Context: an optimization exercise on an open-source flow, tuned for small area, a short achievable clock period and few clock cycles. The choices shown serve that exercise and are no tape-out recipe.
At most, simulation tests tie the RTL to the original design; equivalence was not proved.
Not every run is shown, and edits may drop behaviour that the tests do not exercise.
No functional check of the RTL was part of runs 4 and 5.

### config.mk
export PLATFORM = sky130hd
export DESIGN_NAME = MDC
export DESIGN_NICKNAME = MDC
export VERILOG_FILES = /design/flow/design.v
export SDC_FILE = /design/flow/constraint.sdc
export NUM_CORES = 4
export LEC_CHECK = 0
export CAP_MARGIN = 20
export CORE_MARGIN = 2
export CORE_UTILIZATION = 40
export SLEW_MARGIN = 20
### constraint.sdc
create_clock -name core_clock -period 13.5 [get_ports {clk}]
set_input_delay 2.7000 -clock core_clock [delete_from_list [all_inputs] [get_ports {clk}]]
set_output_delay 2.7000 -clock core_clock [all_outputs]
set_load 0.01 [all_outputs]
### design.v
module HAMMING_IP #(parameter IP_BIT = 8) (
    IN_code,
    OUT_code
);
input [IP_BIT+4-1:0]  IN_code;
output reg [IP_BIT-1:0] OUT_code;
parameter EC_BIT = IP_BIT+4;         
wire [3:0] pos[EC_BIT-1:0];          
wire [3:0] tmp[EC_BIT-2:0];          
reg  [EC_BIT-1:0] decode_data;       
wire [3:0] err_idx, real_idx;        
genvar i;
generate
    for(i=0;i<EC_BIT;i=i+1) begin: position
        assign pos[i] = (IN_code[EC_BIT-1-i]) ? i+1 : 0;
    end
endgenerate
genvar j;
generate
    for(j=0;j<EC_BIT-1;j=j+1) begin: operate
        if(j==0)
            assign tmp[j] = pos[0] ^ pos[1];
        else
            assign tmp[j] = pos[j+1] ^ tmp[j-1];
    end
endgenerate
assign err_idx  = tmp[EC_BIT-2];
assign real_idx = EC_BIT - err_idx;
genvar k;
generate
    for(k=0;k<EC_BIT;k=k+1) begin: error_bit
        always @(*) begin
            if(k == real_idx)
                decode_data[k] = ~IN_code[k];
            else
                decode_data[k] = IN_code[k];
        end
    end
endgenerate
always @(*) begin
    OUT_code = {decode_data[EC_BIT-3], decode_data[EC_BIT-5], decode_data[EC_BIT-6], decode_data[EC_BIT-7],
                decode_data[EC_BIT-9 : 0]};
end
endmodule  
module MDC(
    clk,
	rst_n,
	in_valid,
    in_data, 
	in_mode,
    out_valid, 
	out_data
);
input clk, rst_n, in_valid;
input [8:0] in_mode;
input [14:0] in_data;
output reg out_valid;
output reg [206:0] out_data;
parameter s_IDLE          = 3'd0; 
parameter s_START         = 3'd1; 
parameter s_OUT           = 3'd2; 
parameter s_FOUR_STEP1    = 3'd3; 
parameter s_FOUR_STEP2    = 3'd4; 
parameter s_FOUR_STEP3    = 3'd5; 
parameter s_FOUR_STEP4    = 3'd6; 
reg  [2:0] c_s,n_s;
wire signed[10:0]data_decode;
reg  signed[10:0]data_reg;
wire [4:0] mode_decode;
reg  [4:0] mode;
reg  [4:0] in_cnt;                               
reg  [4:0] in_cnt_delay;                         
reg  [3:0] cnt_2_2;                              
reg  [1:0] cnt_3_3;                              
reg  [1:0] spec_cnt;                             
reg  signed [10:0] in_map      [15:0];           
reg  signed [22:0] result2_2   [8:0];            
reg  signed [22:0] special     [3:0];            
reg  signed [34:0] result3_3   [3:0];            
wire signed [47:0] result_4_4_reg;               
reg  signed [47:0] result_4_4;                   
wire signed [10:0] in_1, in_2, in_3, in_4;
wire signed [22:0] det1, det2;
reg  signed [10:0] mult1_1, mult2_1, mult3_1;
reg  signed [22:0] mult1_2, mult2_2, mult3_2;
wire signed [33:0] mult1, mult2, mult3;          
wire signed [34:0] subt;                         
wire signed [34:0] add_result;                   
wire signed [45:0] mult_4_4;                     
reg [1:0] idx_4_1, idx_4_2; 
wire result2_2_valid;
wire result3_3_valid;
wire special_valid;
reg [3:0] idx_2_2;
reg [1:0] idx_spec;
wire mode_2_2, mode_3_3, mode_4_4;
HAMMING_IP #(11) decode1 (.IN_code(in_data), .OUT_code(data_decode));
HAMMING_IP #(5)  decode2 (.IN_code(in_mode), .OUT_code(mode_decode));
always @(*)
begin
    case(c_s)
        s_IDLE:                                                       
            n_s = in_valid ? s_START : s_IDLE;
        s_START:                                                      
            n_s = (in_cnt_delay[4]) ? (mode_4_4 ? s_FOUR_STEP1 : s_OUT) : s_START; 
        s_OUT:                                                        
            n_s = s_IDLE;
        s_FOUR_STEP1:                                                 
            n_s = s_FOUR_STEP2;
        s_FOUR_STEP2:
            n_s = s_FOUR_STEP3;
        s_FOUR_STEP3:
            n_s = s_FOUR_STEP4;
        s_FOUR_STEP4:
            n_s = s_OUT;
        default:
            n_s = s_IDLE;
    endcase
end
always @(posedge clk or negedge rst_n)
begin
    if(!rst_n)
        c_s <= s_IDLE;
    else
        c_s <= n_s;
end
always @(posedge clk or negedge rst_n) begin
    if(!rst_n)
        in_cnt <= 0;
    else if(in_valid)
        in_cnt <= in_cnt + 1;
    else 
        in_cnt <= 0;
end
always @(posedge clk or negedge rst_n) begin
    if(!rst_n)
        in_cnt_delay <= 0; 
    else
        in_cnt_delay <= in_cnt; 
end
assign result2_2_valid = (in_cnt_delay == 5 || in_cnt_delay == 6 || in_cnt_delay == 7 || in_cnt_delay == 9 || in_cnt_delay == 10 || in_cnt_delay == 11 ||
                          in_cnt_delay == 13 || in_cnt_delay == 14 || in_cnt_delay == 15) ? 1 : 0;
always @(posedge clk or negedge rst_n) begin
    if(!rst_n)
        cnt_2_2 <= 0;
    else if(result2_2_valid)
        cnt_2_2 <= cnt_2_2 + 1;
    else if(n_s == s_IDLE)
        cnt_2_2 <= 0;
end
assign special_valid   = (in_cnt_delay == 10 || in_cnt_delay == 11 || in_cnt_delay == 14 || in_cnt_delay == 15) ? 1 : 0;
always @(posedge clk or negedge rst_n) begin
    if(!rst_n)  
        spec_cnt <= 0;
    else if(special_valid)
        spec_cnt <= spec_cnt + 1;
end
assign result3_3_valid = (in_cnt_delay == 11 || in_cnt_delay == 12 || in_cnt_delay == 15 || in_cnt_delay == 16) ? 1 : 0;  
always @(posedge clk or negedge rst_n) begin
    if(!rst_n)
        cnt_3_3 <= 0;
    else if(result3_3_valid)
        cnt_3_3 <= cnt_3_3 + 1;
end
always @(posedge clk) begin
    data_reg <= data_decode; 
end
always @(posedge clk) begin
    if(in_valid && in_cnt == 0)
        mode <= mode_decode;
end
always @(posedge clk) begin
    if(n_s == s_START) 
        in_map[in_cnt_delay] <= data_reg;
end
always @(posedge clk) begin 
    result2_2[cnt_2_2] <= det1;
end
always @(posedge clk) begin
    if(n_s == s_START || n_s == s_FOUR_STEP1)
        special[spec_cnt] <= det2; 
end
always @(posedge clk) begin
    if(result3_3_valid)
        result3_3[cnt_3_3] <= add_result;
    else if(n_s == s_FOUR_STEP2)
        result3_3[0] <= add_result;
    else if(n_s == s_FOUR_STEP3)
        result3_3[1] <= add_result;
end
always @(posedge clk or negedge rst_n) begin
    if(!rst_n)
        result_4_4 <= 0;
    else if(idx_4_2 == 3 || idx_4_2 == 2 || idx_4_1 == 1) 
        result_4_4 <= result_4_4_reg;
    else if(n_s == s_IDLE)
        result_4_4 <= 0;
end
assign mode_2_2 = (mode == 5'b00100) ? 1 : 0;
assign mode_3_3 = (mode == 5'b00110) ? 1 : 0;
assign mode_4_4 = (mode == 5'b10110) ? 1 : 0;
assign in_1 = (n_s == s_FOUR_STEP1) ? in_map[8]  : data_reg;
assign in_2 = (n_s == s_FOUR_STEP1) ? in_map[15] : in_map[in_cnt_delay-6];
assign in_3 = (n_s == s_FOUR_STEP1) ? in_map[11] : in_map[in_cnt_delay-4];
assign in_4 = (n_s == s_FOUR_STEP1) ? in_map[12] : in_map[in_cnt_delay-2];
DET deter1 (.in1(data_reg), .in2(in_map[in_cnt_delay-5]), .in3(in_map[in_cnt_delay-4]), .in4(in_map[in_cnt_delay-1]), 
            .out(det1));
DET deter2 (.in1(in_1), .in2(in_2), .in3(in_3), .in4(in_4), 
            .out(det2));
always @(*) begin
    case(in_cnt_delay)
    11: idx_2_2 = 4;
    12: idx_2_2 = 5;
    15: idx_2_2 = 7;
    16: idx_2_2 = 8;
    default: idx_2_2 = 0;
    endcase
end
always @(*) begin
    case(in_cnt_delay)
    11: idx_spec = 0;
    12: idx_spec = 1;
    15: idx_spec = 2;
    16: idx_spec = 3;
    default: idx_spec = 0;
    endcase
end
always @(*) begin
    if(n_s == s_FOUR_STEP2 || n_s == s_FOUR_STEP3) 
        mult1_1 = in_map[4];
    else
        mult1_1 = in_map[in_cnt_delay-11];
end
always @(*) begin
    if(n_s == s_FOUR_STEP2)
        mult3_1 = in_map[6];
    else if(n_s == s_FOUR_STEP3)
        mult3_1 = in_map[5];
    else
        mult3_1 = in_map[in_cnt_delay-10];
end
always @(*) begin
    if(n_s == s_FOUR_STEP2 || n_s == s_FOUR_STEP3)
        mult2_1 = in_map[7];
    else
        mult2_1 = in_map[in_cnt_delay-9];
end
always @(*) begin
    if(n_s == s_FOUR_STEP2)
        mult1_2 = result2_2[8];
    else if(n_s == s_FOUR_STEP3)
        mult1_2 = special[3];
    else
        mult1_2 = result2_2[idx_2_2];
end
always @(*) begin
    if(n_s == s_FOUR_STEP2 || n_s == s_FOUR_STEP3)
        mult3_2 = special[0];
    else
        mult3_2 = special[idx_spec];
end
always @(*) begin
    if(n_s == s_FOUR_STEP2)
        mult2_2 = special[2];
    else if(n_s == s_FOUR_STEP3)
        mult2_2 = result2_2[6];
    else
        mult2_2 = result2_2[idx_2_2-1];
end
assign mult1 = mult1_1 * mult1_2;            
assign mult2 = mult2_1 * mult2_2;            
assign mult3 = mult3_1 * mult3_2;            
assign subt  = mult1 - mult3;
assign add_result = subt + mult2;
always @(*) begin
    if(n_s == s_FOUR_STEP2)
        idx_4_1 = 0;
    else if(n_s == s_FOUR_STEP3)
        idx_4_1 = 3;
    else if(c_s == s_FOUR_STEP4)
        idx_4_1 = 2;
    else if(n_s == s_FOUR_STEP4)
        idx_4_1 = 1;
    else
        idx_4_1 = 0;
end
always @(*) begin
    if(n_s == s_FOUR_STEP2)
        idx_4_2 = 3;
    else if(n_s == s_FOUR_STEP3)
        idx_4_2 = 2;
    else if(c_s == s_FOUR_STEP4)
        idx_4_2 = 1;
    else if(n_s == s_FOUR_STEP4)
        idx_4_2 = 0;
    else
        idx_4_2 = 0;
end 
assign mult_4_4 = in_map[idx_4_1] * result3_3[idx_4_2];
assign result_4_4_reg = (idx_4_1 == 0 || idx_4_1 == 2) ? result_4_4 + mult_4_4 : result_4_4 - mult_4_4; 
always @(posedge clk or negedge rst_n) begin
    if(!rst_n)
        out_valid <= 0;
    else if(n_s == s_OUT && mode_2_2)
        out_valid <= 1;
    else if(c_s == s_OUT && mode_3_3)
        out_valid <= 1;
    else if(n_s == s_OUT && mode_4_4) 
        out_valid <= 1;
    else    
        out_valid <= 0;
end
always @(posedge clk or negedge rst_n) begin
    if(!rst_n)
        out_data <= 0;
    else if(n_s == s_OUT && mode_2_2)
        out_data <= {result2_2[0], result2_2[1], result2_2[2], result2_2[3], result2_2[4], result2_2[5], result2_2[6], result2_2[7], result2_2[8]};
    else if(c_s == s_OUT && mode_3_3)
        out_data <= {3'b0, {{16{result3_3[0][34]}},result3_3[0]},  {{16{result3_3[1][34]}},result3_3[1]}, {{16{result3_3[2][34]}},result3_3[2]}, {{16{result3_3[3][34]}},result3_3[3]}};
    else if(n_s == s_OUT && mode_4_4)
        out_data <= {{159{result_4_4_reg[47]}},result_4_4_reg};
    else
        out_data <= 0;
end
endmodule
module DET (in1, in2, in3, in4, out);
input  signed   [10:0] in1, in2, in3, in4;
output signed   [22:0] out;
wire signed     [21:0] mul1, mul2;
assign mul1 = in1 * in2;
assign mul2 = in3 * in4; 
assign out  = mul1 - mul2;
endmodule 
### run.sh
#!/bin/bash
# synth_recipe.tcl (not shown) runs the flow's synth.tcl, then flattens the netlist and writes it again
# the make line also repeats each setting of config.mk as NAME=value (left out here)
make -C /OpenROAD-flow-scripts/flow DESIGN_CONFIG=/design/flow/config.mk WORK_HOME=/design/flow/orfs CLKGATE_MAP_FILE= SYNTH_SCRIPT=/design/flow/synth_recipe.tcl finish
Figure 1. I/O nets highlighted (run 1).
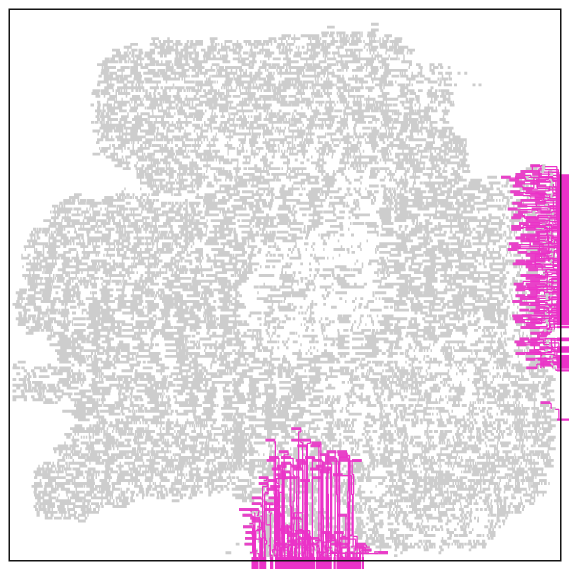
colour	port	bits	direction	edge	end cells	wire
magenta	`out_data`	207	output	122 east, 85 south	207	9170 um
port bufs: 234
IO Count: 235

Figure 2. Sequential cells grouped by signal name (run 1).
Bar = 200 um. Other sequential cells in the stronger grey, the rest of the logic in the fainter grey.
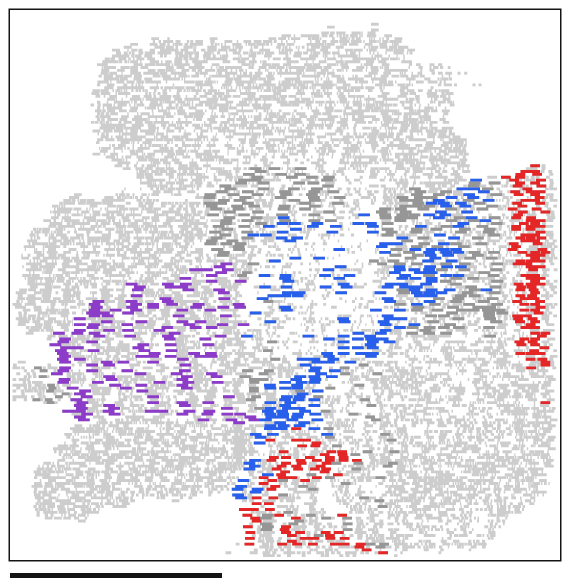
colour	netlist name	sequential cells
red	`out_data`	207
blue	`result2_2`	241
purple	`in_map`	176
register share of the cell area: 0.2269
final core utilization: 0.4499
flip-flop and latch area: 26800 um^2

==> metrics.log, run 1 <==
[metrics] Routed WL: 390.3 mm
[metrics] largest register by flop count: result2_2
[metrics] Gate Count Post-Synth: 10294
[metrics] biggest fanout along the worst timing path: 26
[metrics] class of the worst hold path: reg2reg
[metrics] Largest register FFs: 241
[metrics] outcome: no timing/DRC/antenna violations
[metrics] Critical path origin: c_s[2]
[metrics] commonest cells after routing, fill and taps aside: sky130_fd_sc_hd__inv_1 (1720), sky130_fd_sc_hd__fa_1 (1691), sky130_fd_sc_hd__nand2_1 (1284)
[metrics] drt pass-1 iters: 11
[metrics] master of the slowest instance on the critical path: sky130_fd_sc_hd__nor4bb_1
[metrics] final setup violation count: 0
[metrics] Crit path buffers/inverters: 11
[metrics] number of clock buffers inserted by TritonCTS: 100
[metrics] most frequently used cell type in the post-synthesis netlist: sky130_fd_sc_hd__inv_1
[metrics] crit-path leading delay family: simple AND/OR/NAND/NOR gates
[metrics] Post-CTS Hold Fix Bufs: 0
[metrics] met2 track utilization from global routing: 0.4538
[metrics] average wire per standard cell: 27.49 um
[metrics] Cell Area, Placed: 114500 um^2
[metrics] H-tree lvl count: 3
[metrics] Max transition margin: 0.2090
[metrics] inverter count: 1723
[metrics] slowest cell delay on critical path: 750 ps
[metrics] Worst Hold Slack: 440.1 ps
[metrics] highest clock rate: 76.22 MHz
[metrics] CTS tree: built
[metrics] hold path depth: 0
[metrics] Die Area: 268200 um^2
[metrics] ratio of final minimum period to clock period: 0.9718
[metrics] parity-gate share of the synthesized area counting xor and xnor cells: 0.02450
[metrics] number of ordinary and repair buffers in the finished layout: 726
[metrics] startpoint types: flop
[metrics] clock buffer depth: 3
[metrics] final critical delay including setup and external delays: 13120 ps
[metrics] depth of the critical timing path with buffers and inverters included: 44
[metrics] Async S/R FF share, synth: 0.2941
[metrics] worst reg2reg setup slack: 380 ps
[metrics] RSZ-0062 raised after global routing: false
[metrics] worst reg2reg endpoint: out_data[132]
[metrics] 1st-iter DRT viols: 8497
[metrics] met1 track demand over resource in global routing: 0.3792
[metrics] highest routed layer: met5
[metrics] # Taps: 3515
[metrics] GR Util met3: 0.05631
[metrics] area share of the leading cell type in the synthesized netlist: 0.3204
[metrics] number of nets produced by synthesis: 12505
[metrics] Post-Synth Adder-Cell Area: 0.3788
[metrics] count of cells resized by post-cts repair: 0
[metrics] die width: 517.9 um
[metrics] total number of sequential cells: 942
[metrics] final slew viol count: 0
[metrics] multi-input gate share of total cell area: 0.5996
[metrics] number of diodes: 18
[metrics] commonest non-fill, non-tap cell in the layout: sky130_fd_sc_hd__inv_1
[metrics] clk root buf: sky130_fd_sc_hd__clkbuf_16
[metrics] Primary FF master, synth: sky130_fd_sc_hd__edfxtp_1
[metrics] Routed met1 length: 151.7 mm
[metrics] overall die height: 517.9 um
[metrics] kind of end point of the critical path: flop
[metrics] source of the worst hold timing path: in_cnt[4]
[metrics] data arrival time of the worst path: 13790 ps
[metrics] Via-to-Cell Ratio: 5.640
[metrics] final-layout clock buffer total: 127
[metrics] number of placed instances, taps included: 13978
[metrics] clock slew seen by the registers of the worst setup and hold paths: 60 ps
[metrics] largest family of logic cells by synthesized area: adder cells
[metrics] Most Used Layer, Global Route: met2
[metrics] proportion of final cell area spent on non-clock buffers: 0.05255
[metrics] hpwl dp: 320.7 mm
[metrics] cell taking the most area after synthesis: sky130_fd_sc_hd__fa_1
[metrics] Synth Area in Simple Gates: 0.1222
[metrics] post-placement worst setup slack: 510.2 ps
[metrics] Post-CTS Setup Inserts: 0
[metrics] routability-driven placement congestion ratio: 1.026
[metrics] transition at the pin with the smallest max-transition slack: 1187 ps
[metrics] first-pass GRT wire length: 570.6 mm
[metrics] total via count in the routed design: 80071
[metrics] complex-gate fraction of the synthesized area: 0.07977
[metrics] top post-synthesis cells by count: sky130_fd_sc_hd__inv_1 (1720), sky130_fd_sc_hd__fa_1 (1691), sky130_fd_sc_hd__nand2_1 (1285)
[metrics] cell seen most often among critical-path stages: sky130_fd_sc_hd__buf_4
[metrics] CP required: 14170 ps
[metrics] number of global-route vias before repair: 82827
[metrics] Maximum Capacitance Violations: 0
[metrics] count of clock tree sinks: 942
[metrics] final-stage net count: 12787
Testbench counts for the RTL of run 1, summed over its fixed seeds: cycles 49,680.
Figure 3. Cell classes on the final placement (run 1).
Bar = 200 um.
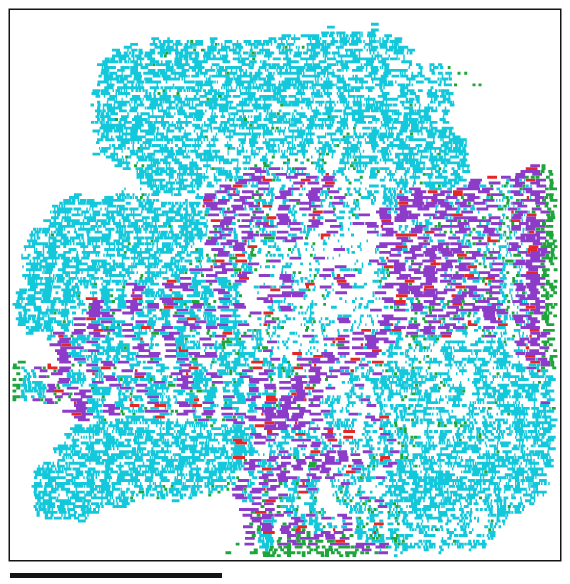
colour	class	cells	share of their area
purple	flip-flops	942	24%
red	clock drivers and dummy loads	189	3.0%
green	other buffers and delay cells	726	5.5%
cyan	all other logic	8806	68%
number of core rows: 188
core region area: 262500 um^2
cell area after layout: 118100 um^2

Figure 4. Worst path highlighted (run 1).
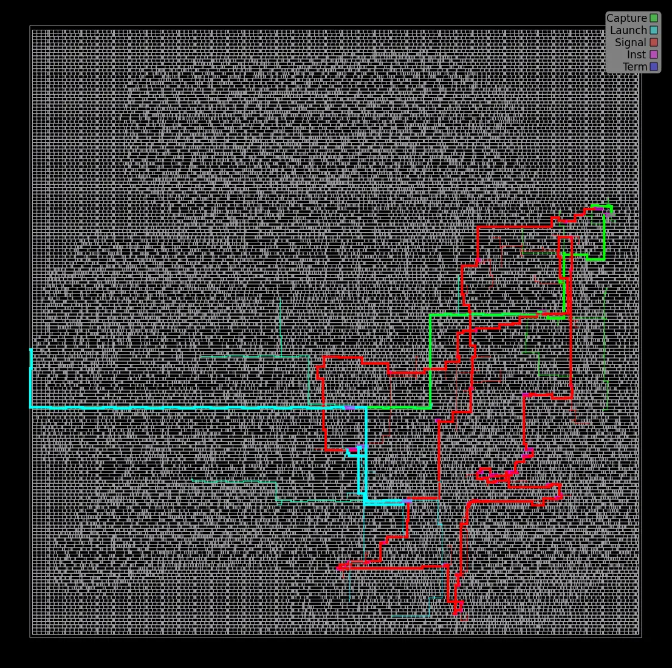
TNS Setup: 0 ps
Worst Setup Slack, final: 380.3 ps

Figure 5. Close-up of the layout (run 1).
Bar = 20 um. Region (104, 104) to (154, 154) um. Cells in grey, sequential cells in the stronger grey; small squares are vias.
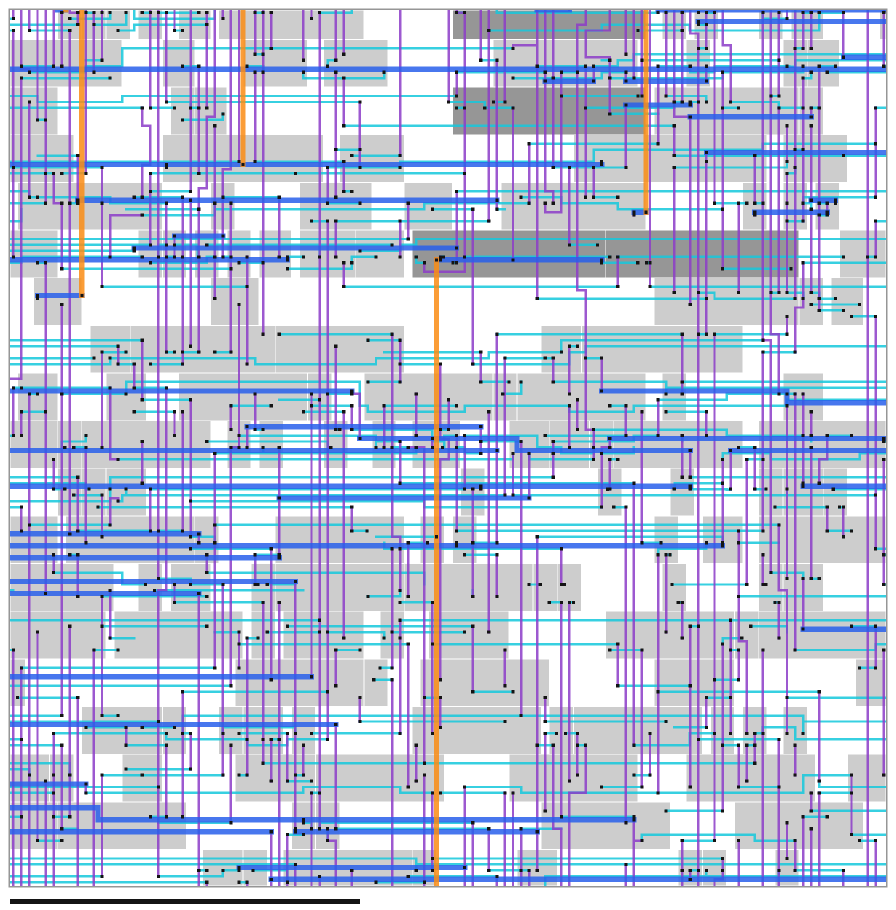

## Run 2: files that changed since run 1, shown whole
==> design.v <==
module HAMMING_IP #(parameter IP_BIT = 8) (
    input  [IP_BIT+4-1:0] IN_code,
    output [IP_BIT-1:0]   OUT_code
);
localparam EC_BIT = IP_BIT + 4;
reg [3:0] syn;
integer p;
always @(*) begin
    syn = 4'd0;
    for (p = 1; p <= EC_BIT; p = p + 1)
        if (IN_code[EC_BIT-p]) syn = syn ^ p[3:0];
end
reg [IP_BIT-1:0] d;
integer q, k;
always @(*) begin
    d = {IP_BIT{1'b0}};
    k = IP_BIT - 1;
    for (q = 3; q <= EC_BIT; q = q + 1)
        if (q != 4 && q != 8) begin
            d[k] = IN_code[EC_BIT-q] ^ (syn == q[3:0]);
            k = k - 1;
        end
end
assign OUT_code = d;
endmodule
module MDC(
    clk,
    rst_n,
    in_valid,
    in_data,
    in_mode,
    out_valid,
    out_data
);
input clk, rst_n, in_valid;
input [8:0] in_mode;
input [14:0] in_data;
output reg out_valid;
output [206:0] out_data;
reg  [3:0]  cnt;        
reg         v1;         
reg  [3:0]  k1;         
reg  [14:0] raw;
reg  [8:0]  rawm;
always @(posedge clk or negedge rst_n) begin
    if (!rst_n) begin
        cnt <= 4'd0;
        v1  <= 1'b0;
    end else begin
        v1  <= in_valid;
        cnt <= in_valid ? cnt + 4'd1 : 4'd0;
    end
end
always @(posedge clk) begin
    raw <= in_data;
    k1  <= cnt;
    if (in_valid && cnt == 4'd0)
        rawm <= in_mode;
end
wire [10:0] e;
wire [4:0]  md;
HAMMING_IP #(11) dec_data (.IN_code(raw),  .OUT_code(e));
HAMMING_IP #(5)  dec_mode (.IN_code(rawm), .OUT_code(md));
reg m4, m3;
always @(posedge clk) begin
    if (v1 && k1 == 4'd0) begin
        m4 <= md[4];             
        m3 <= md[1] & ~md[4];    
    end
end
wire m2 = ~m4 & ~m3;             
reg signed [10:0] sr [1:8];
reg signed [10:0] row0 [0:3];
integer i;
always @(posedge clk) begin
    sr[1] <= e;
    for (i = 2; i <= 8; i = i + 1)
        sr[i] <= sr[i-1];
    if (v1 && k1[3:2] == 2'd0)
        row0[k1[1:0]] <= e;
end
function [17:0] booth;
    input [10:0] v;
    input        ng;
    reg   [12:0] t;
    integer j;
    begin
        t = {v[10], v, 1'b0};
        for (j = 0; j < 6; j = j + 1)
            booth[3*j +: 3] = {t[2*j+2] ^ ng,
                               t[2*j+1] ^ t[2*j],
                               (t[2*j+2 -: 3] == 3'b011) || (t[2*j+2 -: 3] == 3'b100)};
    end
endfunction
wire [1:0] r = k1[3:2];
wire [1:0] c = k1[1:0];
wire pph  = v1 & ((m4 & r == 2'd1) | (m3 & r == 2'd2));    
wire ring = v1 & ((m4 & r == 2'd2) | (m3 & r == 2'd3));    
wire drow = v1 & m4 & (r == 2'd3);                         
wire d2   = v1 & m2 & (r != 2'd0);                         
wire rg3  = ring & m3;
wire c0 = c == 2'd0, c1 = c == 2'd1, c2 = c == 2'd2, c3 = c == 2'd3;
reg [10:0] x0v, x1v, x2v;
reg        x0n, x1n, x2n, x0e, x1e, x2e;
reg [8:0]  ys0n;   
reg [4:0]  as0n;   
reg [4:0]  ds0n;   
reg [5:0]  ys1n;   
reg [2:0]  as1n;   
reg [3:0]  ds1n;   
reg [7:0]  ys2n;   
reg [2:0]  as2n;   
reg [3:0]  ds2n;   
reg [8:0]  dfn;    
always @(*) begin
    x0v  = rg3 & c0 ? row0[0] : rg3 & c1 ? row0[3] : e;
    x0e  = pph | ring | drow;
    x0n  = pph ? c0 : (ring & m4) ? c1 : drow ? (c0 | c2) : 1'b0;
    ys0n = pph  ? {c0, c1, c2, c3, 5'b0} :
           (ring & m4) ? {4'b0, c0, c1, c2, c3, 1'b0} :
           rg3  ? {6'b0, c2, ~c2, 1'b0} :
           drow ? 9'b1 : 9'b0;
    as0n = pph  ? {c1, c2, c3, 2'b0} :
           ring ? {3'b0, ~c0, 1'b0} :
           drow ? {4'b0, ~c0} : 5'b0;
    ds0n = pph  ? {c0 | c1, c2, c3, 2'b0} :
           ring ? 5'b00010 :
           drow ? 5'b00001 : 5'b0;
    x1v  = rg3 & c0 ? row0[2] : rg3 & c3 ? row0[1] : e;
    x1e  = pph | ring | (d2 & ~c3);
    x1n  = pph ? (c0 | c1) : (ring & m4) ? (c1 | c2) : 1'b1;
    ys1n = pph  ? {c0, c1, c2, c3, 2'b0} :
           ring ? {4'b0, c0 | c2, c1 | c3} :
           d2   ? 6'b010000 : 6'b0;
    as1n = pph  ? {c2, c3, 1'b0} :
           ring ? {2'b0, ~c0} :
           drow ? 3'b001 : 3'b0;
    ds1n = pph  ? {c0, c1 | c2, c3, 1'b0} :
           (ring | drow) ? 4'b0001 :
           (d2 & ~c3) ? 4'b0100 : 4'b0;
    x2v  = rg3 & c2 ? row0[2] : rg3 & c3 ? row0[1] : e;
    x2e  = pph | ring | (d2 & ~c0);
    x2n  = pph ? ~c3 : (ring & m4) ? c2 : 1'b0;
    ys2n = pph  ? {c0, c1, c2, c3, 4'b0} :
           (ring & m4) ? {4'b0, c0, c1, c2, c3} :
           rg3  ? {4'b0, c0, c1 | c3, 1'b0, c2} :
           d2   ? 8'b00010000 : 8'b0;
    as2n = pph  ? {c3, 2'b0} :
           (ring | drow) ? {1'b0, drow | ~(c0 | c1), 1'b0} :
           d2   ? 3'b001 : 3'b0;
    ds2n = pph  ? {c0, c1, c2 | c3, 1'b0} :
           (ring | drow) ? 4'b0001 : 4'b0;
    dfn  = (d2 & ~c0) ? (9'd1 << (3 * (r - 2'd1) + (c - 2'd1))) : 9'b0;
end
reg [17:0] X0, X1, X2;
reg [8:0]  ys0; reg [4:0] as0, ds0;
reg [5:0]  ys1; reg [2:0] as1; reg [3:0] ds1;
reg [7:0]  ys2; reg [2:0] as2; reg [3:0] ds2;
reg [8:0]  dfe;
reg        rot3, rot0;
reg        done;
always @(posedge clk) begin
    X0  <= x0e ? booth(x0v, x0n) : 18'd0;
    X1  <= x1e ? booth(x1v, x1n) : 18'd0;
    X2  <= x2e ? booth(x2v, x2n) : 18'd0;
    ys0 <= ys0n; as0 <= as0n; ds0 <= ds0n;
    ys1 <= ys1n; as1 <= as1n; ds1 <= ds1n;
    ys2 <= ys2n; as2 <= as2n; ds2 <= ds2n;
    dfe <= dfn;
    rot3 <= ring | drow;
    rot0 <= drow;
end
always @(posedge clk or negedge rst_n) begin
    if (!rst_n)
        done <= 1'b0;
    else
        done <= v1 & (k1 == 4'd15);
end
reg  [206:0] R;
reg  [44:0]  DET;
reg  [21:0]  P01, P02, P03, P12, P13, P23;
wire [33:0]  POS0 = R[33:0];
wire [33:0]  POS1 = R[186:153];
wire [33:0]  POS2 = R[135:102];
wire [33:0]  POS3 = R[84:51];
function [33:0] sx11;  input [10:0] a; sx11 = {{23{a[10]}}, a}; endfunction
function [33:0] sx22;  input [21:0] a; sx22 = {{12{a[21]}}, a}; endfunction
wire [33:0] y0 = ({34{ys0[8]}} & sx11(sr[4])) | ({34{ys0[7]}} & sx11(sr[6])) |
                 ({34{ys0[6]}} & sx11(sr[7])) | ({34{ys0[5]}} & sx11(sr[8])) |
                 ({34{ys0[4]}} & sx22(P23))   | ({34{ys0[3]}} & sx22(P03))   |
                 ({34{ys0[2]}} & sx22(P01))   | ({34{ys0[1]}} & sx22(P12))   |
                 ({34{ys0[0]}} & POS0);
wire [44:0] a0 = ({45{as0[4]}} & {{23{P01[21]}}, P01}) |
                 ({45{as0[3]}} & {{23{P02[21]}}, P02}) |
                 ({45{as0[2]}} & {{23{P03[21]}}, P03}) |
                 ({45{as0[1]}} & {{11{POS1[33]}}, POS1}) |
                 ({45{as0[0]}} & DET);
wire [21:0] y1 = ({22{ys1[5]}} & sx11(sr[3])) | ({22{ys1[4]}} & sx11(sr[4])) |
                 ({22{ys1[3]}} & sx11(sr[6])) | ({22{ys1[2]}} & sx11(sr[7])) |
                 ({22{ys1[1]}} & P13)         | ({22{ys1[0]}} & P02);
wire [33:0] a1 = ({34{as1[2]}} & sx22(P12)) | ({34{as1[1]}} & sx22(P13)) |
                 ({34{as1[0]}} & POS2);
wire [21:0] y2 = ({22{ys2[7]}} & sx11(sr[2])) | ({22{ys2[6]}} & sx11(sr[3])) |
                 ({22{ys2[5]}} & sx11(sr[4])) | ({22{ys2[4]}} & sx11(sr[6])) |
                 ({22{ys2[3]}} & P12)         | ({22{ys2[2]}} & P23)         |
                 ({22{ys2[1]}} & P03)         | ({22{ys2[0]}} & P01);
wire [33:0] a2 = ({34{as2[2]}} & sx22(P23)) | ({34{as2[1]}} & POS3) |
                 ({34{as2[0]}} & sx22(P12));
wire [44:0] o0;
wire [33:0] o1, o2;
MAC #(.YW(34), .AW(45)) lane0 (.X(X0), .y(y0), .acc(a0), .o(o0));
MAC #(.YW(22), .AW(34)) lane1 (.X(X1), .y(y1), .acc(a1), .o(o1));
MAC #(.YW(22), .AW(34)) lane2 (.X(X2), .y(y2), .acc(a2), .o(o2));
always @(posedge clk) begin
    if (ds0[4])      P01 <= o0[21:0];
    if (ds0[3])      P02 <= o0[21:0];
    else if (ds1[3]) P02 <= o1[21:0];
    if (ds0[2])      P03 <= o0[21:0];
    else if (ds2[3]) P03 <= o2[21:0];
    if (ds1[2])      P12 <= o1[21:0];
    if (ds1[1])      P13 <= o1[21:0];
    else if (ds2[2]) P13 <= o2[21:0];
    if (ds2[1])      P23 <= o2[21:0];
    if (ds0[0])      DET <= o0;
end
reg [206:0] Rn;
integer m;
always @(*) begin
    Rn = R;
    for (m = 0; m < 9; m = m + 1)
        if (dfe[m]) Rn[206-23*m -: 23] = {o2[21], o2[21:0]};
    if (ds0[1])      Rn[33:0] = o0[33:0];
    else if (rot0)   Rn[33:0] = POS1;
    if (ds1[0])      Rn[186:153] = o1;
    if (ds2[0])      Rn[135:102] = o2;
    if (rot3)        Rn[84:51] = POS0;
end
always @(posedge clk) R <= Rn;
always @(posedge clk or negedge rst_n) begin
    if (!rst_n)
        out_valid <= 1'b0;
    else
        out_valid <= done;
end
wire [206:0] r3 = {3'b000,
                   {17{R[186]}}, R[186:153],
                   {17{R[135]}}, R[135:102],
                   {17{R[84]}},  R[84:51],
                   {17{R[33]}},  R[33:0]};
wire [206:0] r4 = {{162{DET[44]}}, DET};
assign out_data = ({207{out_valid & m2}} & R) |
                  ({207{out_valid & m3}} & r3) |
                  ({207{out_valid & m4}} & r4);
endmodule
module MAC #(parameter YW = 22, parameter AW = 34) (
    input  [17:0]   X,
    input  [YW-1:0] y,
    input  [AW-1:0] acc,
    output [AW-1:0] o
);
wire [AW-1:0] row [0:5];
wire [5:0]    ng;
genvar j;
generate
    for (j = 0; j < 6; j = j + 1) begin : pp
        wire n1 = X[3*j+2], one = X[3*j+1], two = X[3*j];
        wire [YW:0] mg = ({(YW+1){one}} & {y[YW-1], y}) |
                         ({(YW+1){two}} & {y, 1'b0});
        wire [YW:0] mm = mg ^ {(YW+1){n1}};
        assign row[j] = {{(AW-YW-1){1'b0}}, ~mm[YW], mm[YW-1:0]} << (2*j);
        assign ng[j]  = n1;
    end
endgenerate
wire [AW-1:0] negs = {ng[5], 1'b0, ng[4], 1'b0, ng[3], 1'b0,
                      ng[2], 1'b0, ng[1], 1'b0, ng[0]};
wire [AW-1:0] K = -(({{(AW-1){1'b0}}, 1'b1} << YW) * 1365);    
assign o = acc + row[0] + row[1] + row[2] + row[3] + row[4] + row[5] + negs + K;
endmodule
Figure 6. Close-up of the layout (run 2).
Bar = 20 um. Region (67, 67) to (117, 117) um. Cells in grey, sequential cells in the stronger grey; small squares are vias.
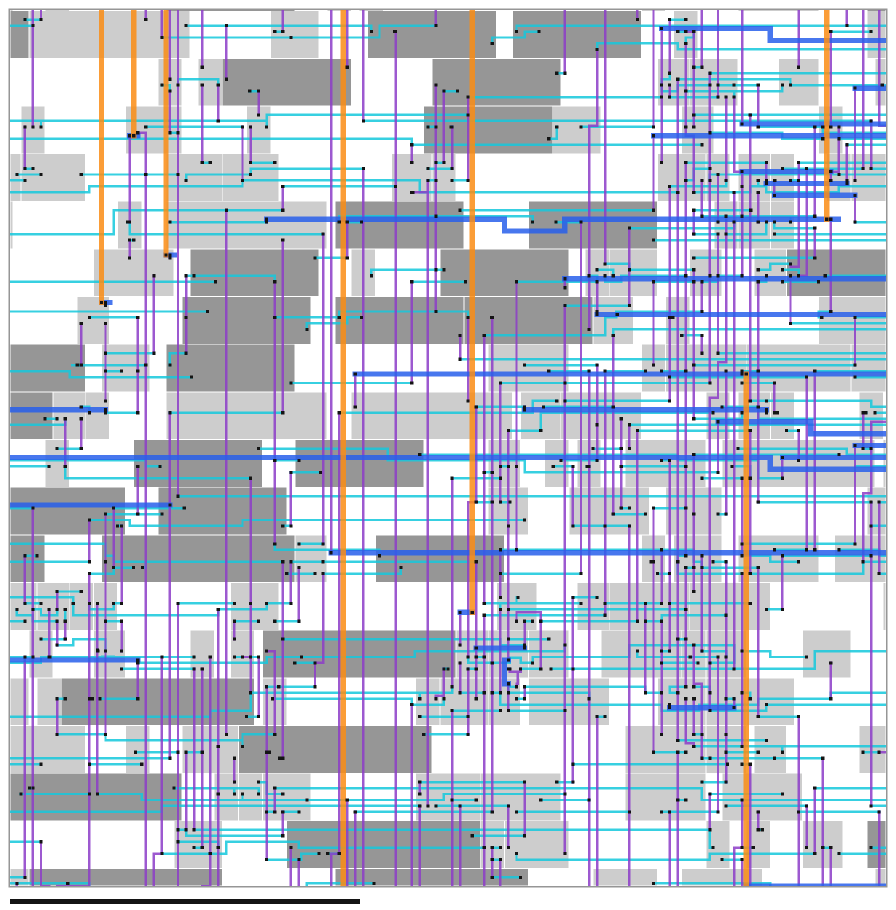
colour	layer
purple	met2
cyan	met1
blue	met3
orange	met4
sequential cells in the window	25
cells with their middle in the window	142
netlist names of flops here include	`sr` (14), `row0` (7), `X1` (3)
most frequent	dfxtp_1 (17), ha_1 (16), nor2_1 (15)

Figure 7. Worst path highlighted (run 2).
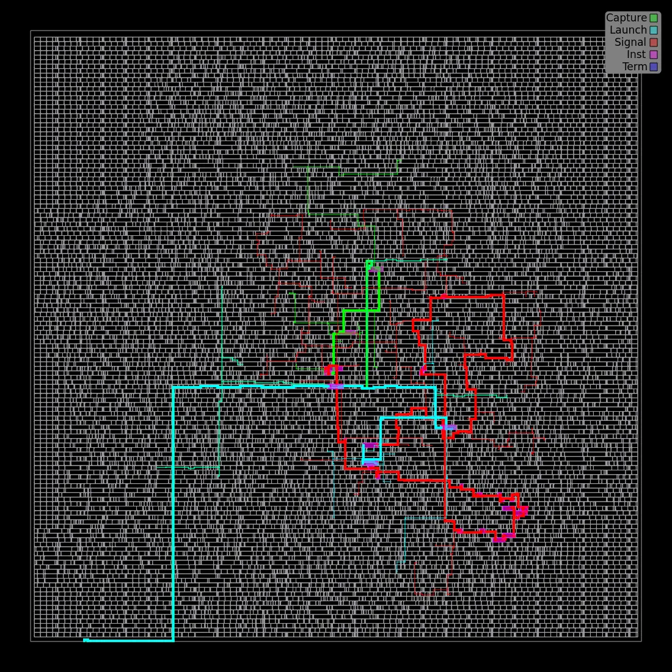
final core utilization: 0.4513
Worst Setup Slack, final: 5152 ps
final instance count without filler cells: 7047
final critical delay including setup and external delays: 8348 ps

==> run 2 against run 1 <==
Cell area shrank 50%. Sequential cell count shrank 303. First-iteration DRC count shrank 17%. Die area fell by 49%. Clock skew fell by 52 ps. Still clean on timing, DRC and antenna. Utilization rose by 0.14 points. Wire length decreased by 44%. Sequential share of layout area rose by 6.3 points. Critical path depth is 24 lower. Setup slack gained 4800 ps.
==> metrics.log, run 2 <==
[metrics] slowest cell delay on critical path: 790 ps
[metrics] setup clock skew after layout: 37.18 ps
[metrics] Post-CTS Hold Fix Bufs: 0
[metrics] parity-gate share of the synthesized area counting xor and xnor cells: 0.1057
[metrics] cell taking the most area after synthesis: sky130_fd_sc_hd__edfxtp_1
[metrics] total track usage: 0.3178
[metrics] Worst Hold Slack: 320.4 ps
[metrics] Routed met1 length: 84.93 mm
[metrics] Critical path origin: ys2[5]
[metrics] # Taps: 1755
[metrics] total via count in the routed design: 43901
[metrics] ratio of final minimum period to clock period: 0.6184
[metrics] clock slew seen by the registers of the worst setup and hold paths: 60 ps
[metrics] Seq/Total Area, Yosys: 0.3234
[metrics] average size of a mapped cell: 10.15 um^2
[metrics] class of the worst hold path: reg2reg
[metrics] clk root buf: sky130_fd_sc_hd__clkbuf_16
[metrics] most area-hungry cell class in the final design: multi-input combinational cells
[metrics] cell seen most often among critical-path stages: sky130_fd_sc_hd__fa_1
[metrics] crit-path leading delay family: adder cells
[metrics] commonest cells after routing, fill and taps aside: sky130_fd_sc_hd__inv_1 (551), sky130_fd_sc_hd__a22oi_1 (518), sky130_fd_sc_hd__edfxtp_1 (435)
[metrics] Async S/R FF share, synth: 0.01095
[metrics] proportion of final cell area spent on non-clock buffers: 0.05438
[metrics] hold path depth: 0
[metrics] total number of sequential cells: 639
[metrics] final setup violation count: 0
[metrics] highest routed layer: met5
[metrics] Post-route DRC: 0
[metrics] number of ordinary and repair buffers in the finished layout: 350
[metrics] Primary FF master, synth: sky130_fd_sc_hd__edfxtp_1
[metrics] drt pass-1 iters: 22
[metrics] Most Used Layer, Global Route: met2
[metrics] top post-synthesis cells by count: sky130_fd_sc_hd__inv_1 (551), sky130_fd_sc_hd__a22oi_1 (518), sky130_fd_sc_hd__edfxtp_1 (435)
[metrics] depth of the critical timing path with buffers and inverters included: 20
[metrics] average wire per standard cell: 31.17 um
[metrics] Gate Count Post-Synth: 5232
[metrics] clock buffer depth: 3
[metrics] worst reg2reg setup slack: 5150 ps
[metrics] count of distinct cell types in the synthesized netlist: 95
[metrics] biggest fanout along the worst timing path: 55
[metrics] cell area after layout: 59400 um^2
[metrics] 1st-iter DRT viols: 7045
[metrics] first-pass GRT wire length: 313.2 mm
[metrics] Max transition margin: 0.1886
[metrics] number of antenna violations at the first check in global routing: 19
[metrics] final slew viol count: 0
[metrics] Post-Synth Adder-Cell Area: 0.2160
[metrics] core region area: 131600 um^2
[metrics] hpwl dp: 163.4 mm
[metrics] Synth Area in Simple Gates: 0.06965
[metrics] final-layout clock buffer total: 96
[metrics] source of the worst hold timing path: sr[1][4]
[metrics] area of the multi-input gates: 32350 um^2
[metrics] Worst-Skew Late Latency: 660 ps
[metrics] TNS Setup: 0 ps
[metrics] Worst Hold Path EP: sr[2][4]
[metrics] count of clock tree sinks: 639
[metrics] port bufs: 234
[metrics] largest register by flop count: R
[metrics] GR Util met3: 0.1097
[metrics] outcome: no timing/DRC/antenna violations
[metrics] cells along the critical path: buf_4 -> a22oi_1 -> nand4_1 -> a22oi_1 -> xor2_1 -> fa_1 -> fa_1 -> fa_1 -> inv_1 -> fa_1 -> ha_1 -> or2_2 -> nor3_1 -> o21ai_0 -> a221oi_1 -> o21ai_0 -> a31oi_1 -> xor2_1 -> inv_1 -> mux2_2
[metrics] largest family of logic cells by synthesized area: adder cells
[metrics] CP required: 13910 ps
[metrics] master of the slowest instance on the critical path: sky130_fd_sc_hd__dfxtp_4
[metrics] Crit path buffers/inverters: 3
[metrics] Synth warnings: 6
[metrics] Post-CTS Setup Inserts: 0
[metrics] CTS tree: built
[metrics] Register-to-Register Path Depth: 20
[metrics] RSZ-0062 raised after global routing: false
[metrics] number of diodes: 9
[metrics] final-stage net count: 5941
[metrics] overall die height: 368.4 um
[metrics] Cell Area, Placed: 57020 um^2
[metrics] kind of end point of the critical path: flop
[metrics] leading post-synthesis cells by cell area: sky130_fd_sc_hd__edfxtp_1 (25%), sky130_fd_sc_hd__fa_1 (14%), sky130_fd_sc_hd__dfxtp_1 (7.4%)
[metrics] number of global-route vias before repair: 42300
[metrics] data arrival time of the worst path: 8760 ps
[metrics] commonest non-fill, non-tap cell in the layout: sky130_fd_sc_hd__inv_1
[metrics] count of cells resized by post-cts repair: 0
[metrics] area share of the leading cell type in the synthesized netlist: 0.2459
[metrics] Routed WL: 219.7 mm
[metrics] Post-synth EDFFs: 435
[metrics] number of clock buffers inserted by TritonCTS: 73
[metrics] most frequently used cell type in the post-synthesis netlist: sky130_fd_sc_hd__inv_1
[metrics] met2 track utilization from global routing: 0.4614
[metrics] IO Count: 235
[metrics] met1 track demand over resource in global routing: 0.4176
[metrics] routability-driven placement congestion ratio: 1.009
[metrics] number of core rows: 133
[metrics] number of nets produced by synthesis: 5948
[metrics] startpoint types: flop
[metrics] Largest register FFs: 203
[metrics] Via-to-Cell Ratio: 6.230
[metrics] complex-gate fraction of the synthesized area: 0.1954
[metrics] flip-flop and latch area: 17210 um^2
[metrics] register share of the cell area: 0.2898
[metrics] worst reg2reg endpoint: P03[18]
[metrics] transition at the pin with the smallest max-transition slack: 1211 ps
[metrics] Die Area: 135700 um^2
[metrics] Maximum Capacitance Violations: 0
[metrics] multi-input gate share of total cell area: 0.5446
[metrics] highest clock rate: 119.8 MHz
[metrics] H-tree lvl count: 3
[metrics] post-placement worst setup slack: 5195 ps
[metrics] number of placed instances, taps included: 6902
[metrics] die width: 368.4 um
[metrics] flop and latch count out of synthesis: 639
[metrics] inverter count: 552
Testbench counts for the RTL of run 2, summed over its fixed seeds: cycles 45,600.
Figure 8. I/O nets highlighted (run 2).
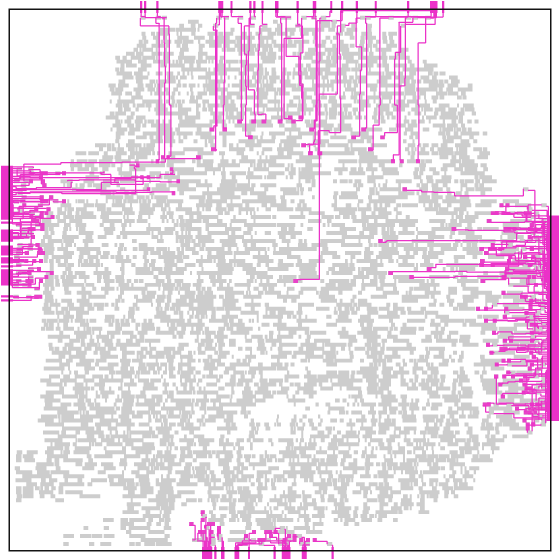
colour	port	bits	direction	edge	end cells	wire
magenta	`out_data`	207	output	103 east, 53 west, 26 north, 25 south	203	8930 um

Figure 9. Cell classes on the final placement (run 2).
Bar = 100 um.
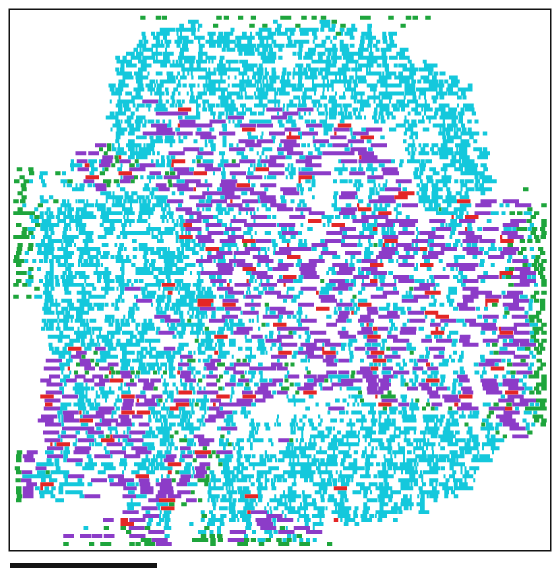

## Run 3: files that changed since run 2, shown whole
==> design.v <==
module HAMMING_IP #(parameter IP_BIT = 8) (
    input  [IP_BIT+4-1:0] IN_code,
    output [IP_BIT-1:0]   OUT_code
);
localparam EC_BIT = IP_BIT + 4;
reg [3:0] syn;
integer p;
always @(*) begin
    syn = 4'd0;
    for (p = 1; p <= EC_BIT; p = p + 1)
        if (IN_code[EC_BIT-p]) syn = syn ^ p[3:0];
end
reg [IP_BIT-1:0] d;
integer q, k;
always @(*) begin
    d = {IP_BIT{1'b0}};
    k = IP_BIT - 1;
    for (q = 3; q <= EC_BIT; q = q + 1)
        if (q != 4 && q != 8) begin
            d[k] = IN_code[EC_BIT-q] ^ (syn == q[3:0]);
            k = k - 1;
        end
end
assign OUT_code = d;
endmodule
module MDC(
    clk,
    rst_n,
    in_valid,
    in_data,
    in_mode,
    out_valid,
    out_data
);
input clk, rst_n, in_valid;
input [8:0] in_mode;
input [14:0] in_data;
output reg out_valid;
output [206:0] out_data;
reg  [3:0]  cnt;        
reg         v1;         
reg  [3:0]  k1;         
reg  [14:0] raw;
reg  [8:0]  rawm;
always @(posedge clk or negedge rst_n) begin
    if (!rst_n) begin
        cnt <= 4'd0;
        v1  <= 1'b0;
    end else begin
        v1  <= in_valid;
        cnt <= in_valid ? cnt + 4'd1 : 4'd0;
    end
end
always @(posedge clk) begin
    raw <= in_data;
    k1  <= cnt;
    if (in_valid && cnt == 4'd0)
        rawm <= in_mode;
end
wire [10:0] e;
wire [4:0]  md;
HAMMING_IP #(11) dec_data (.IN_code(raw),  .OUT_code(e));
HAMMING_IP #(5)  dec_mode (.IN_code(rawm), .OUT_code(md));
reg m4, m3;
always @(posedge clk) begin
    if (v1 && k1 == 4'd0) begin
        m4 <= md[4];             
        m3 <= md[1] & ~md[4];    
    end
end
wire m2 = ~m4 & ~m3;             
reg signed [10:0] sr [1:8];
reg signed [10:0] row0 [0:3];
integer i;
always @(posedge clk) begin
    sr[1] <= e;
    for (i = 2; i <= 8; i = i + 1)
        sr[i] <= sr[i-1];
    if (v1 && k1[3:2] == 2'd0)
        row0[k1[1:0]] <= e;
end
function [17:0] booth;
    input [10:0] v;
    input        ng;
    reg   [12:0] t;
    integer j;
    begin
        t = {v[10], v, 1'b0};
        for (j = 0; j < 6; j = j + 1)
            booth[3*j +: 3] = {t[2*j+2] ^ ng,
                               t[2*j+1] ^ t[2*j],
                               (t[2*j+2 -: 3] == 3'b011) || (t[2*j+2 -: 3] == 3'b100)};
    end
endfunction
reg p16;
always @(posedge clk or negedge rst_n) begin
    if (!rst_n)
        p16 <= 1'b0;
    else
        p16 <= v1 & (k1 == 4'd15) & m4;
end
wire [1:0] r = k1[3:2];
wire [1:0] c = k1[1:0];
wire pph   = v1 & ((m4 & r == 2'd1) | (m3 & r == 2'd2));   
wire ring4 = v1 & m4 & (r == 2'd2);                         
wire ring4x= v1 & m4 & (k1 == 4'd12);                       
wire ring3 = v1 & m3 & (r == 2'd3);                         
wire det4  = (v1 & m4 & (r == 2'd3) & ~c[1] & c[0]) |       
             (v1 & m4 & (r == 2'd3) & c[1]) | p16;          
wire d2    = v1 & m2 & (r != 2'd0);                         
wire c0 = c == 2'd0, c1 = c == 2'd1, c2 = c == 2'd2, c3 = c == 2'd3;
wire ringa = ring4 | ring4x | ring3;
reg [10:0] x0v, x1v, x2v;
reg        x0n, x1n, x2n, x0e, x1e, x2e;
reg [9:0]  ys0n;   
reg [4:0]  as0n;   
reg [4:0]  ds0n;   
reg [6:0]  ys1n;   
reg [2:0]  as1n;   
reg [3:0]  ds1n;   
reg [7:0]  ys2n;   
reg [2:0]  as2n;   
reg [3:0]  ds2n;   
reg [8:0]  dfn;    
always @(*) begin
    x0v  = (ring3 & c0) ? row0[0] : (ring3 & c1) ? row0[2] :
           ring4x ? sr[4] : det4 ? sr[1] : e;
    x0e  = pph | (ring4 & ~c0) | ring4x | ring3 | det4;
    x0n  = pph ? c0 : ring4 ? c1 : ring3 ? c1 : det4 ? (~p16 & c[0]) : 1'b0;
    ys0n = pph   ? {c0, c1, c2, c3, 6'b0} :
           ring4 ? {4'b0, c0, c1, c2, c3, 2'b0} :
           ring4x? {4'b0, 1'b1, 5'b0} :
           ring3 ? {6'b0, c2, c0 | c3, c1, 1'b0} :
           det4  ? 10'b1 : 10'b0;
    as0n = pph   ? {c1, c2, c3, 2'b0} :
           ringa ? {3'b0, ~(c0 & ~ring4x), 1'b0} :
           det4  ? {4'b0, ~(c1 & ~p16)} : 5'b0;
    ds0n = pph   ? {c0 | c1, c2, c3, 2'b0} :
           ringa ? 5'b00010 :
           det4  ? 5'b00001 : 5'b0;
    x1v  = (ring3 & c0) ? row0[3] : (ring3 & c3) ? row0[1] :
           ring4x ? sr[4] : e;
    x1e  = pph | (ring4 & ~c0) | ring4x | ring3 | (d2 & ~c3);
    x1n  = pph ? (c0 | c1) : ring4 ? (c1 | c2) : ring3 ? ~c0 :
           ring4x ? 1'b0 : 1'b1;
    ys1n = pph   ? {c0, c1, c2, c3, 3'b0} :
           (ring4 | ring4x) ? {4'b0, c0 | c2, c1 | c3, 1'b0} :
           ring3 ? {4'b0, c2, c1 | c3, c0} :
           d2    ? 7'b0100000 : 7'b0;
    as1n = pph   ? {c2, c3, 1'b0} :
           ringa ? {2'b0, ~(c0 & ~ring4x)} :
           det4  ? 3'b001 : 3'b0;
    ds1n = pph   ? {c0, c1 | c2, c3, 1'b0} :
           (ringa | det4) ? 4'b0001 :
           (d2 & ~c3) ? 4'b0100 : 4'b0;
    x2v  = (ring3 & c2) ? row0[2] : (ring3 & c3) ? row0[1] : e;
    x2e  = pph | ring4 | ring3 | (d2 & ~c0);
    x2n  = pph ? ~c3 : ring4 ? c2 : 1'b0;
    ys2n = pph   ? {c0, c1, c2, c3, 4'b0} :
           ring4 ? {4'b0, c0, c1, c2, c3} :
           ring3 ? {4'b0, c0, c1 | c3, 1'b0, c2} :
           d2    ? 8'b00010000 : 8'b0;
    as2n = pph   ? {c3, 2'b0} :
           (ring4 | ring3) ? {1'b0, ~(c0 | c1), 1'b0} :
           (ring4x | det4) ? 3'b010 :
           d2    ? 3'b001 : 3'b0;
    ds2n = pph   ? {c0, c1, c2 | c3, 1'b0} :
           (ringa | det4) ? 4'b0001 : 4'b0;
    dfn  = (d2 & ~c0) ? (9'd1 << (3 * (r - 2'd1) + (c - 2'd1))) : 9'b0;
end
reg [17:0] X0, X1, X2;
reg [9:0]  ys0;
reg [6:0]  ys1;
reg [7:0]  ys2;
reg [4:0]  as0q, ds0q, as0, ds0;
reg [2:0]  as1q, as1, as2q, as2;
reg [3:0]  ds1q, ds1, ds2q, ds2;
reg [8:0]  dfq, dfe;
reg        rot3q, rot0q, rot3, rot0;
always @(posedge clk) begin
    X0  <= x0e ? booth(x0v, x0n) : 18'd0;
    X1  <= x1e ? booth(x1v, x1n) : 18'd0;
    X2  <= x2e ? booth(x2v, x2n) : 18'd0;
    ys0 <= ys0n; ys1 <= ys1n; ys2 <= ys2n;
    as0q <= as0n; ds0q <= ds0n; as0 <= as0q; ds0 <= ds0q;
    as1q <= as1n; ds1q <= ds1n; as1 <= as1q; ds1 <= ds1q;
    as2q <= as2n; ds2q <= ds2n; as2 <= as2q; ds2 <= ds2q;
    dfq <= dfn; dfe <= dfq;
    rot3q <= ringa | det4; rot3 <= rot3q;
    rot0q <= det4;         rot0 <= rot0q;
end
reg done1, done2;
reg ov2, ov3, ov4;
always @(posedge clk or negedge rst_n) begin
    if (!rst_n) begin
        done1 <= 1'b0;
        done2 <= 1'b0;
        out_valid <= 1'b0;
        ov2 <= 1'b0;
        ov3 <= 1'b0;
        ov4 <= 1'b0;
    end else begin
        done1 <= (v1 & (k1 == 4'd15) & ~m4) | p16;
        done2 <= done1;
        out_valid <= done2;
        ov2 <= done2 & m2;
        ov3 <= done2 & m3;
        ov4 <= done2 & m4;
    end
end
reg  [206:0] R;
reg  [44:0]  DET;
reg  [21:0]  P01, P02, P03, P12, P13, P23;
wire [33:0]  POS0 = R[33:0];
wire [33:0]  POS1 = R[186:153];
wire [33:0]  POS2 = R[135:102];
wire [33:0]  POS3 = R[84:51];
function [33:0] sx11;  input [10:0] a; sx11 = {{23{a[10]}}, a}; endfunction
function [33:0] sx22;  input [21:0] a; sx22 = {{12{a[21]}}, a}; endfunction
wire [33:0] y0 = ({34{ys0[9]}} & sx11(sr[4])) | ({34{ys0[8]}} & sx11(sr[6])) |
                 ({34{ys0[7]}} & sx11(sr[7])) | ({34{ys0[6]}} & sx11(sr[8])) |
                 ({34{ys0[5]}} & sx22(P23))   | ({34{ys0[4]}} & sx22(P03))   |
                 ({34{ys0[3]}} & sx22(P01))   | ({34{ys0[2]}} & sx22(P12))   |
                 ({34{ys0[1]}} & sx22(P13))   | ({34{ys0[0]}} & POS0);
wire [21:0] y1 = ({22{ys1[6]}} & sx11(sr[3])) | ({22{ys1[5]}} & sx11(sr[4])) |
                 ({22{ys1[4]}} & sx11(sr[6])) | ({22{ys1[3]}} & sx11(sr[7])) |
                 ({22{ys1[2]}} & P13)         | ({22{ys1[1]}} & P02)         |
                 ({22{ys1[0]}} & P12);
wire [21:0] y2 = ({22{ys2[7]}} & sx11(sr[2])) | ({22{ys2[6]}} & sx11(sr[3])) |
                 ({22{ys2[5]}} & sx11(sr[4])) | ({22{ys2[4]}} & sx11(sr[6])) |
                 ({22{ys2[3]}} & P12)         | ({22{ys2[2]}} & P23)         |
                 ({22{ys2[1]}} & P03)         | ({22{ys2[0]}} & P01);
wire [44:0] s0w, c0w;
wire [33:0] s1w, c1w, s2w, c2w;
MUL1 #(.YW(34), .AW(45)) mul0 (.X(X0), .y(y0), .s(s0w), .c(c0w));
MUL1 #(.YW(22), .AW(34)) mul1 (.X(X1), .y(y1), .s(s1w), .c(c1w));
MUL1 #(.YW(22), .AW(34)) mul2 (.X(X2), .y(y2), .s(s2w), .c(c2w));
reg [44:0] S0, C0;
reg [33:0] S1, C1, S2, C2;
always @(posedge clk) begin
    S0 <= s0w; C0 <= c0w;
    S1 <= s1w; C1 <= c1w;
    S2 <= s2w; C2 <= c2w;
end
wire [44:0] a0 = ({45{as0[4]}} & {{23{P01[21]}}, P01}) |
                 ({45{as0[3]}} & {{23{P02[21]}}, P02}) |
                 ({45{as0[2]}} & {{23{P03[21]}}, P03}) |
                 ({45{as0[1]}} & {{11{POS1[33]}}, POS1}) |
                 ({45{as0[0]}} & DET);
wire [33:0] a1 = ({34{as1[2]}} & sx22(P12)) | ({34{as1[1]}} & sx22(P13)) |
                 ({34{as1[0]}} & POS2);
wire [33:0] a2 = ({34{as2[2]}} & sx22(P23)) | ({34{as2[1]}} & POS3) |
                 ({34{as2[0]}} & sx22(P12));
wire [44:0] o0 = a0 + S0 + C0;
wire [33:0] o1 = a1 + S1 + C1;
wire [33:0] o2 = a2 + S2 + C2;
always @(posedge clk) begin
    if (ds0[4])      P01 <= o0[21:0];
    if (ds0[3])      P02 <= o0[21:0];
    else if (ds1[3]) P02 <= o1[21:0];
    if (ds0[2])      P03 <= o0[21:0];
    else if (ds2[3]) P03 <= o2[21:0];
    if (ds1[2])      P12 <= o1[21:0];
    if (ds1[1])      P13 <= o1[21:0];
    else if (ds2[2]) P13 <= o2[21:0];
    if (ds2[1])      P23 <= o2[21:0];
    if (ds0[0])      DET <= o0;
end
reg [206:0] Rn;
integer m;
always @(*) begin
    Rn = R;
    for (m = 0; m < 9; m = m + 1)
        if (dfe[m]) Rn[206-23*m -: 23] = {o2[21], o2[21:0]};
    if (ds0[1])      Rn[33:0] = o0[33:0];
    else if (rot0)   Rn[33:0] = POS1;
    if (ds1[0])      Rn[186:153] = o1;
    if (ds2[0])      Rn[135:102] = o2;
    if (rot3)        Rn[84:51] = POS0;
end
always @(posedge clk) R <= Rn;
wire [206:0] r3 = {3'b000,
                   {17{R[186]}}, R[186:153],
                   {17{R[135]}}, R[135:102],
                   {17{R[84]}},  R[84:51],
                   {17{R[33]}},  R[33:0]};
wire [206:0] r4 = {{162{DET[44]}}, DET};
assign out_data = ({207{ov2}} & R) | ({207{ov3}} & r3) | ({207{ov4}} & r4);
endmodule
module MUL1 #(parameter YW = 22, parameter AW = 34) (
    input  [17:0]   X,
    input  [YW-1:0] y,
    output [AW-1:0] s,
    output [AW-1:0] c
);
wire [AW-1:0] row [0:6];
wire [5:0]    ng;
genvar j;
generate
    for (j = 0; j < 6; j = j + 1) begin : pp
        wire n1 = X[3*j+2], one = X[3*j+1], two = X[3*j];
        wire [YW:0] mg = ({(YW+1){one}} & {y[YW-1], y}) |
                         ({(YW+1){two}} & {y, 1'b0});
        wire [YW:0] mm = mg ^ {(YW+1){n1}};
        assign row[j] = {{(AW-YW-1){1'b0}}, ~mm[YW], mm[YW-1:0]} << (2*j);
        assign ng[j]  = n1;
    end
endgenerate
wire [AW-1:0] K = -(({{(AW-1){1'b0}}, 1'b1} << YW) * 1365);
assign row[6] = K | {ng[5], 1'b0, ng[4], 1'b0, ng[3], 1'b0,
                     ng[2], 1'b0, ng[1], 1'b0, ng[0]};
function [2*AW-1:0] csa;
    input [AW-1:0] a, b, d;
    begin
        csa[AW-1:0]    = a ^ b ^ d;
        csa[2*AW-1:AW] = ((a & b) | (a & d) | (b & d)) << 1;
    end
endfunction
wire [AW-1:0] s1a, c1a, s1b, c1b, s2, c2, s3, c3;
assign {c1a, s1a} = csa(row[0], row[1], row[2]);
assign {c1b, s1b} = csa(row[3], row[4], row[5]);
assign {c2, s2}   = csa(s1a, c1a, s1b);
assign {c3, s3}   = csa(s2, c2, c1b);
assign {c, s}     = csa(s3, c3, row[6]);
endmodule
Figure 10. Cell classes on the final placement (run 3).
Bar = 100 um.
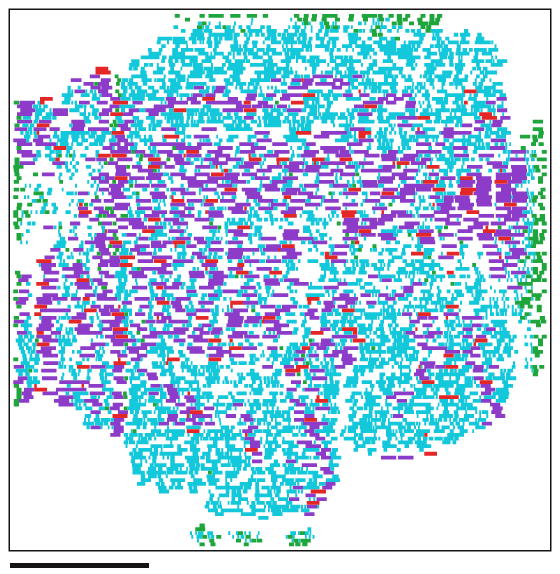
cell area after layout: 66700 um^2
register share of the cell area: 0.3328

Figure 11. I/O nets highlighted (run 3).
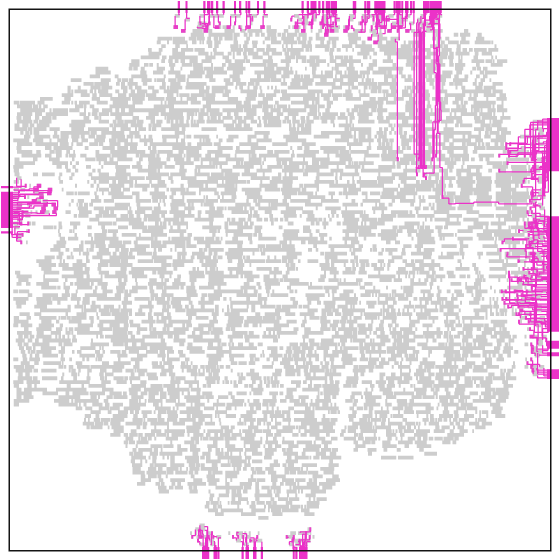
colour	port	bits	direction	edge	end cells	wire
magenta	`out_data`	207	output	100 east, 64 north, 22 south, 21 west	203	5710 um

Figure 12. Close-up of the layout (run 3).
Bar = 20 um. Region (72, 72) to (122, 122) um. Cells in grey, sequential cells in the stronger grey; small squares are vias.
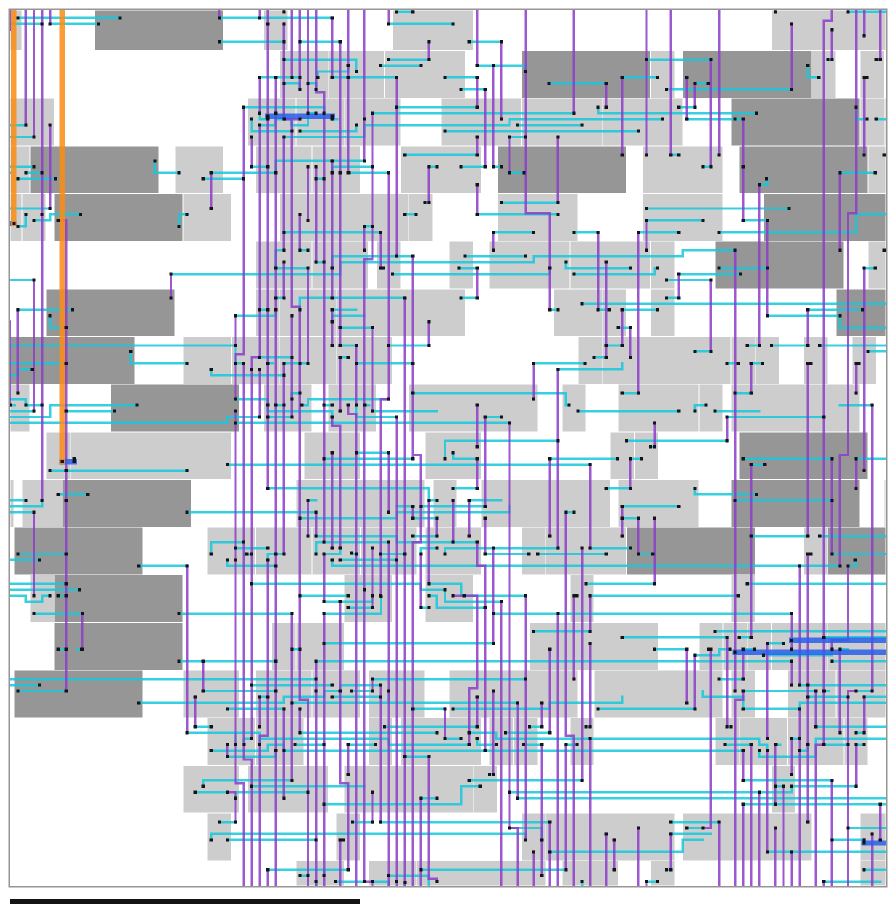
colour	layer
cyan	met1
orange	met4
blue	met3
purple	met2
sequential cells in the window	21
most frequent	inv_1 (36), dfxtp_1 (21), a22oi_1 (19)
cells with their middle in the window	150
netlist names of flops here include	`X1` (11), `C1` (5), `S1` (5)

==> run 3 against run 2 <==
Still clean on timing, DRC and antenna. Count of clock-buffer cells in the layout up 31. First-iteration DRC count up 1.1%. Cell area up 12%. Die area up 12%. Wire length up 5.3%. Register-to-register slack better by 2000 ps. Sequential share of layout area up 4.3 points. Critical path type is now reg2out. Largest cell class unchanged.
==> metrics.log, run 3 <==
[metrics] number of nets produced by synthesis: 6717
[metrics] area of the multi-input gates: 33080 um^2
[metrics] inverter count: 680
[metrics] outcome: no timing/DRC/antenna violations
[metrics] kind of end point of the critical path: primary output
[metrics] Die Area: 151400 um^2
[metrics] Post-CTS Hold Fix Bufs: 0
[metrics] source of the worst hold timing path: ds0q[1]
[metrics] hold path depth: 0
[metrics] first-pass GRT wire length: 329.0 mm
[metrics] Via-to-Cell Ratio: 5.977
[metrics] worst reg2reg setup slack: 7190 ps
[metrics] met1 track demand over resource in global routing: 0.3778
[metrics] Worst Hold Slack: 326.8 ps
[metrics] routability-driven placement congestion ratio: 1.017
[metrics] core region area: 147500 um^2
[metrics] Routed met1 length: 87.70 mm
[metrics] Synth warnings: 6
[metrics] clock buffer depth: 3
[metrics] total via count in the routed design: 47799
[metrics] cells along the critical path: buf_4 -> or2_4 -> buf_4 -> a22o_1 -> clkdlybuf4s50_1
[metrics] number of clock buffers inserted by TritonCTS: 95
[metrics] Routed WL: 231.4 mm
[metrics] Largest register FFs: 203
[metrics] RSZ-0062 raised after global routing: false
[metrics] most area-hungry cell class in the final design: multi-input combinational cells
[metrics] complex-gate fraction of the synthesized area: 0.1638
[metrics] Max transition margin: 0.2080
[metrics] # Taps: 1930
[metrics] largest family of logic cells by synthesized area: adder cells
[metrics] area share of the leading cell type in the synthesized netlist: 0.2202
[metrics] met2 track utilization from global routing: 0.4533
[metrics] Synth Area in Simple Gates: 0.08776
[metrics] Most Used Layer, Global Route: met2
[metrics] Worst-Skew Late Latency: 730 ps
[metrics] flip-flop and latch area: 22200 um^2
[metrics] post-placement worst setup slack: 7582 ps
[metrics] Worst Hold Path EP: ds0[1]
[metrics] count of distinct cell types in the synthesized netlist: 81
[metrics] final critical delay including setup and external delays: 6671 ps
[metrics] proportion of final cell area spent on non-clock buffers: 0.04620
[metrics] commonest cells after routing, fill and taps aside: sky130_fd_sc_hd__nand2_1 (751), sky130_fd_sc_hd__inv_1 (667), sky130_fd_sc_hd__a22oi_1 (560)
[metrics] 1st-iter DRT viols: 7123
[metrics] Post-CTS Setup Inserts: 0
[metrics] Post-route DRC: 0
[metrics] GR Util met3: 0.09052
[metrics] clk root buf: sky130_fd_sc_hd__clkbuf_16
[metrics] CTS tree: built
[metrics] final setup violation count: 0
[metrics] highest routed layer: met5
[metrics] parity-gate share of the synthesized area counting xor and xnor cells: 0.09617
[metrics] number of global-route vias before repair: 46457
[metrics] overall die height: 389.1 um
[metrics] final-stage net count: 6721
[metrics] port bufs: 234
[metrics] transition at the pin with the smallest max-transition slack: 1184 ps
[metrics] number of core rows: 141
[metrics] final-layout clock buffer total: 127
[metrics] count of cells resized by post-cts repair: 0
[metrics] multi-input gate share of total cell area: 0.4959
[metrics] number of antenna violations at the first check in global routing: 7
[metrics] class of the worst hold path: reg2reg
[metrics] Seq/Total Area, Yosys: 0.3737
[metrics] Critical path origin: ov2
[metrics] depth of the critical timing path with buffers and inverters included: 5
[metrics] count of clock tree sinks: 887
[metrics] crit-path leading delay family: buffers and inverters
[metrics] ratio of final minimum period to clock period: 0.4941
[metrics] cell taking the most area after synthesis: sky130_fd_sc_hd__edfxtp_1
[metrics] biggest fanout along the worst timing path: 91
[metrics] slowest cell delay on critical path: 850 ps
Testbench counts for the RTL of run 3, summed over its fixed seeds: cycles 48,826.
Figure 13. Signal routing as the flow saved it (run 3).
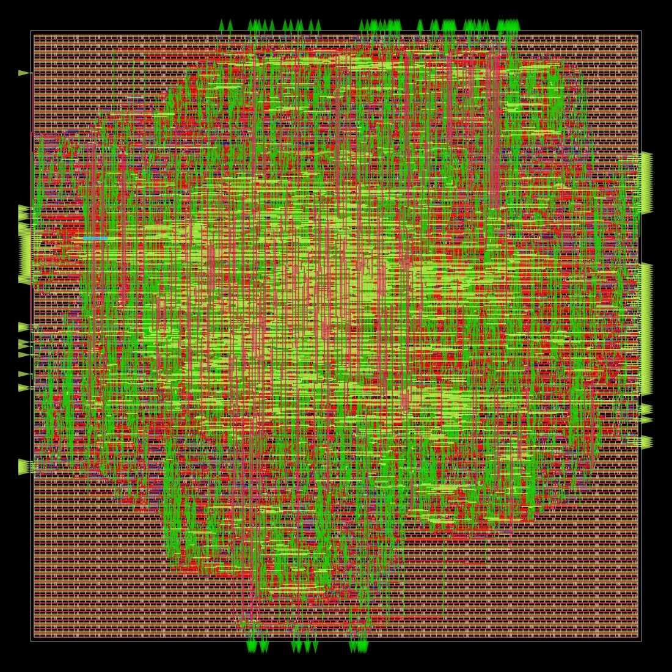

--- run 4 (changed files replaced; the others as in run 3) ---
==> design.v <==
module HAMMING_IP #(parameter IP_BIT = 8) (
    input  [IP_BIT+4-1:0] IN_code,
    output [IP_BIT-1:0]   OUT_code
);
localparam EC_BIT = IP_BIT + 4;
reg [3:0] syn;
integer p;
always @(*) begin
    syn = 4'd0;
    for (p = 1; p <= EC_BIT; p = p + 1)
        if (IN_code[EC_BIT-p]) syn = syn ^ p[3:0];
end
reg [IP_BIT-1:0] d;
integer q, k;
always @(*) begin
    d = {IP_BIT{1'b0}};
    k = IP_BIT - 1;
    for (q = 3; q <= EC_BIT; q = q + 1)
        if (q != 4 && q != 8) begin
            d[k] = IN_code[EC_BIT-q] ^ (syn == q[3:0]);
            k = k - 1;
        end
end
assign OUT_code = d;
endmodule
module MDC(
    clk,
    rst_n,
    in_valid,
    in_data,
    in_mode,
    out_valid,
    out_data
);
input clk, rst_n, in_valid;
input [8:0] in_mode;
input [14:0] in_data;
output reg out_valid;
output [206:0] out_data;
reg  [3:0]  cnt;        
reg         v1;         
reg  [3:0]  k1;         
reg  [14:0] raw;
reg  [8:0]  rawm;
always @(posedge clk or negedge rst_n) begin
    if (!rst_n) begin
        cnt <= 4'd0;
        v1  <= 1'b0;
    end else begin
        v1  <= in_valid;
        cnt <= in_valid ? cnt + 4'd1 : 4'd0;
    end
end
always @(posedge clk) begin
    raw <= in_data;
    k1  <= cnt;
    if (in_valid && cnt == 4'd0)
        rawm <= in_mode;
end
wire [10:0] e;
wire [4:0]  md;
HAMMING_IP #(11) dec_data (.IN_code(raw),  .OUT_code(e));
HAMMING_IP #(5)  dec_mode (.IN_code(rawm), .OUT_code(md));
reg m4, m3;
always @(posedge clk) begin
    if (v1 && k1 == 4'd0) begin
        m4 <= md[4];             
        m3 <= md[1] & ~md[4];    
    end
end
wire m2 = ~m4 & ~m3;             
reg signed [10:0] sr [1:8];
integer i;
always @(posedge clk) begin
    sr[1] <= e;
    for (i = 2; i <= 8; i = i + 1)
        sr[i] <= sr[i-1];
end
wire [3:0] r0ld = (v1 && k1[3:2] == 2'd0) ? (4'd1 << k1[1:0]) : 4'd0;
wire [44:0] DET;
wire [10:0] row0 [0:3];
assign row0[0] = DET[10:0];
assign row0[1] = DET[21:11];
assign row0[2] = DET[32:22];
assign row0[3] = DET[43:33];
function [17:0] booth;
    input [10:0] v;
    input        ng;
    reg   [12:0] t;
    integer j;
    begin
        t = {v[10], v, 1'b0};
        for (j = 0; j < 6; j = j + 1)
            booth[3*j +: 3] = {t[2*j+2] ^ ng,
                               t[2*j+1] ^ t[2*j],
                               (t[2*j+2 -: 3] == 3'b011) || (t[2*j+2 -: 3] == 3'b100)};
    end
endfunction
reg p16;
always @(posedge clk or negedge rst_n) begin
    if (!rst_n)
        p16 <= 1'b0;
    else
        p16 <= v1 & (k1 == 4'd15) & m4;
end
reg        v2, p16b;
reg  [3:0] k2;
always @(posedge clk or negedge rst_n) begin
    if (!rst_n) begin
        v2   <= 1'b0;
        p16b <= 1'b0;
    end else begin
        v2   <= v1;
        p16b <= p16;
    end
end
always @(posedge clk) k2 <= k1;
wire [3:0] xs0, xs1, xs2;
wire       x0e, x1e, x2e, x0n, x1n, x2n;
wire [9:0] ys0n;
wire [6:0] ys1n;
wire [7:0] ys2n;
wire [4:0] as0n, ds0n;
wire [2:0] as1n, as2n;
wire [3:0] ds1n, ds2n;
wire [8:0] dfn;
wire       rot3n, rot0n;
CTL ctl_d (.v(v1), .k(k1), .p16(p16), .m4(m4), .m3(m3),
           .xs0(xs0), .xs1(xs1), .xs2(xs2), .x0e(x0e), .x1e(x1e), .x2e(x2e),
           .x0n(x0n), .x1n(x1n), .x2n(x2n), .ys0(ys0n), .ys1(ys1n), .ys2(ys2n),
           .as0(), .ds0(), .as1(), .ds1(), .as2(), .ds2(), .df(), .rot3(), .rot0());
CTL ctl_s (.v(v2), .k(k2), .p16(p16b), .m4(m4), .m3(m3),
           .xs0(), .xs1(), .xs2(), .x0e(), .x1e(), .x2e(),
           .x0n(), .x1n(), .x2n(), .ys0(), .ys1(), .ys2(),
           .as0(as0n), .ds0(ds0n), .as1(as1n), .ds1(ds1n), .as2(as2n), .ds2(ds2n),
           .df(dfn), .rot3(rot3n), .rot0(rot0n));
wire [10:0] x0v = xs0[3] ? row0[0] : xs0[2] ? row0[2] : xs0[1] ? sr[4] : xs0[0] ? sr[1] : e;
wire [10:0] x1v = xs1[3] ? row0[3] : xs1[2] ? row0[1] : xs1[1] ? sr[4] : e;
wire [10:0] x2v = xs2[3] ? row0[2] : xs2[2] ? row0[1] : e;
reg [17:0] X0, X1, X2;
reg [9:0]  ys0;
reg [6:0]  ys1;
reg [7:0]  ys2;
reg [4:0]  as0, ds0;
reg [2:0]  as1, as2;
reg [3:0]  ds1, ds2;
reg [8:0]  dfe;
reg        rot3, rot0;
always @(posedge clk) begin
    X0  <= x0e ? booth(x0v, x0n) : 18'd0;
    X1  <= x1e ? booth(x1v, x1n) : 18'd0;
    X2  <= x2e ? booth(x2v, x2n) : 18'd0;
    ys0 <= ys0n; ys1 <= ys1n; ys2 <= ys2n;
    as0 <= as0n; ds0 <= ds0n;
    as1 <= as1n; ds1 <= ds1n;
    as2 <= as2n; ds2 <= ds2n;
    dfe <= dfn;
    rot3 <= rot3n;
    rot0 <= rot0n;
end
reg done1, done2;
reg ov2, ov3, ov4;
always @(posedge clk or negedge rst_n) begin
    if (!rst_n) begin
        done1 <= 1'b0;
        done2 <= 1'b0;
        out_valid <= 1'b0;
        ov2 <= 1'b0;
        ov3 <= 1'b0;
        ov4 <= 1'b0;
    end else begin
        done1 <= (v1 & (k1 == 4'd15) & ~m4) | p16;
        done2 <= done1;
        out_valid <= done2;
        ov2 <= done2 & m2;
        ov3 <= done2 & m3;
        ov4 <= done2 & m4;
    end
end
reg  [206:0] R;
assign DET = {R[101:94], R[152:136], R[206:187]};
reg  [21:0]  P01, P02, P03, P12, P13, P23;
wire [33:0]  POS0 = R[33:0];
wire [33:0]  POS1 = R[186:153];
wire [33:0]  POS2 = R[135:102];
wire [33:0]  POS3 = R[84:51];
function [33:0] sx11;  input [10:0] a; sx11 = {{23{a[10]}}, a}; endfunction
function [33:0] sx22;  input [21:0] a; sx22 = {{12{a[21]}}, a}; endfunction
wire [33:0] y0 = ({34{ys0[9]}} & sx11(sr[4])) | ({34{ys0[8]}} & sx11(sr[6])) |
                 ({34{ys0[7]}} & sx11(sr[7])) | ({34{ys0[6]}} & sx11(sr[8])) |
                 ({34{ys0[5]}} & sx22(P23))   | ({34{ys0[4]}} & sx22(P03))   |
                 ({34{ys0[3]}} & sx22(P01))   | ({34{ys0[2]}} & sx22(P12))   |
                 ({34{ys0[1]}} & sx22(P13))   | ({34{ys0[0]}} & POS0);
wire [21:0] y1 = ({22{ys1[6]}} & sx11(sr[3])) | ({22{ys1[5]}} & sx11(sr[4])) |
                 ({22{ys1[4]}} & sx11(sr[6])) | ({22{ys1[3]}} & sx11(sr[7])) |
                 ({22{ys1[2]}} & P13)         | ({22{ys1[1]}} & P02)         |
                 ({22{ys1[0]}} & P12);
wire [21:0] y2 = ({22{ys2[7]}} & sx11(sr[2])) | ({22{ys2[6]}} & sx11(sr[3])) |
                 ({22{ys2[5]}} & sx11(sr[4])) | ({22{ys2[4]}} & sx11(sr[6])) |
                 ({22{ys2[3]}} & P12)         | ({22{ys2[2]}} & P23)         |
                 ({22{ys2[1]}} & P03)         | ({22{ys2[0]}} & P01);
wire [44:0] s0w, c0w;
wire [33:0] s1w, c1w, s2w, c2w;
MUL1 #(.YW(34), .AW(45)) mul0 (.X(X0), .y(y0), .s(s0w), .c(c0w));
MUL1 #(.YW(22), .AW(34)) mul1 (.X(X1), .y(y1), .s(s1w), .c(c1w));
MUL1 #(.YW(22), .AW(34)) mul2 (.X(X2), .y(y2), .s(s2w), .c(c2w));
reg [44:0] S0, C0;
reg [33:0] S1, C1, S2, C2;
always @(posedge clk) begin
    S0 <= s0w; C0 <= c0w;
    S1 <= s1w; C1 <= c1w;
    S2 <= s2w; C2 <= c2w;
end
wire [44:0] a0 = ({45{as0[4]}} & {{23{P01[21]}}, P01}) |
                 ({45{as0[3]}} & {{23{P02[21]}}, P02}) |
                 ({45{as0[2]}} & {{23{P03[21]}}, P03}) |
                 ({45{as0[1]}} & {{11{POS1[33]}}, POS1}) |
                 ({45{as0[0]}} & DET);
wire [33:0] a1 = ({34{as1[2]}} & sx22(P12)) | ({34{as1[1]}} & sx22(P13)) |
                 ({34{as1[0]}} & POS2);
wire [33:0] a2 = ({34{as2[2]}} & sx22(P23)) | ({34{as2[1]}} & POS3) |
                 ({34{as2[0]}} & sx22(P12));
wire [44:0] o0 = a0 + S0 + C0;
wire [33:0] o1 = a1 + S1 + C1;
wire [33:0] o2 = a2 + S2 + C2;
always @(posedge clk) begin
    if (ds0[4])      P01 <= o0[21:0];
    if (ds0[3])      P02 <= o0[21:0];
    else if (ds1[3]) P02 <= o1[21:0];
    if (ds0[2])      P03 <= o0[21:0];
    else if (ds2[3]) P03 <= o2[21:0];
    if (ds1[2])      P12 <= o1[21:0];
    if (ds1[1])      P13 <= o1[21:0];
    else if (ds2[2]) P13 <= o2[21:0];
    if (ds2[1])      P23 <= o2[21:0];
end
reg [206:0] Rn;
reg [44:0]  Dn;
integer m;
always @(*) begin
    Rn = R;
    Dn = DET;
    if (ds0[0])  Dn = o0;
    if (r0ld[0]) Dn[10:0]  = e;
    if (r0ld[1]) Dn[21:11] = e;
    if (r0ld[2]) Dn[32:22] = e;
    if (r0ld[3]) Dn[43:33] = e;
    {Rn[101:94], Rn[152:136], Rn[206:187]} = Dn;
    for (m = 0; m < 9; m = m + 1)
        if (dfe[m]) Rn[206-23*m -: 23] = {o2[21], o2[21:0]};
    if (ds0[1])      Rn[33:0] = o0[33:0];
    else if (rot0)   Rn[33:0] = POS1;
    if (ds1[0])      Rn[186:153] = o1;
    if (ds2[0])      Rn[135:102] = o2;
    if (rot3)        Rn[84:51] = POS0;
end
always @(posedge clk) R <= Rn;
wire [206:0] r3 = {3'b000,
                   {17{R[186]}}, R[186:153],
                   {17{R[135]}}, R[135:102],
                   {17{R[84]}},  R[84:51],
                   {17{R[33]}},  R[33:0]};
wire [206:0] r4 = {{162{DET[44]}}, DET};
assign out_data = ({207{ov2}} & R) | ({207{ov3}} & r3) | ({207{ov4}} & r4);
endmodule
module MUL1 #(parameter YW = 22, parameter AW = 34) (
    input  [17:0]   X,
    input  [YW-1:0] y,
    output [AW-1:0] s,
    output [AW-1:0] c
);
wire [AW-1:0] row [0:6];
wire [5:0]    ng;
genvar j;
generate
    for (j = 0; j < 6; j = j + 1) begin : pp
        wire n1 = X[3*j+2], one = X[3*j+1], two = X[3*j];
        wire [YW:0] mg = ({(YW+1){one}} & {y[YW-1], y}) |
                         ({(YW+1){two}} & {y, 1'b0});
        wire [YW:0] mm = mg ^ {(YW+1){n1}};
        assign row[j] = {{(AW-YW-1){1'b0}}, ~mm[YW], mm[YW-1:0]} << (2*j);
        assign ng[j]  = n1;
    end
endgenerate
wire [AW-1:0] K = -(({{(AW-1){1'b0}}, 1'b1} << YW) * 1365);
assign row[6] = K | {ng[5], 1'b0, ng[4], 1'b0, ng[3], 1'b0,
                     ng[2], 1'b0, ng[1], 1'b0, ng[0]};
function [2*AW-1:0] csa;
    input [AW-1:0] a, b, d;
    begin
        csa[AW-1:0]    = a ^ b ^ d;
        csa[2*AW-1:AW] = ((a & b) | (a & d) | (b & d)) << 1;
    end
endfunction
wire [AW-1:0] s1a, c1a, s1b, c1b, s2, c2, s3, c3;
assign {c1a, s1a} = csa(row[0], row[1], row[2]);
assign {c1b, s1b} = csa(row[3], row[4], row[5]);
assign {c2, s2}   = csa(s1a, c1a, s1b);
assign {c3, s3}   = csa(s2, c2, c1b);
assign {c, s}     = csa(s3, c3, row[6]);
endmodule
module CTL (
    input        v, p16, m4, m3,
    input  [3:0] k,
    output [3:0] xs0, xs1, xs2,      
    output       x0e, x1e, x2e,      
    output       x0n, x1n, x2n,      
    output [9:0] ys0,    
    output [6:0] ys1,    
    output [7:0] ys2,    
    output [4:0] as0,    
    output [4:0] ds0,    
    output [2:0] as1,    
    output [3:0] ds1,    
    output [2:0] as2,    
    output [3:0] ds2,    
    output [8:0] df,     
    output       rot3, rot0
);
wire m2 = ~m4 & ~m3;
wire [1:0] r = k[3:2];
wire [1:0] c = k[1:0];
wire pph   = v & ((m4 & r == 2'd1) | (m3 & r == 2'd2));   
wire ring4 = v & m4 & (r == 2'd2);                         
wire ring4x= v & m4 & (k == 4'd12);                        
wire ring3 = v & m3 & (r == 2'd3);                         
wire det4  = (v & m4 & (r == 2'd3) & (c != 2'd0)) | p16;   
wire d2    = v & m2 & (r != 2'd0);                         
wire c0 = c == 2'd0, c1 = c == 2'd1, c2 = c == 2'd2, c3 = c == 2'd3;
wire ringa = ring4 | ring4x | ring3;
assign xs0 = {ring3 & c0, ring3 & c1, ring4x, det4};
assign x0e = pph | (ring4 & ~c0) | ring4x | ring3 | det4;
assign x0n = pph ? c0 : ring4 ? c1 : ring3 ? c1 : det4 ? (~p16 & c[0]) : 1'b0;
assign ys0 = pph   ? {c0, c1, c2, c3, 6'b0} :
             ring4 ? {4'b0, c0, c1, c2, c3, 2'b0} :
             ring4x? {4'b0, 1'b1, 5'b0} :
             ring3 ? {6'b0, c2, c0 | c3, c1, 1'b0} :
             det4  ? 10'b1 : 10'b0;
assign as0 = pph   ? {c1, c2, c3, 2'b0} :
             ringa ? {3'b0, ~(c0 & ~ring4x), 1'b0} :
             det4  ? {4'b0, ~(c1 & ~p16)} : 5'b0;
assign ds0 = pph   ? {c0 | c1, c2, c3, 2'b0} :
             ringa ? 5'b00010 :
             det4  ? 5'b00001 : 5'b0;
assign xs1 = {ring3 & c0, ring3 & c3, ring4x, 1'b0};
assign x1e = pph | (ring4 & ~c0) | ring4x | ring3 | (d2 & ~c3);
assign x1n = pph ? (c0 | c1) : ring4 ? (c1 | c2) : ring3 ? ~c0 :
             ring4x ? 1'b0 : 1'b1;
assign ys1 = pph   ? {c0, c1, c2, c3, 3'b0} :
             (ring4 | ring4x) ? {4'b0, c0 | c2, c1 | c3, 1'b0} :
             ring3 ? {4'b0, c2, c1 | c3, c0} :
             d2    ? 7'b0100000 : 7'b0;
assign as1 = pph   ? {c2, c3, 1'b0} :
             ringa ? {2'b0, ~(c0 & ~ring4x)} :
             det4  ? 3'b001 : 3'b0;
assign ds1 = pph   ? {c0, c1 | c2, c3, 1'b0} :
             (ringa | det4) ? 4'b0001 :
             (d2 & ~c3) ? 4'b0100 : 4'b0;
assign xs2 = {ring3 & c2, ring3 & c3, 2'b0};
assign x2e = pph | ring4 | ring3 | (d2 & ~c0);
assign x2n = pph ? ~c3 : ring4 ? c2 : 1'b0;
assign ys2 = pph   ? {c0, c1, c2, c3, 4'b0} :
             ring4 ? {4'b0, c0, c1, c2, c3} :
             ring3 ? {4'b0, c0, c1 | c3, 1'b0, c2} :
             d2    ? 8'b00010000 : 8'b0;
assign as2 = pph   ? {c3, 2'b0} :
             (ring4 | ring3) ? {1'b0, ~(c0 | c1), 1'b0} :
             (ring4x | det4) ? 3'b010 :
             d2    ? 3'b001 : 3'b0;
assign ds2 = pph   ? {c0, c1, c2 | c3, 1'b0} :
             (ringa | det4) ? 4'b0001 : 4'b0;
assign df  = (d2 & ~c0) ? (9'd1 << (3 * (r - 2'd1) + (c - 2'd1))) : 9'b0;
assign rot3 = ringa | det4;
assign rot0 = det4;
endmodule
==> config.mk <==
export PLATFORM = sky130hd
export DESIGN_NAME = MDC
export DESIGN_NICKNAME = MDC
export VERILOG_FILES = /design/flow/design.v
export SDC_FILE = /design/flow/constraint.sdc
export NUM_CORES = 4
export LEC_CHECK = 0
export CAP_MARGIN = 50
export CORE_MARGIN = 2
export CORE_UTILIZATION = 40
export SLEW_MARGIN = 70
Figure 14. Signal routing as the flow saved it (run 4).
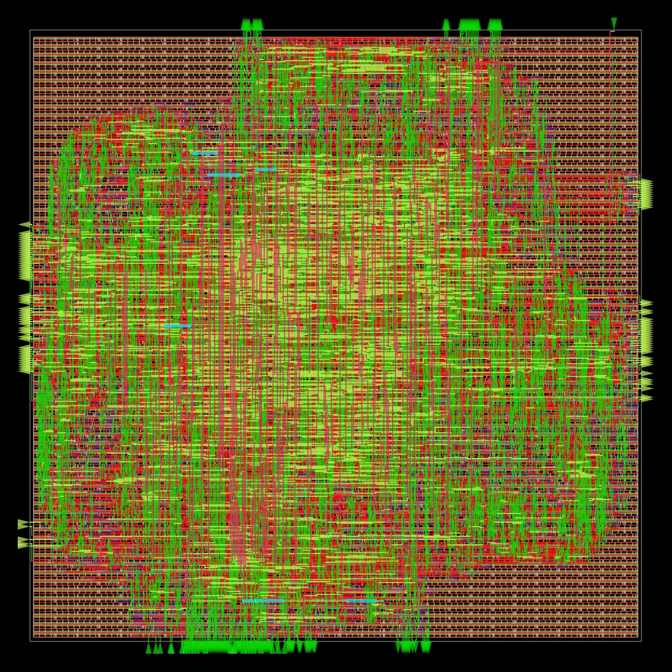
total via count in the routed design: 51160
Routed WL: 257.5 mm
total track usage: 0.3412
highest routed layer: met5

Figure 15. Sequential cells grouped by signal name (run 4).
Bar = 100 um. Other sequential cells in the stronger grey, the rest of the logic in the fainter grey.
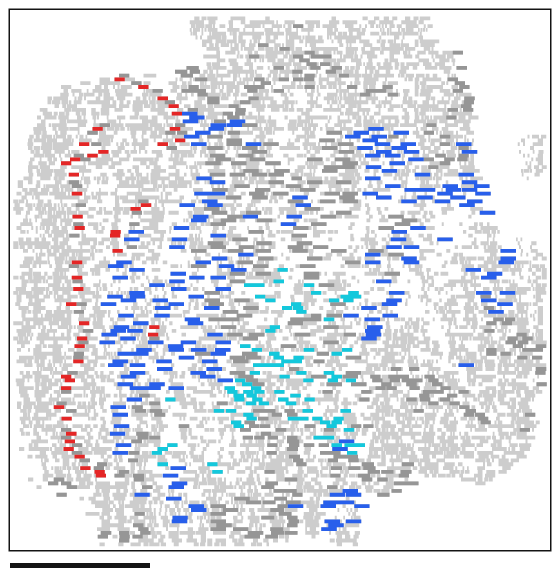
colour	netlist name	sequential cells
blue	`R`	205
cyan	`sr`	88
red	`S0`	45
not coloured	446
register share of the cell area: 0.2796
final core utilization: 0.4816
flip-flop and latch area: 19390 um^2

Figure 16. I/O nets highlighted (run 4).
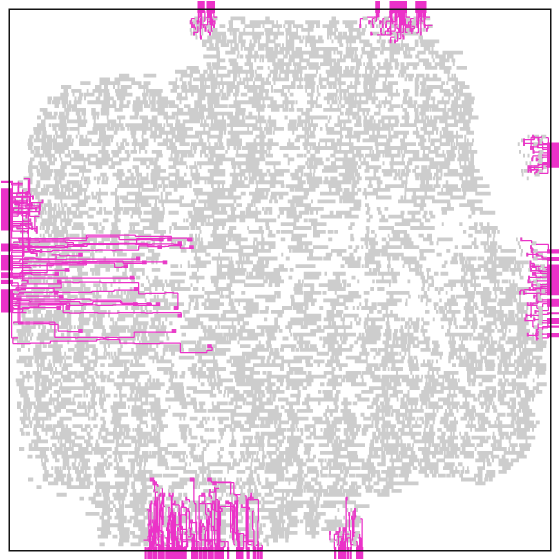

==> run 4 against run 3 <==
Area after synthesis shrank 1.9%. Utilization up 2.9 points.
==> metrics.log, run 4 <==
[metrics] biggest registers after layout: R x205, sr x88, S0 x45
[metrics] commonest cells after routing, fill and taps aside: sky130_fd_sc_hd__nand2_1 (753), sky130_fd_sc_hd__inv_1 (697), sky130_fd_sc_hd__a22oi_1 (562)
[metrics] largest register by flop count: R
[metrics] H-tree lvl count: 3
[metrics] CTS tree: built
[metrics] cells along the critical path: buf_16 -> buf_16 -> or2_4 -> buf_8 -> buf_12 -> nand2_1 -> nand2_1 -> clkdlybuf4s50_1
[metrics] Die Area: 148600 um^2
[metrics] hold path depth: 0
[metrics] largest net degree at the start of global routing: 69
[metrics] Worst Hold Path EP: sr[6][10]
[metrics] Synth Area in Simple Gates: 0.09562
[metrics] cell taking the most area after synthesis: sky130_fd_sc_hd__edfxtp_1
[metrics] Primary FF master, synth: sky130_fd_sc_hd__dfxtp_1
[metrics] GR Overflow Total: 0
[metrics] data arrival time of the worst path: 3250 ps
[metrics] area share of the leading cell type in the synthesized netlist: 0.1795
[metrics] count of clock tree sinks: 784
[metrics] synthesized area: 58200 um^2
[metrics] Max transition margin: 0.6601
[metrics] Seq/Total Area, Yosys: 0.3307
[metrics] number of diodes: 13
[metrics] routability-driven placement congestion ratio: 1.051
[metrics] multi-input gate share of total cell area: 0.5191
[metrics] Crit path buffers/inverters: 5
[metrics] Async S/R FF share, synth: 0.01786
[metrics] CP required: 10800 ps
[metrics] met1 track demand over resource in global routing: 0.4413
[metrics] Via-to-Cell Ratio: 6.093
[metrics] Worst-Skew Late Latency: 740 ps
[metrics] number of nets produced by synthesis: 6882
[metrics] post-detailed-route count of antenna-violating nets: 0
[metrics] depth of the critical timing path with buffers and inverters included: 8
[metrics] source of the worst hold timing path: sr[5][10]
[metrics] average size of a mapped cell: 9.485 um^2
[metrics] clock buffer depth: 3
[metrics] proportion of final cell area spent on non-clock buffers: 0.07881
[metrics] slowest cell delay on critical path: 530 ps
[metrics] master of the slowest instance on the critical path: sky130_fd_sc_hd__clkdlybuf4s50_1
[metrics] layout cell share with drive strength beyond 1: 0.1276
[metrics] number of placed instances, taps included: 8184
[metrics] total number of sequential cells: 784
[metrics] Critical path origin: ov2
[metrics] final-layout clock buffer total: 142
[metrics] final slew viol count: 0
[metrics] cell area after layout: 69360 um^2
[metrics] overall die height: 385.5 um
[metrics] Synth warnings: 6
[metrics] highest clock rate: 168.0 MHz
[metrics] startpoint types: flop
[metrics] IO Count: 235
[metrics] initial standard-cell utilization of the core: 0.4042
[metrics] Post-CTS Setup Inserts: 0
[metrics] biggest fanout along the worst timing path: 44
[metrics] Worst Hold Slack: 322.9 ps
[metrics] met3 wire length: 30.60 mm
[metrics] Post-route DRC: 0
[metrics] ratio of final minimum period to clock period: 0.4409
[metrics] inverter count: 715
[metrics] count of distinct cell types in the synthesized netlist: 91
[metrics] complex-gate fraction of the synthesized area: 0.1776
[metrics] number of antenna violations at the first check in global routing: 14
[metrics] Post-synth EDFFs: 348
[metrics] final-stage net count: 7146
[metrics] average wire per standard cell: 30.67 um
[metrics] hpwl dp: 198.3 mm
[metrics] largest family of logic cells by synthesized area: adder cells
[metrics] clk root buf: sky130_fd_sc_hd__clkbuf_16
[metrics] flop and latch count out of synthesis: 784
[metrics] count of cells resized by post-cts repair: 0
[metrics] final setup violation count: 0
[metrics] Most Used Layer, Global Route: met2
[metrics] area of the multi-input gates: 36000 um^2
[metrics] top post-synthesis cells by count: sky130_fd_sc_hd__nand2_1 (790), sky130_fd_sc_hd__inv_1 (705), sky130_fd_sc_hd__a22oi_1 (562)
[metrics] fill cell total of the finished layout: 13526
[metrics] TNS Setup: 0 ps
[metrics] Reg2Reg Launch Point: R[160]
[metrics] Maximum Capacitance Violations: 0
[metrics] number of ordinary and repair buffers in the finished layout: 626
[metrics] class of the worst hold path: reg2reg
[metrics] Register-to-Register Path Depth: 17
[metrics] met2 track utilization from global routing: 0.5091
[metrics] number of clock buffers inserted by TritonCTS: 92
[metrics] Crit Path Category: reg2out
[metrics] length of routed met2 wiring: 111.2 mm
[metrics] Largest register FFs: 205
[metrics] Routed met1 length: 98.02 mm
[metrics] number of core rows: 139
[metrics] first-pass GRT wire length: 363.6 mm
[metrics] crit-path leading delay family: buffers and inverters
[metrics] leading post-synthesis cells by cell area: sky130_fd_sc_hd__edfxtp_1 (18%), sky130_fd_sc_hd__dfxtp_1 (15%), sky130_fd_sc_hd__fa_1 (14%)
[metrics] Post-CTS Hold Fix Bufs: 0
[metrics] transition at the pin with the smallest max-transition slack: 509.8 ps
[metrics] number of global-route vias before repair: 49200
[metrics] clock slew seen by the registers of the worst setup and hold paths: 70 ps
[metrics] parity-gate share of the synthesized area counting xor and xnor cells: 0.09966
[metrics] most area-hungry cell class in the final design: multi-input combinational cells
[metrics] RSZ-0062 raised after global routing: false
[metrics] Cell Area, Placed: 65460 um^2
[metrics] core region area: 144000 um^2
[metrics] Post-Synth Adder-Cell Area: 0.2060
[metrics] setup clock skew after layout: 71.90 ps
[metrics] final instance count without filler cells: 8396
[metrics] port bufs: 234
[metrics] die width: 385.5 um
[metrics] final critical delay including setup and external delays: 5952 ps
[metrics] # Taps: 1903
[metrics] drt pass-1 iters: 14
[metrics] GR Util met3: 0.09786
[metrics] most frequently used cell type in the post-synthesis netlist: sky130_fd_sc_hd__nand2_1
[metrics] worst reg2reg setup slack: 8260 ps
[metrics] Gate Count Post-Synth: 6136
[metrics] commonest non-fill, non-tap cell in the layout: sky130_fd_sc_hd__nand2_1
[metrics] 1st-iter DRT viols: 7356
[metrics] post-placement worst setup slack: 8322 ps
[metrics] worst reg2reg endpoint: R[95]
[metrics] outcome: no timing/DRC/antenna violations
[metrics] Worst Setup Slack, final: 7548 ps
[metrics] kind of end point of the critical path: primary output
Figure 17. Close-up of the layout (run 4).
Bar = 20 um. Region (71, 71) to (121, 121) um. Cells in grey, sequential cells in the stronger grey; small squares are vias.
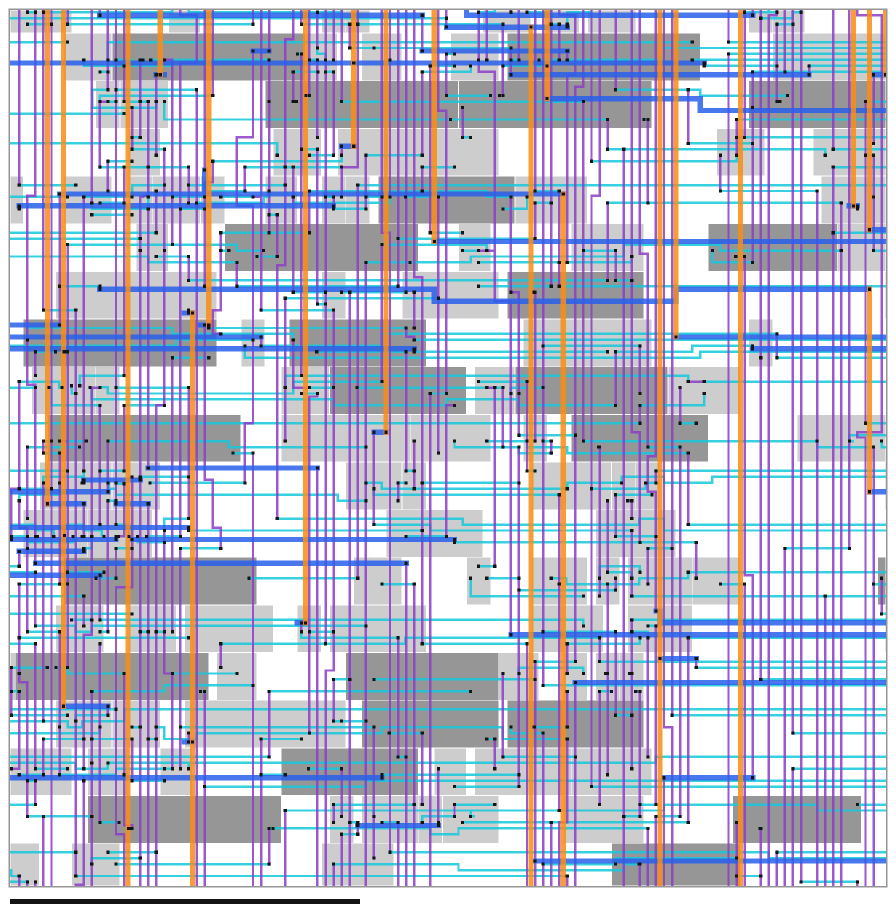

==> inputs of run 5 (changes only) <==
==> flow/run.sh (new file) <==
#!/bin/bash
# Standard layout with a tighter internal setup target for timing repair
# (the clock period and constraints are unchanged).
set -euo pipefail
bash standard.sh SETUP_SLACK_MARGIN=9.5 SLEW_MARGIN=70 CAP_MARGIN=50 finish > standard_flow.log 2>&1
==> standard.sh (new file) <==
#!/bin/bash
# synth_recipe.tcl (not shown) runs the flow's synth.tcl, then flattens the netlist and writes it again
# the make line also repeats each setting of config.mk as NAME=value (left out here)
make -C /OpenROAD-flow-scripts/flow DESIGN_CONFIG=/design/flow/config.mk WORK_HOME=/design/flow/orfs CLKGATE_MAP_FILE= SYNTH_SCRIPT=/design/flow/synth_recipe.tcl "${@:-finish}"
removed: run.sh
Figure 18. Close-up of the layout (run 5).
Bar = 20 um. Region (71, 71) to (121, 121) um. Cells in grey, sequential cells in the stronger grey; small squares are vias.
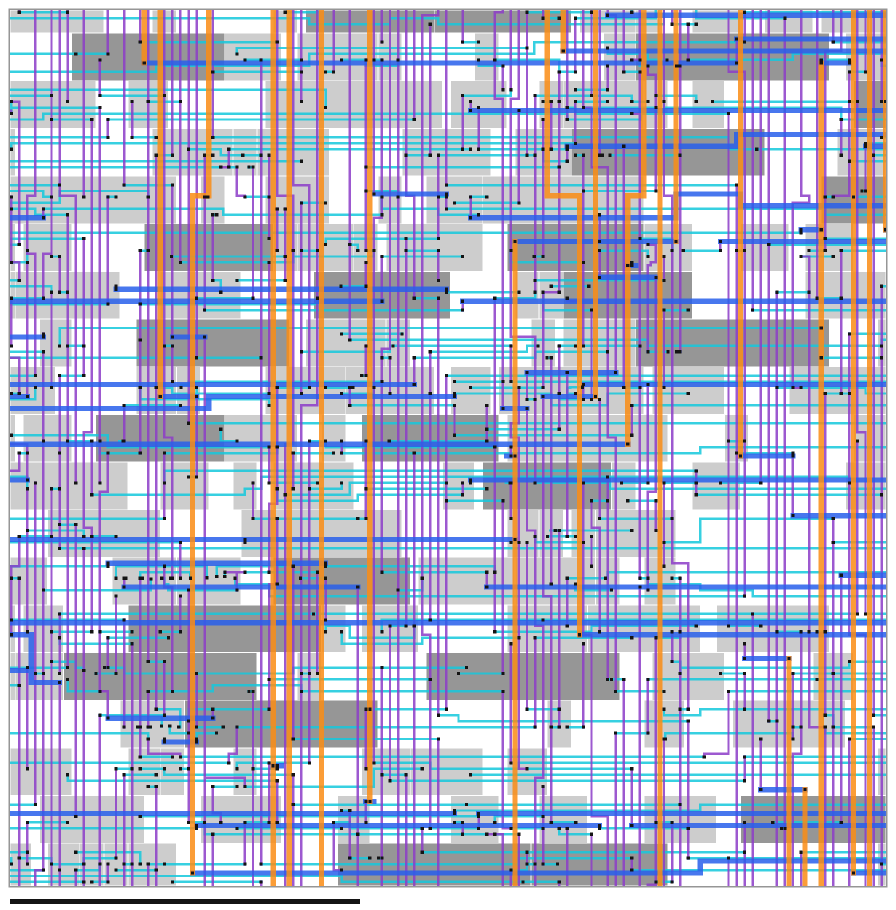

Figure 19. Sequential cells grouped by signal name (run 5).
Bar = 100 um. Other sequential cells in the stronger grey, the rest of the logic in the fainter grey.
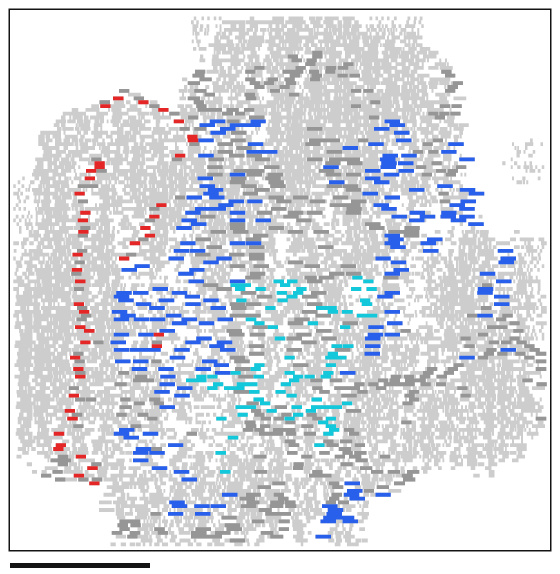
final core utilization: 0.5733
register share of the cell area: 0.2353

Figure 20. Cell classes on the final placement (run 5).
Bar = 100 um.
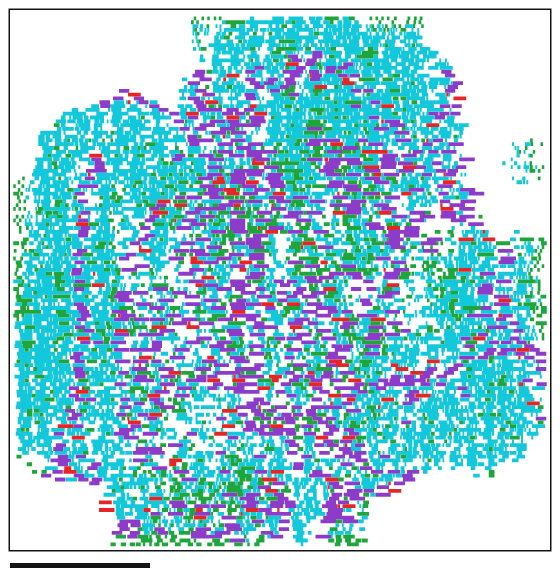
colour	class	cells	share of their area
red	clock drivers and dummy loads	168	3.8%
green	other buffers and delay cells	1248	16%
purple	flip-flops	784	24%
cyan	all other logic	4915	56%
cell area after layout: 82560 um^2
number of core rows: 139
core region area: 144000 um^2

==> run 5 against run 4 <==
Count of clock-buffer cells in the layout shrank 7. Register-to-register slack gained 630 ps. Still clean. Cell count grew 7.7%. Sequential share of layout area shrank 4.4 points. Non-clock buffer count grew 622.
==> metrics.log, run 5 <==
[metrics] IO Count: 235
[metrics] Post-CTS Hold Fix Bufs: 0
[metrics] drt pass-1 iters: 15
[metrics] flop and latch count out of synthesis: 784
[metrics] number of antenna violations at the first check in global routing: 17
[metrics] layout cell share with drive strength beyond 1: 0.3834
[metrics] routability-driven placement congestion ratio: 1.054
[metrics] count of distinct cell types in the synthesized netlist: 91
[metrics] met2 track utilization from global routing: 0.5471
[metrics] Post-Synth Adder-Cell Area: 0.2060
[metrics] length of routed met2 wiring: 120.6 mm
[metrics] Routed met1 length: 100.0 mm
[metrics] slowest cell delay on critical path: 420 ps
[metrics] cells along the critical path: or2_4 -> buf_16 -> buf_16 -> buf_16 -> a22o_4 -> buf_6
[metrics] TNS Setup: 0 ps
[metrics] hpwl dp: 193.4 mm
[metrics] Via-to-Cell Ratio: 6.280
[metrics] worst reg2reg endpoint: S0[26]
[metrics] final setup violation count: 0
[metrics] outcome: no timing/DRC/antenna violations
[metrics] final critical delay including setup and external delays: 5097 ps
[metrics] area share of the leading cell type in the synthesized netlist: 0.1795
[metrics] Async S/R FF share, synth: 0.01786
[metrics] Gate Count Post-Synth: 6136
[metrics] number of global-route vias before repair: 53430
[metrics] Seq/Total Area, Yosys: 0.3307
[metrics] clock slew seen by the registers of the worst setup and hold paths: 60 ps
[metrics] CTS tree: built
[metrics] Synth Area in Simple Gates: 0.09562
[metrics] transition at the pin with the smallest max-transition slack: 746.8 ps
[metrics] largest register by flop count: R
[metrics] H-tree lvl count: 3
[metrics] Worst Hold Path EP: sr[6][1]
[metrics] commonest cells after routing, fill and taps aside: sky130_fd_sc_hd__nand2_1 (629), sky130_fd_sc_hd__inv_1 (581), sky130_fd_sc_hd__buf_6 (393)
[metrics] clock buffer depth: 3
[metrics] Reg2Reg Launch Point: ys0[9]
[metrics] Routed WL: 289.7 mm
[metrics] final-stage net count: 7784
[metrics] number of clock buffers inserted by TritonCTS: 89
[metrics] post-detailed-route count of antenna-violating nets: 0
[metrics] multi-input gate share of total cell area: 0.5116
[metrics] count of cells resized by post-cts repair: 1591
[metrics] kind of end point of the critical path: primary output
[metrics] largest family of logic cells by synthesized area: adder cells
[metrics] Primary FF master, synth: sky130_fd_sc_hd__dfxtp_1
[metrics] count of clock tree sinks: 784
[metrics] ratio of final minimum period to clock period: 0.3775
[metrics] overall die height: 385.5 um
[metrics] Worst Hold Slack: 325.0 ps
[metrics] Post-CTS Setup Inserts: 362
[metrics] Maximum Capacitance Violations: 0
[metrics] cell taking the most area after synthesis: sky130_fd_sc_hd__edfxtp_1
[metrics] average wire per standard cell: 32.04 um
[metrics] Post-route DRC: 0
[metrics] proportion of final cell area spent on non-clock buffers: 0.1540
[metrics] worst reg2reg setup slack: 8890 ps
[metrics] data arrival time of the worst path: 2400 ps
[metrics] Worst Setup Slack, final: 8403 ps
Figure 21. Signal routing as the flow saved it (run 5).
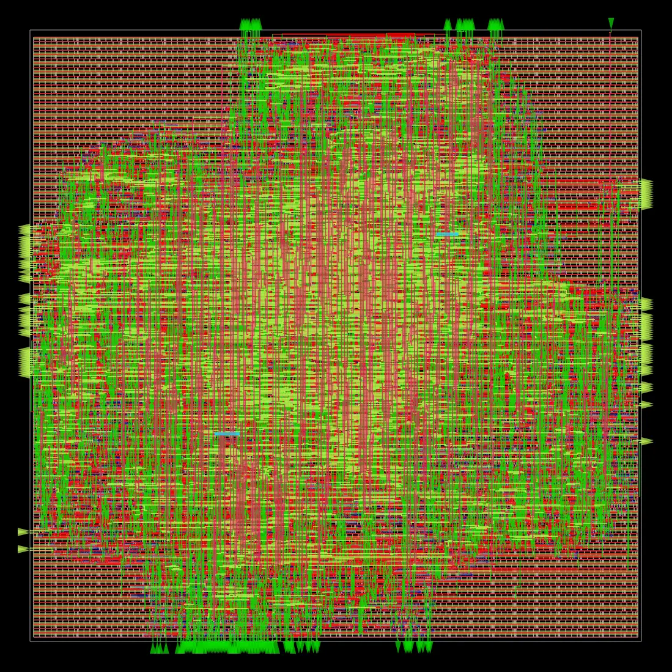

==> inputs of run 6 (changes only) <==
--- a/design.v
+++ b/design.v
@@ -40,28 +40,16 @@
 reg  [3:0]  cnt;        
-reg         v1;         
-reg  [3:0]  k1;         
-reg  [14:0] raw;
-reg  [8:0]  rawm;
 always @(posedge clk or negedge rst_n) begin
-    if (!rst_n) begin
+    if (!rst_n)
         cnt <= 4'd0;
-        v1  <= 1'b0;
-    end else begin
-        v1  <= in_valid;
+    else
         cnt <= in_valid ? cnt + 4'd1 : 4'd0;
-    end
-end
-always @(posedge clk) begin
-    raw <= in_data;
-    k1  <= cnt;
-    if (in_valid && cnt == 4'd0)
-        rawm <= in_mode;
 end
+wire [3:0] k1 = cnt;
 wire [10:0] e;
 wire [4:0]  md;
-HAMMING_IP #(11) dec_data (.IN_code(raw),  .OUT_code(e));
-HAMMING_IP #(5)  dec_mode (.IN_code(rawm), .OUT_code(md));
+HAMMING_IP #(11) dec_data (.IN_code(in_data), .OUT_code(e));
+HAMMING_IP #(5)  dec_mode (.IN_code(in_mode), .OUT_code(md));
 reg m4, m3;
 always @(posedge clk) begin
-    if (v1 && k1 == 4'd0) begin
+    if (in_valid && cnt == 4'd0) begin
         m4 <= md[4];             
@@ -78,3 +66,3 @@
 end
-wire [3:0] r0ld = (v1 && k1[3:2] == 2'd0) ? (4'd1 << k1[1:0]) : 4'd0;
+wire [3:0] r0ld = (in_valid && k1[3:2] == 2'd0) ? (4'd1 << k1[1:0]) : 4'd0;
 wire [44:0] DET;
@@ -103,5 +91,5 @@
     else
-        p16 <= v1 & (k1 == 4'd15) & m4;
+        p16 <= (k1 == 4'd15) & m4;
 end
-reg        v2, p16b;
+reg        p16b;
 reg  [3:0] k2;
@@ -109,10 +97,9 @@
     if (!rst_n) begin
-        v2   <= 1'b0;
         p16b <= 1'b0;
+        k2   <= 4'd0;
     end else begin
-        v2   <= v1;
         p16b <= p16;
+        k2   <= k1;
     end
 end
-always @(posedge clk) k2 <= k1;
 wire [3:0] xs0, xs1, xs2;
@@ -127,3 +114,3 @@
 wire       rot3n, rot0n;
-CTL ctl_d (.v(v1), .k(k1), .p16(p16), .m4(m4), .m3(m3),
+CTL ctl_d (.v(1'b1), .k(k1), .p16(p16), .m4(m4), .m3(m3),
            .xs0(xs0), .xs1(xs1), .xs2(xs2), .x0e(x0e), .x1e(x1e), .x2e(x2e),
@@ -131,3 +118,3 @@
            .as0(), .ds0(), .as1(), .ds1(), .as2(), .ds2(), .df(), .rot3(), .rot0());
-CTL ctl_s (.v(v2), .k(k2), .p16(p16b), .m4(m4), .m3(m3),
+CTL ctl_s (.v(1'b1), .k(k2), .p16(p16b), .m4(m4), .m3(m3),
            .xs0(), .xs1(), .xs2(), .x0e(), .x1e(), .x2e(),
@@ -161,3 +148,3 @@
 reg done1, done2;
-reg ov2, ov3, ov4;
+reg ov2, ov3, ov4, ov23;
 always @(posedge clk or negedge rst_n) begin
@@ -170,4 +157,5 @@
         ov4 <= 1'b0;
+        ov23 <= 1'b0;
     end else begin
-        done1 <= (v1 & (k1 == 4'd15) & ~m4) | p16;
+        done1 <= ((k1 == 4'd15) & ~m4) | p16;
         done2 <= done1;
@@ -177,2 +165,3 @@
         ov4 <= done2 & m4;
+        ov23 <= done2 & ~m4;
     end
@@ -257,9 +246,14 @@
 always @(posedge clk) R <= Rn;
-wire [206:0] r3 = {3'b000,
-                   {17{R[186]}}, R[186:153],
-                   {17{R[135]}}, R[135:102],
-                   {17{R[84]}},  R[84:51],
-                   {17{R[33]}},  R[33:0]};
-wire [206:0] r4 = {{162{DET[44]}}, DET};
-assign out_data = ({207{ov2}} & R) | ({207{ov3}} & r3) | ({207{ov4}} & r4);
+wire t3f0 = ov3 & R[186];
+wire t3f1 = ov3 & R[135];
+wire t3f2 = ov3 & R[84];
+wire t3f3 = ov3 & R[33];
+wire t4s  = ov4 & DET[44];
+wire [206:0] t3 = {3'b000, {17{t3f0}}, 34'b0, {17{t3f1}}, 34'b0,
+                   {17{t3f2}}, 34'b0, {17{t3f3}}, 34'b0};
+wire [206:0] t4 = {{162{t4s}}, {45{ov4}} & DET};
+wire [206:0] ring_bits = {20'b0, {34{1'b1}}, 17'b0, {34{1'b1}}, 17'b0,
+                          {34{1'b1}}, 17'b0, {34{1'b1}}};
+assign out_data = (ring_bits & {207{ov23}} & R) |
+                  (~ring_bits & {207{ov2}} & R) | t3 | t4;
 endmodule
==> run.sh (new file) <==
#!/bin/bash
# synth_recipe.tcl (not shown) runs the flow's synth.tcl, then flattens the netlist and writes it again
# the make line also repeats each setting of config.mk as NAME=value (left out here)
make -C /OpenROAD-flow-scripts/flow DESIGN_CONFIG=/design/flow/config.mk WORK_HOME=/design/flow/orfs CLKGATE_MAP_FILE= SYNTH_SCRIPT=/design/flow/synth_recipe.tcl finish
removed: flow/run.sh
removed: standard.sh
Figure 22. Signal routing as the flow saved it (run 6).
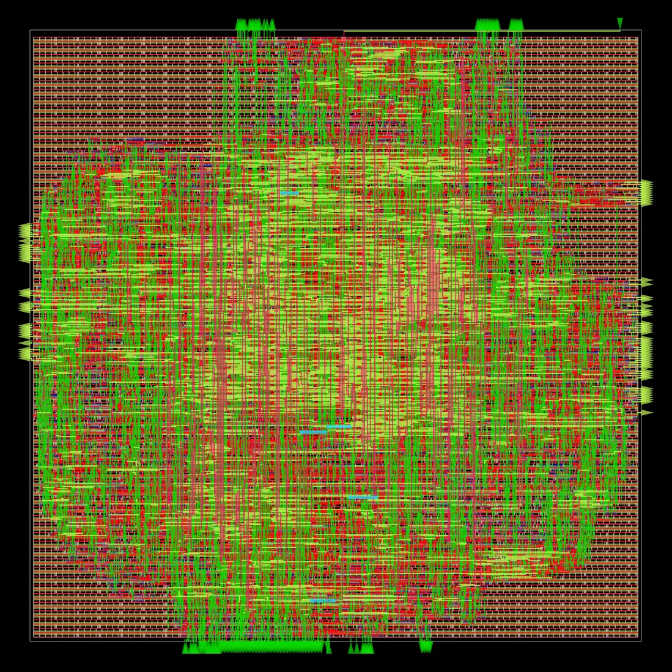
length of routed met2 wiring: 109.8 mm
met3 wire length: 32.93 mm
average wire per standard cell: 30.55 um

Figure 23. Sequential cells grouped by signal name (run 6).
Bar = 100 um. Other sequential cells in the stronger grey, the rest of the logic in the fainter grey.
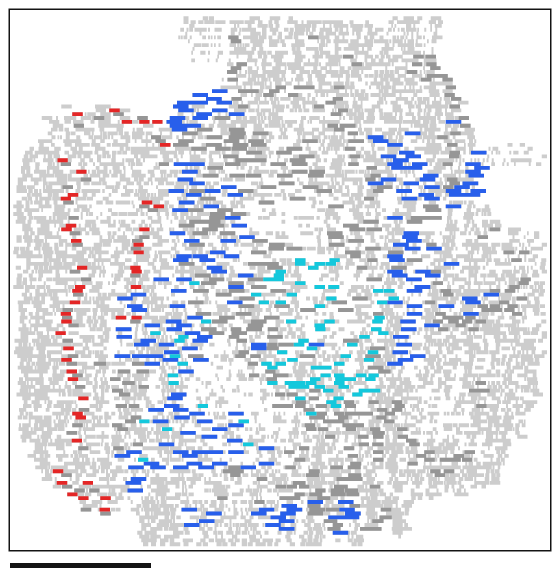
register share of the cell area: 0.2761
final core utilization: 0.4765

==> run 6 against run 5 <==
Synthesized cell count decreased by 0.52%. Die area decreased by 1.5%. Critical path depth increased by 8. Maximum frequency decreased by 7.7%. Highest routed layer unchanged. Sequential share of layout area increased by 4.1 points. Clock skew decreased by 11 ps. Setup slack got worse by 430 ps.
==> metrics.log, run 6 <==
[metrics] RSZ-0062 raised after global routing: false
[metrics] leading post-synthesis cells by cell area: sky130_fd_sc_hd__edfxtp_1 (18%), sky130_fd_sc_hd__dfxtp_1 (14%), sky130_fd_sc_hd__fa_1 (14%)
[metrics] met2 track utilization from global routing: 0.5131
[metrics] biggest registers after layout: R x205, sr x88, S0 x45
[metrics] average size of a mapped cell: 9.390 um^2
[metrics] Via-to-Cell Ratio: 6.075
[metrics] commonest cells after routing, fill and taps aside: sky130_fd_sc_hd__nand2_1 (760), sky130_fd_sc_hd__inv_1 (686), sky130_fd_sc_hd__a22oi_1 (561)
[metrics] count of clock tree sinks: 755
[metrics] total via count in the routed design: 50554
[metrics] Synth warnings: 6
[metrics] complex-gate fraction of the synthesized area: 0.1786
[metrics] slowest cell delay on critical path: 580 ps
[metrics] CP required: 14070 ps
[metrics] transition at the pin with the smallest max-transition slack: 540.9 ps
[metrics] most frequently used cell type in the post-synthesis netlist: sky130_fd_sc_hd__nand2_1
[metrics] met1 track demand over resource in global routing: 0.4319
[metrics] 1st-iter DRT viols: 7654
[metrics] area share of the leading cell type in the synthesized netlist: 0.1776
[metrics] clock slew seen by the registers of the worst setup and hold paths: 70 ps
[metrics] initial standard-cell utilization of the core: 0.4038
[metrics] hpwl dp: 195.1 mm
[metrics] Register-to-Register Path Depth: 18
[metrics] Cell Area, Placed: 64110 um^2
[metrics] outcome: no timing/DRC/antenna violations
[metrics] clock buffer depth: 3
[metrics] number of diodes: 19
[metrics] inverter count: 704
[metrics] Most Used Layer, Global Route: met2
[metrics] final-stage net count: 7081
[metrics] master of the slowest instance on the critical path: sky130_fd_sc_hd__clkdlybuf4s50_1
[metrics] post-detailed-route count of antenna-violating nets: 0
[metrics] proportion of final cell area spent on non-clock buffers: 0.07855
[metrics] class of the worst hold path: reg2reg
[metrics] Primary FF master, synth: sky130_fd_sc_hd__dfxtp_1
[metrics] Gate Count Post-Synth: 6104
[metrics] IO Count: 235
[metrics] startpoint types: input pin
[metrics] number of clock buffers inserted by TritonCTS: 89
[metrics] cells along the critical path: clkdlybuf4s50_1 -> xor2_2 -> xnor2_2 -> xnor2_2 -> buf_2 -> buf_2 -> nor4b_4 -> xnor2_4 -> inv_2 -> mux2i_1 -> a21oi_1 -> o21ai_2 -> ha_1 -> nor2b_1
[metrics] source of the worst hold timing path: sr[5][0]
[metrics] flip-flop and latch area: 18670 um^2
[metrics] highest routed layer: met5
[metrics] Post-synth EDFFs: 339
[metrics] multi-input gate share of total cell area: 0.5268
[metrics] cell taking the most area after synthesis: sky130_fd_sc_hd__edfxtp_1
[metrics] hold path depth: 0
[metrics] largest net degree at the start of global routing: 71
[metrics] Max transition margin: 0.6368
[metrics] routability-driven placement congestion ratio: 1.041
[metrics] die width: 382.5 um
[metrics] largest family of logic cells by synthesized area: adder cells
[metrics] total track usage: 0.3396
[metrics] Worst Hold Path EP: sr[6][0]
[metrics] number of global-route vias before repair: 48813
[metrics] number of ordinary and repair buffers in the finished layout: 602
[metrics] commonest non-fill, non-tap cell in the layout: sky130_fd_sc_hd__nand2_1
[metrics] final-layout clock buffer total: 115
[metrics] GR Util met3: 0.1049
[metrics] highest clock rate: 181.1 MHz
[metrics] count of cells resized by post-cts repair: 0
[metrics] area of the multi-input gates: 35630 um^2
[metrics] biggest fanout along the worst timing path: 6
[metrics] setup clock skew after layout: 33.66 ps
[metrics] Crit path buffers/inverters: 4
[metrics] worst reg2reg setup slack: 8030 ps
[metrics] data arrival time of the worst path: 6090 ps
[metrics] post-placement worst setup slack: 7294 ps
[metrics] Post-CTS Hold Fix Bufs: 0
[metrics] synthesized area: 57310 um^2
[metrics] ratio of final minimum period to clock period: 0.4091
[metrics] clk root buf: sky130_fd_sc_hd__clkbuf_16
[metrics] drt pass-1 iters: 13
[metrics] Seq/Total Area, Yosys: 0.3244
[metrics] Largest register FFs: 205
[metrics] layout cell share with drive strength beyond 1: 0.1232
[metrics] Critical path origin: in_data[0]
[metrics] GR Overflow Total: 0
[metrics] H-tree lvl count: 3
[metrics] parity-gate share of the synthesized area counting xor and xnor cells: 0.1004
[metrics] cell area after layout: 67630 um^2
[metrics] port bufs: 234
[metrics] Routed met1 length: 94.71 mm
[metrics] final slew viol count: 0
[metrics] Worst Hold Slack: 319.9 ps
[metrics] core region area: 141900 um^2
[metrics] kind of end point of the critical path: flop
[metrics] final instance count without filler cells: 8321
[metrics] worst reg2reg endpoint: R[149]
[metrics] flop and latch count out of synthesis: 755
[metrics] Synth Area in Simple Gates: 0.09760
[metrics] final setup violation count: 0
Testbench counts for the RTL of run 6, summed over its fixed seeds: cycles 46,426.
Figure 24. Close-up of the layout (run 6).
Bar = 20 um. Region (71, 71) to (121, 121) um. Cells in grey, sequential cells in the stronger grey; small squares are vias.
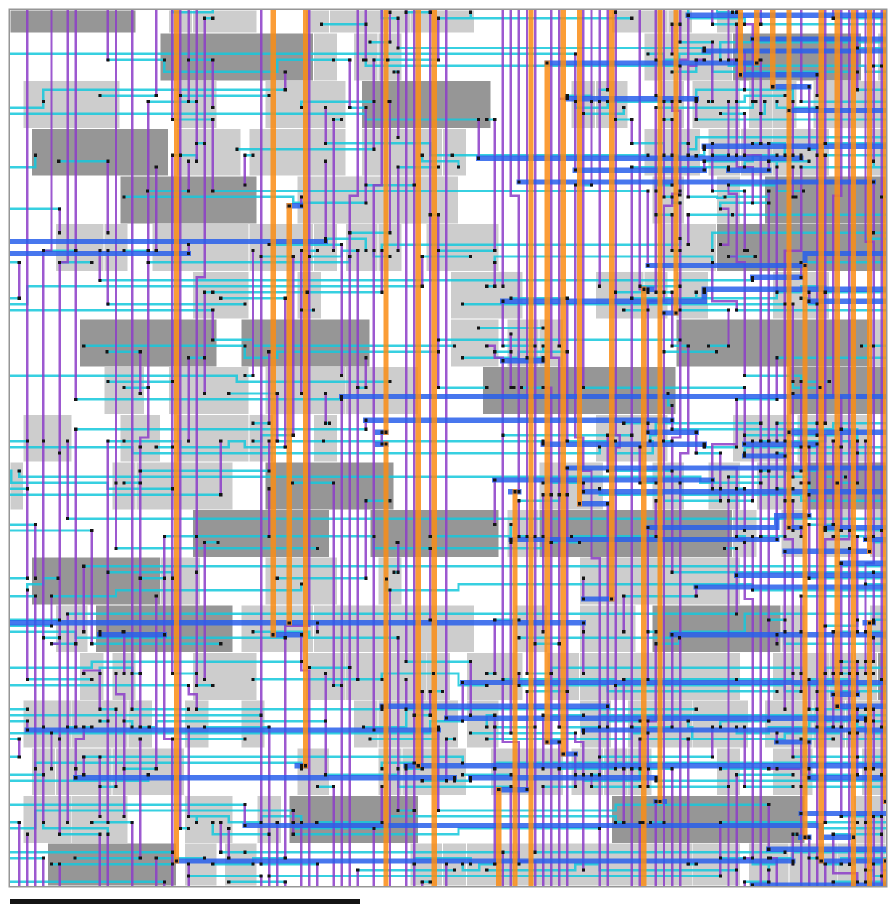
colour	layer
purple	met2
blue	met3
cyan	met1
orange	met4
netlist names of flops here include	`X0` (12), `R` (7), `sr` (3)
cells with their middle in the window	157
sequential cells in the window	22
most frequent	nor2_1 (17), a21oi_1 (16)

==> static timing again, ports no longer ideal <==
The flow's constraints put no driver on any port. The routed layouts listed below were extracted and timed again, unchanged, in two steps. Step 1 assumes that a clkbuf_16 drives the clock port and a buf_2 every other input. Step 2, shift: input delay + t, output delay - t, t = (earliest + latest rising clock arrival at the registers) / 2. This alone moves slack from input paths to output paths. a / b / c = no drivers / after step 1 / after step 2; a / b = the first two.
run | t, ns | setup slack, ns | worst hold slack (ns) | worst slew at a driven data input, ns
run 1 | 0.826 | 0.380 / 0.380 / 0.380 | 0.440 / 0.440 / 0.440 | 0.05
run 2 | 0.718 | 5.152 / 5.152 / 5.152 | 0.320 / 0.320 / 0.320 | 0.04
run 3 | 0.795 | 6.829 / 6.747 / 7.192 | 0.327 / 0.327 / 0.327 | 0.06
run 4 | 0.784 | 7.548 / 7.466 / 8.250 | 0.323 / 0.323 / 0.323 | 0.04
run 5 | 0.798 | 8.403 / 8.318 / 8.886 | 0.325 / 0.325 / 0.325 | 0.04
run 6 | 0.772 | 7.978 / 7.916 / 7.260 | 0.320 / 0.320 / 0.320 | 0.06
After both steps setup and hold are still met in every run listed. For run 6, which loses most, drivers alone change the setup slack by -0.062 ns; drivers and shift together by -0.718 ns.
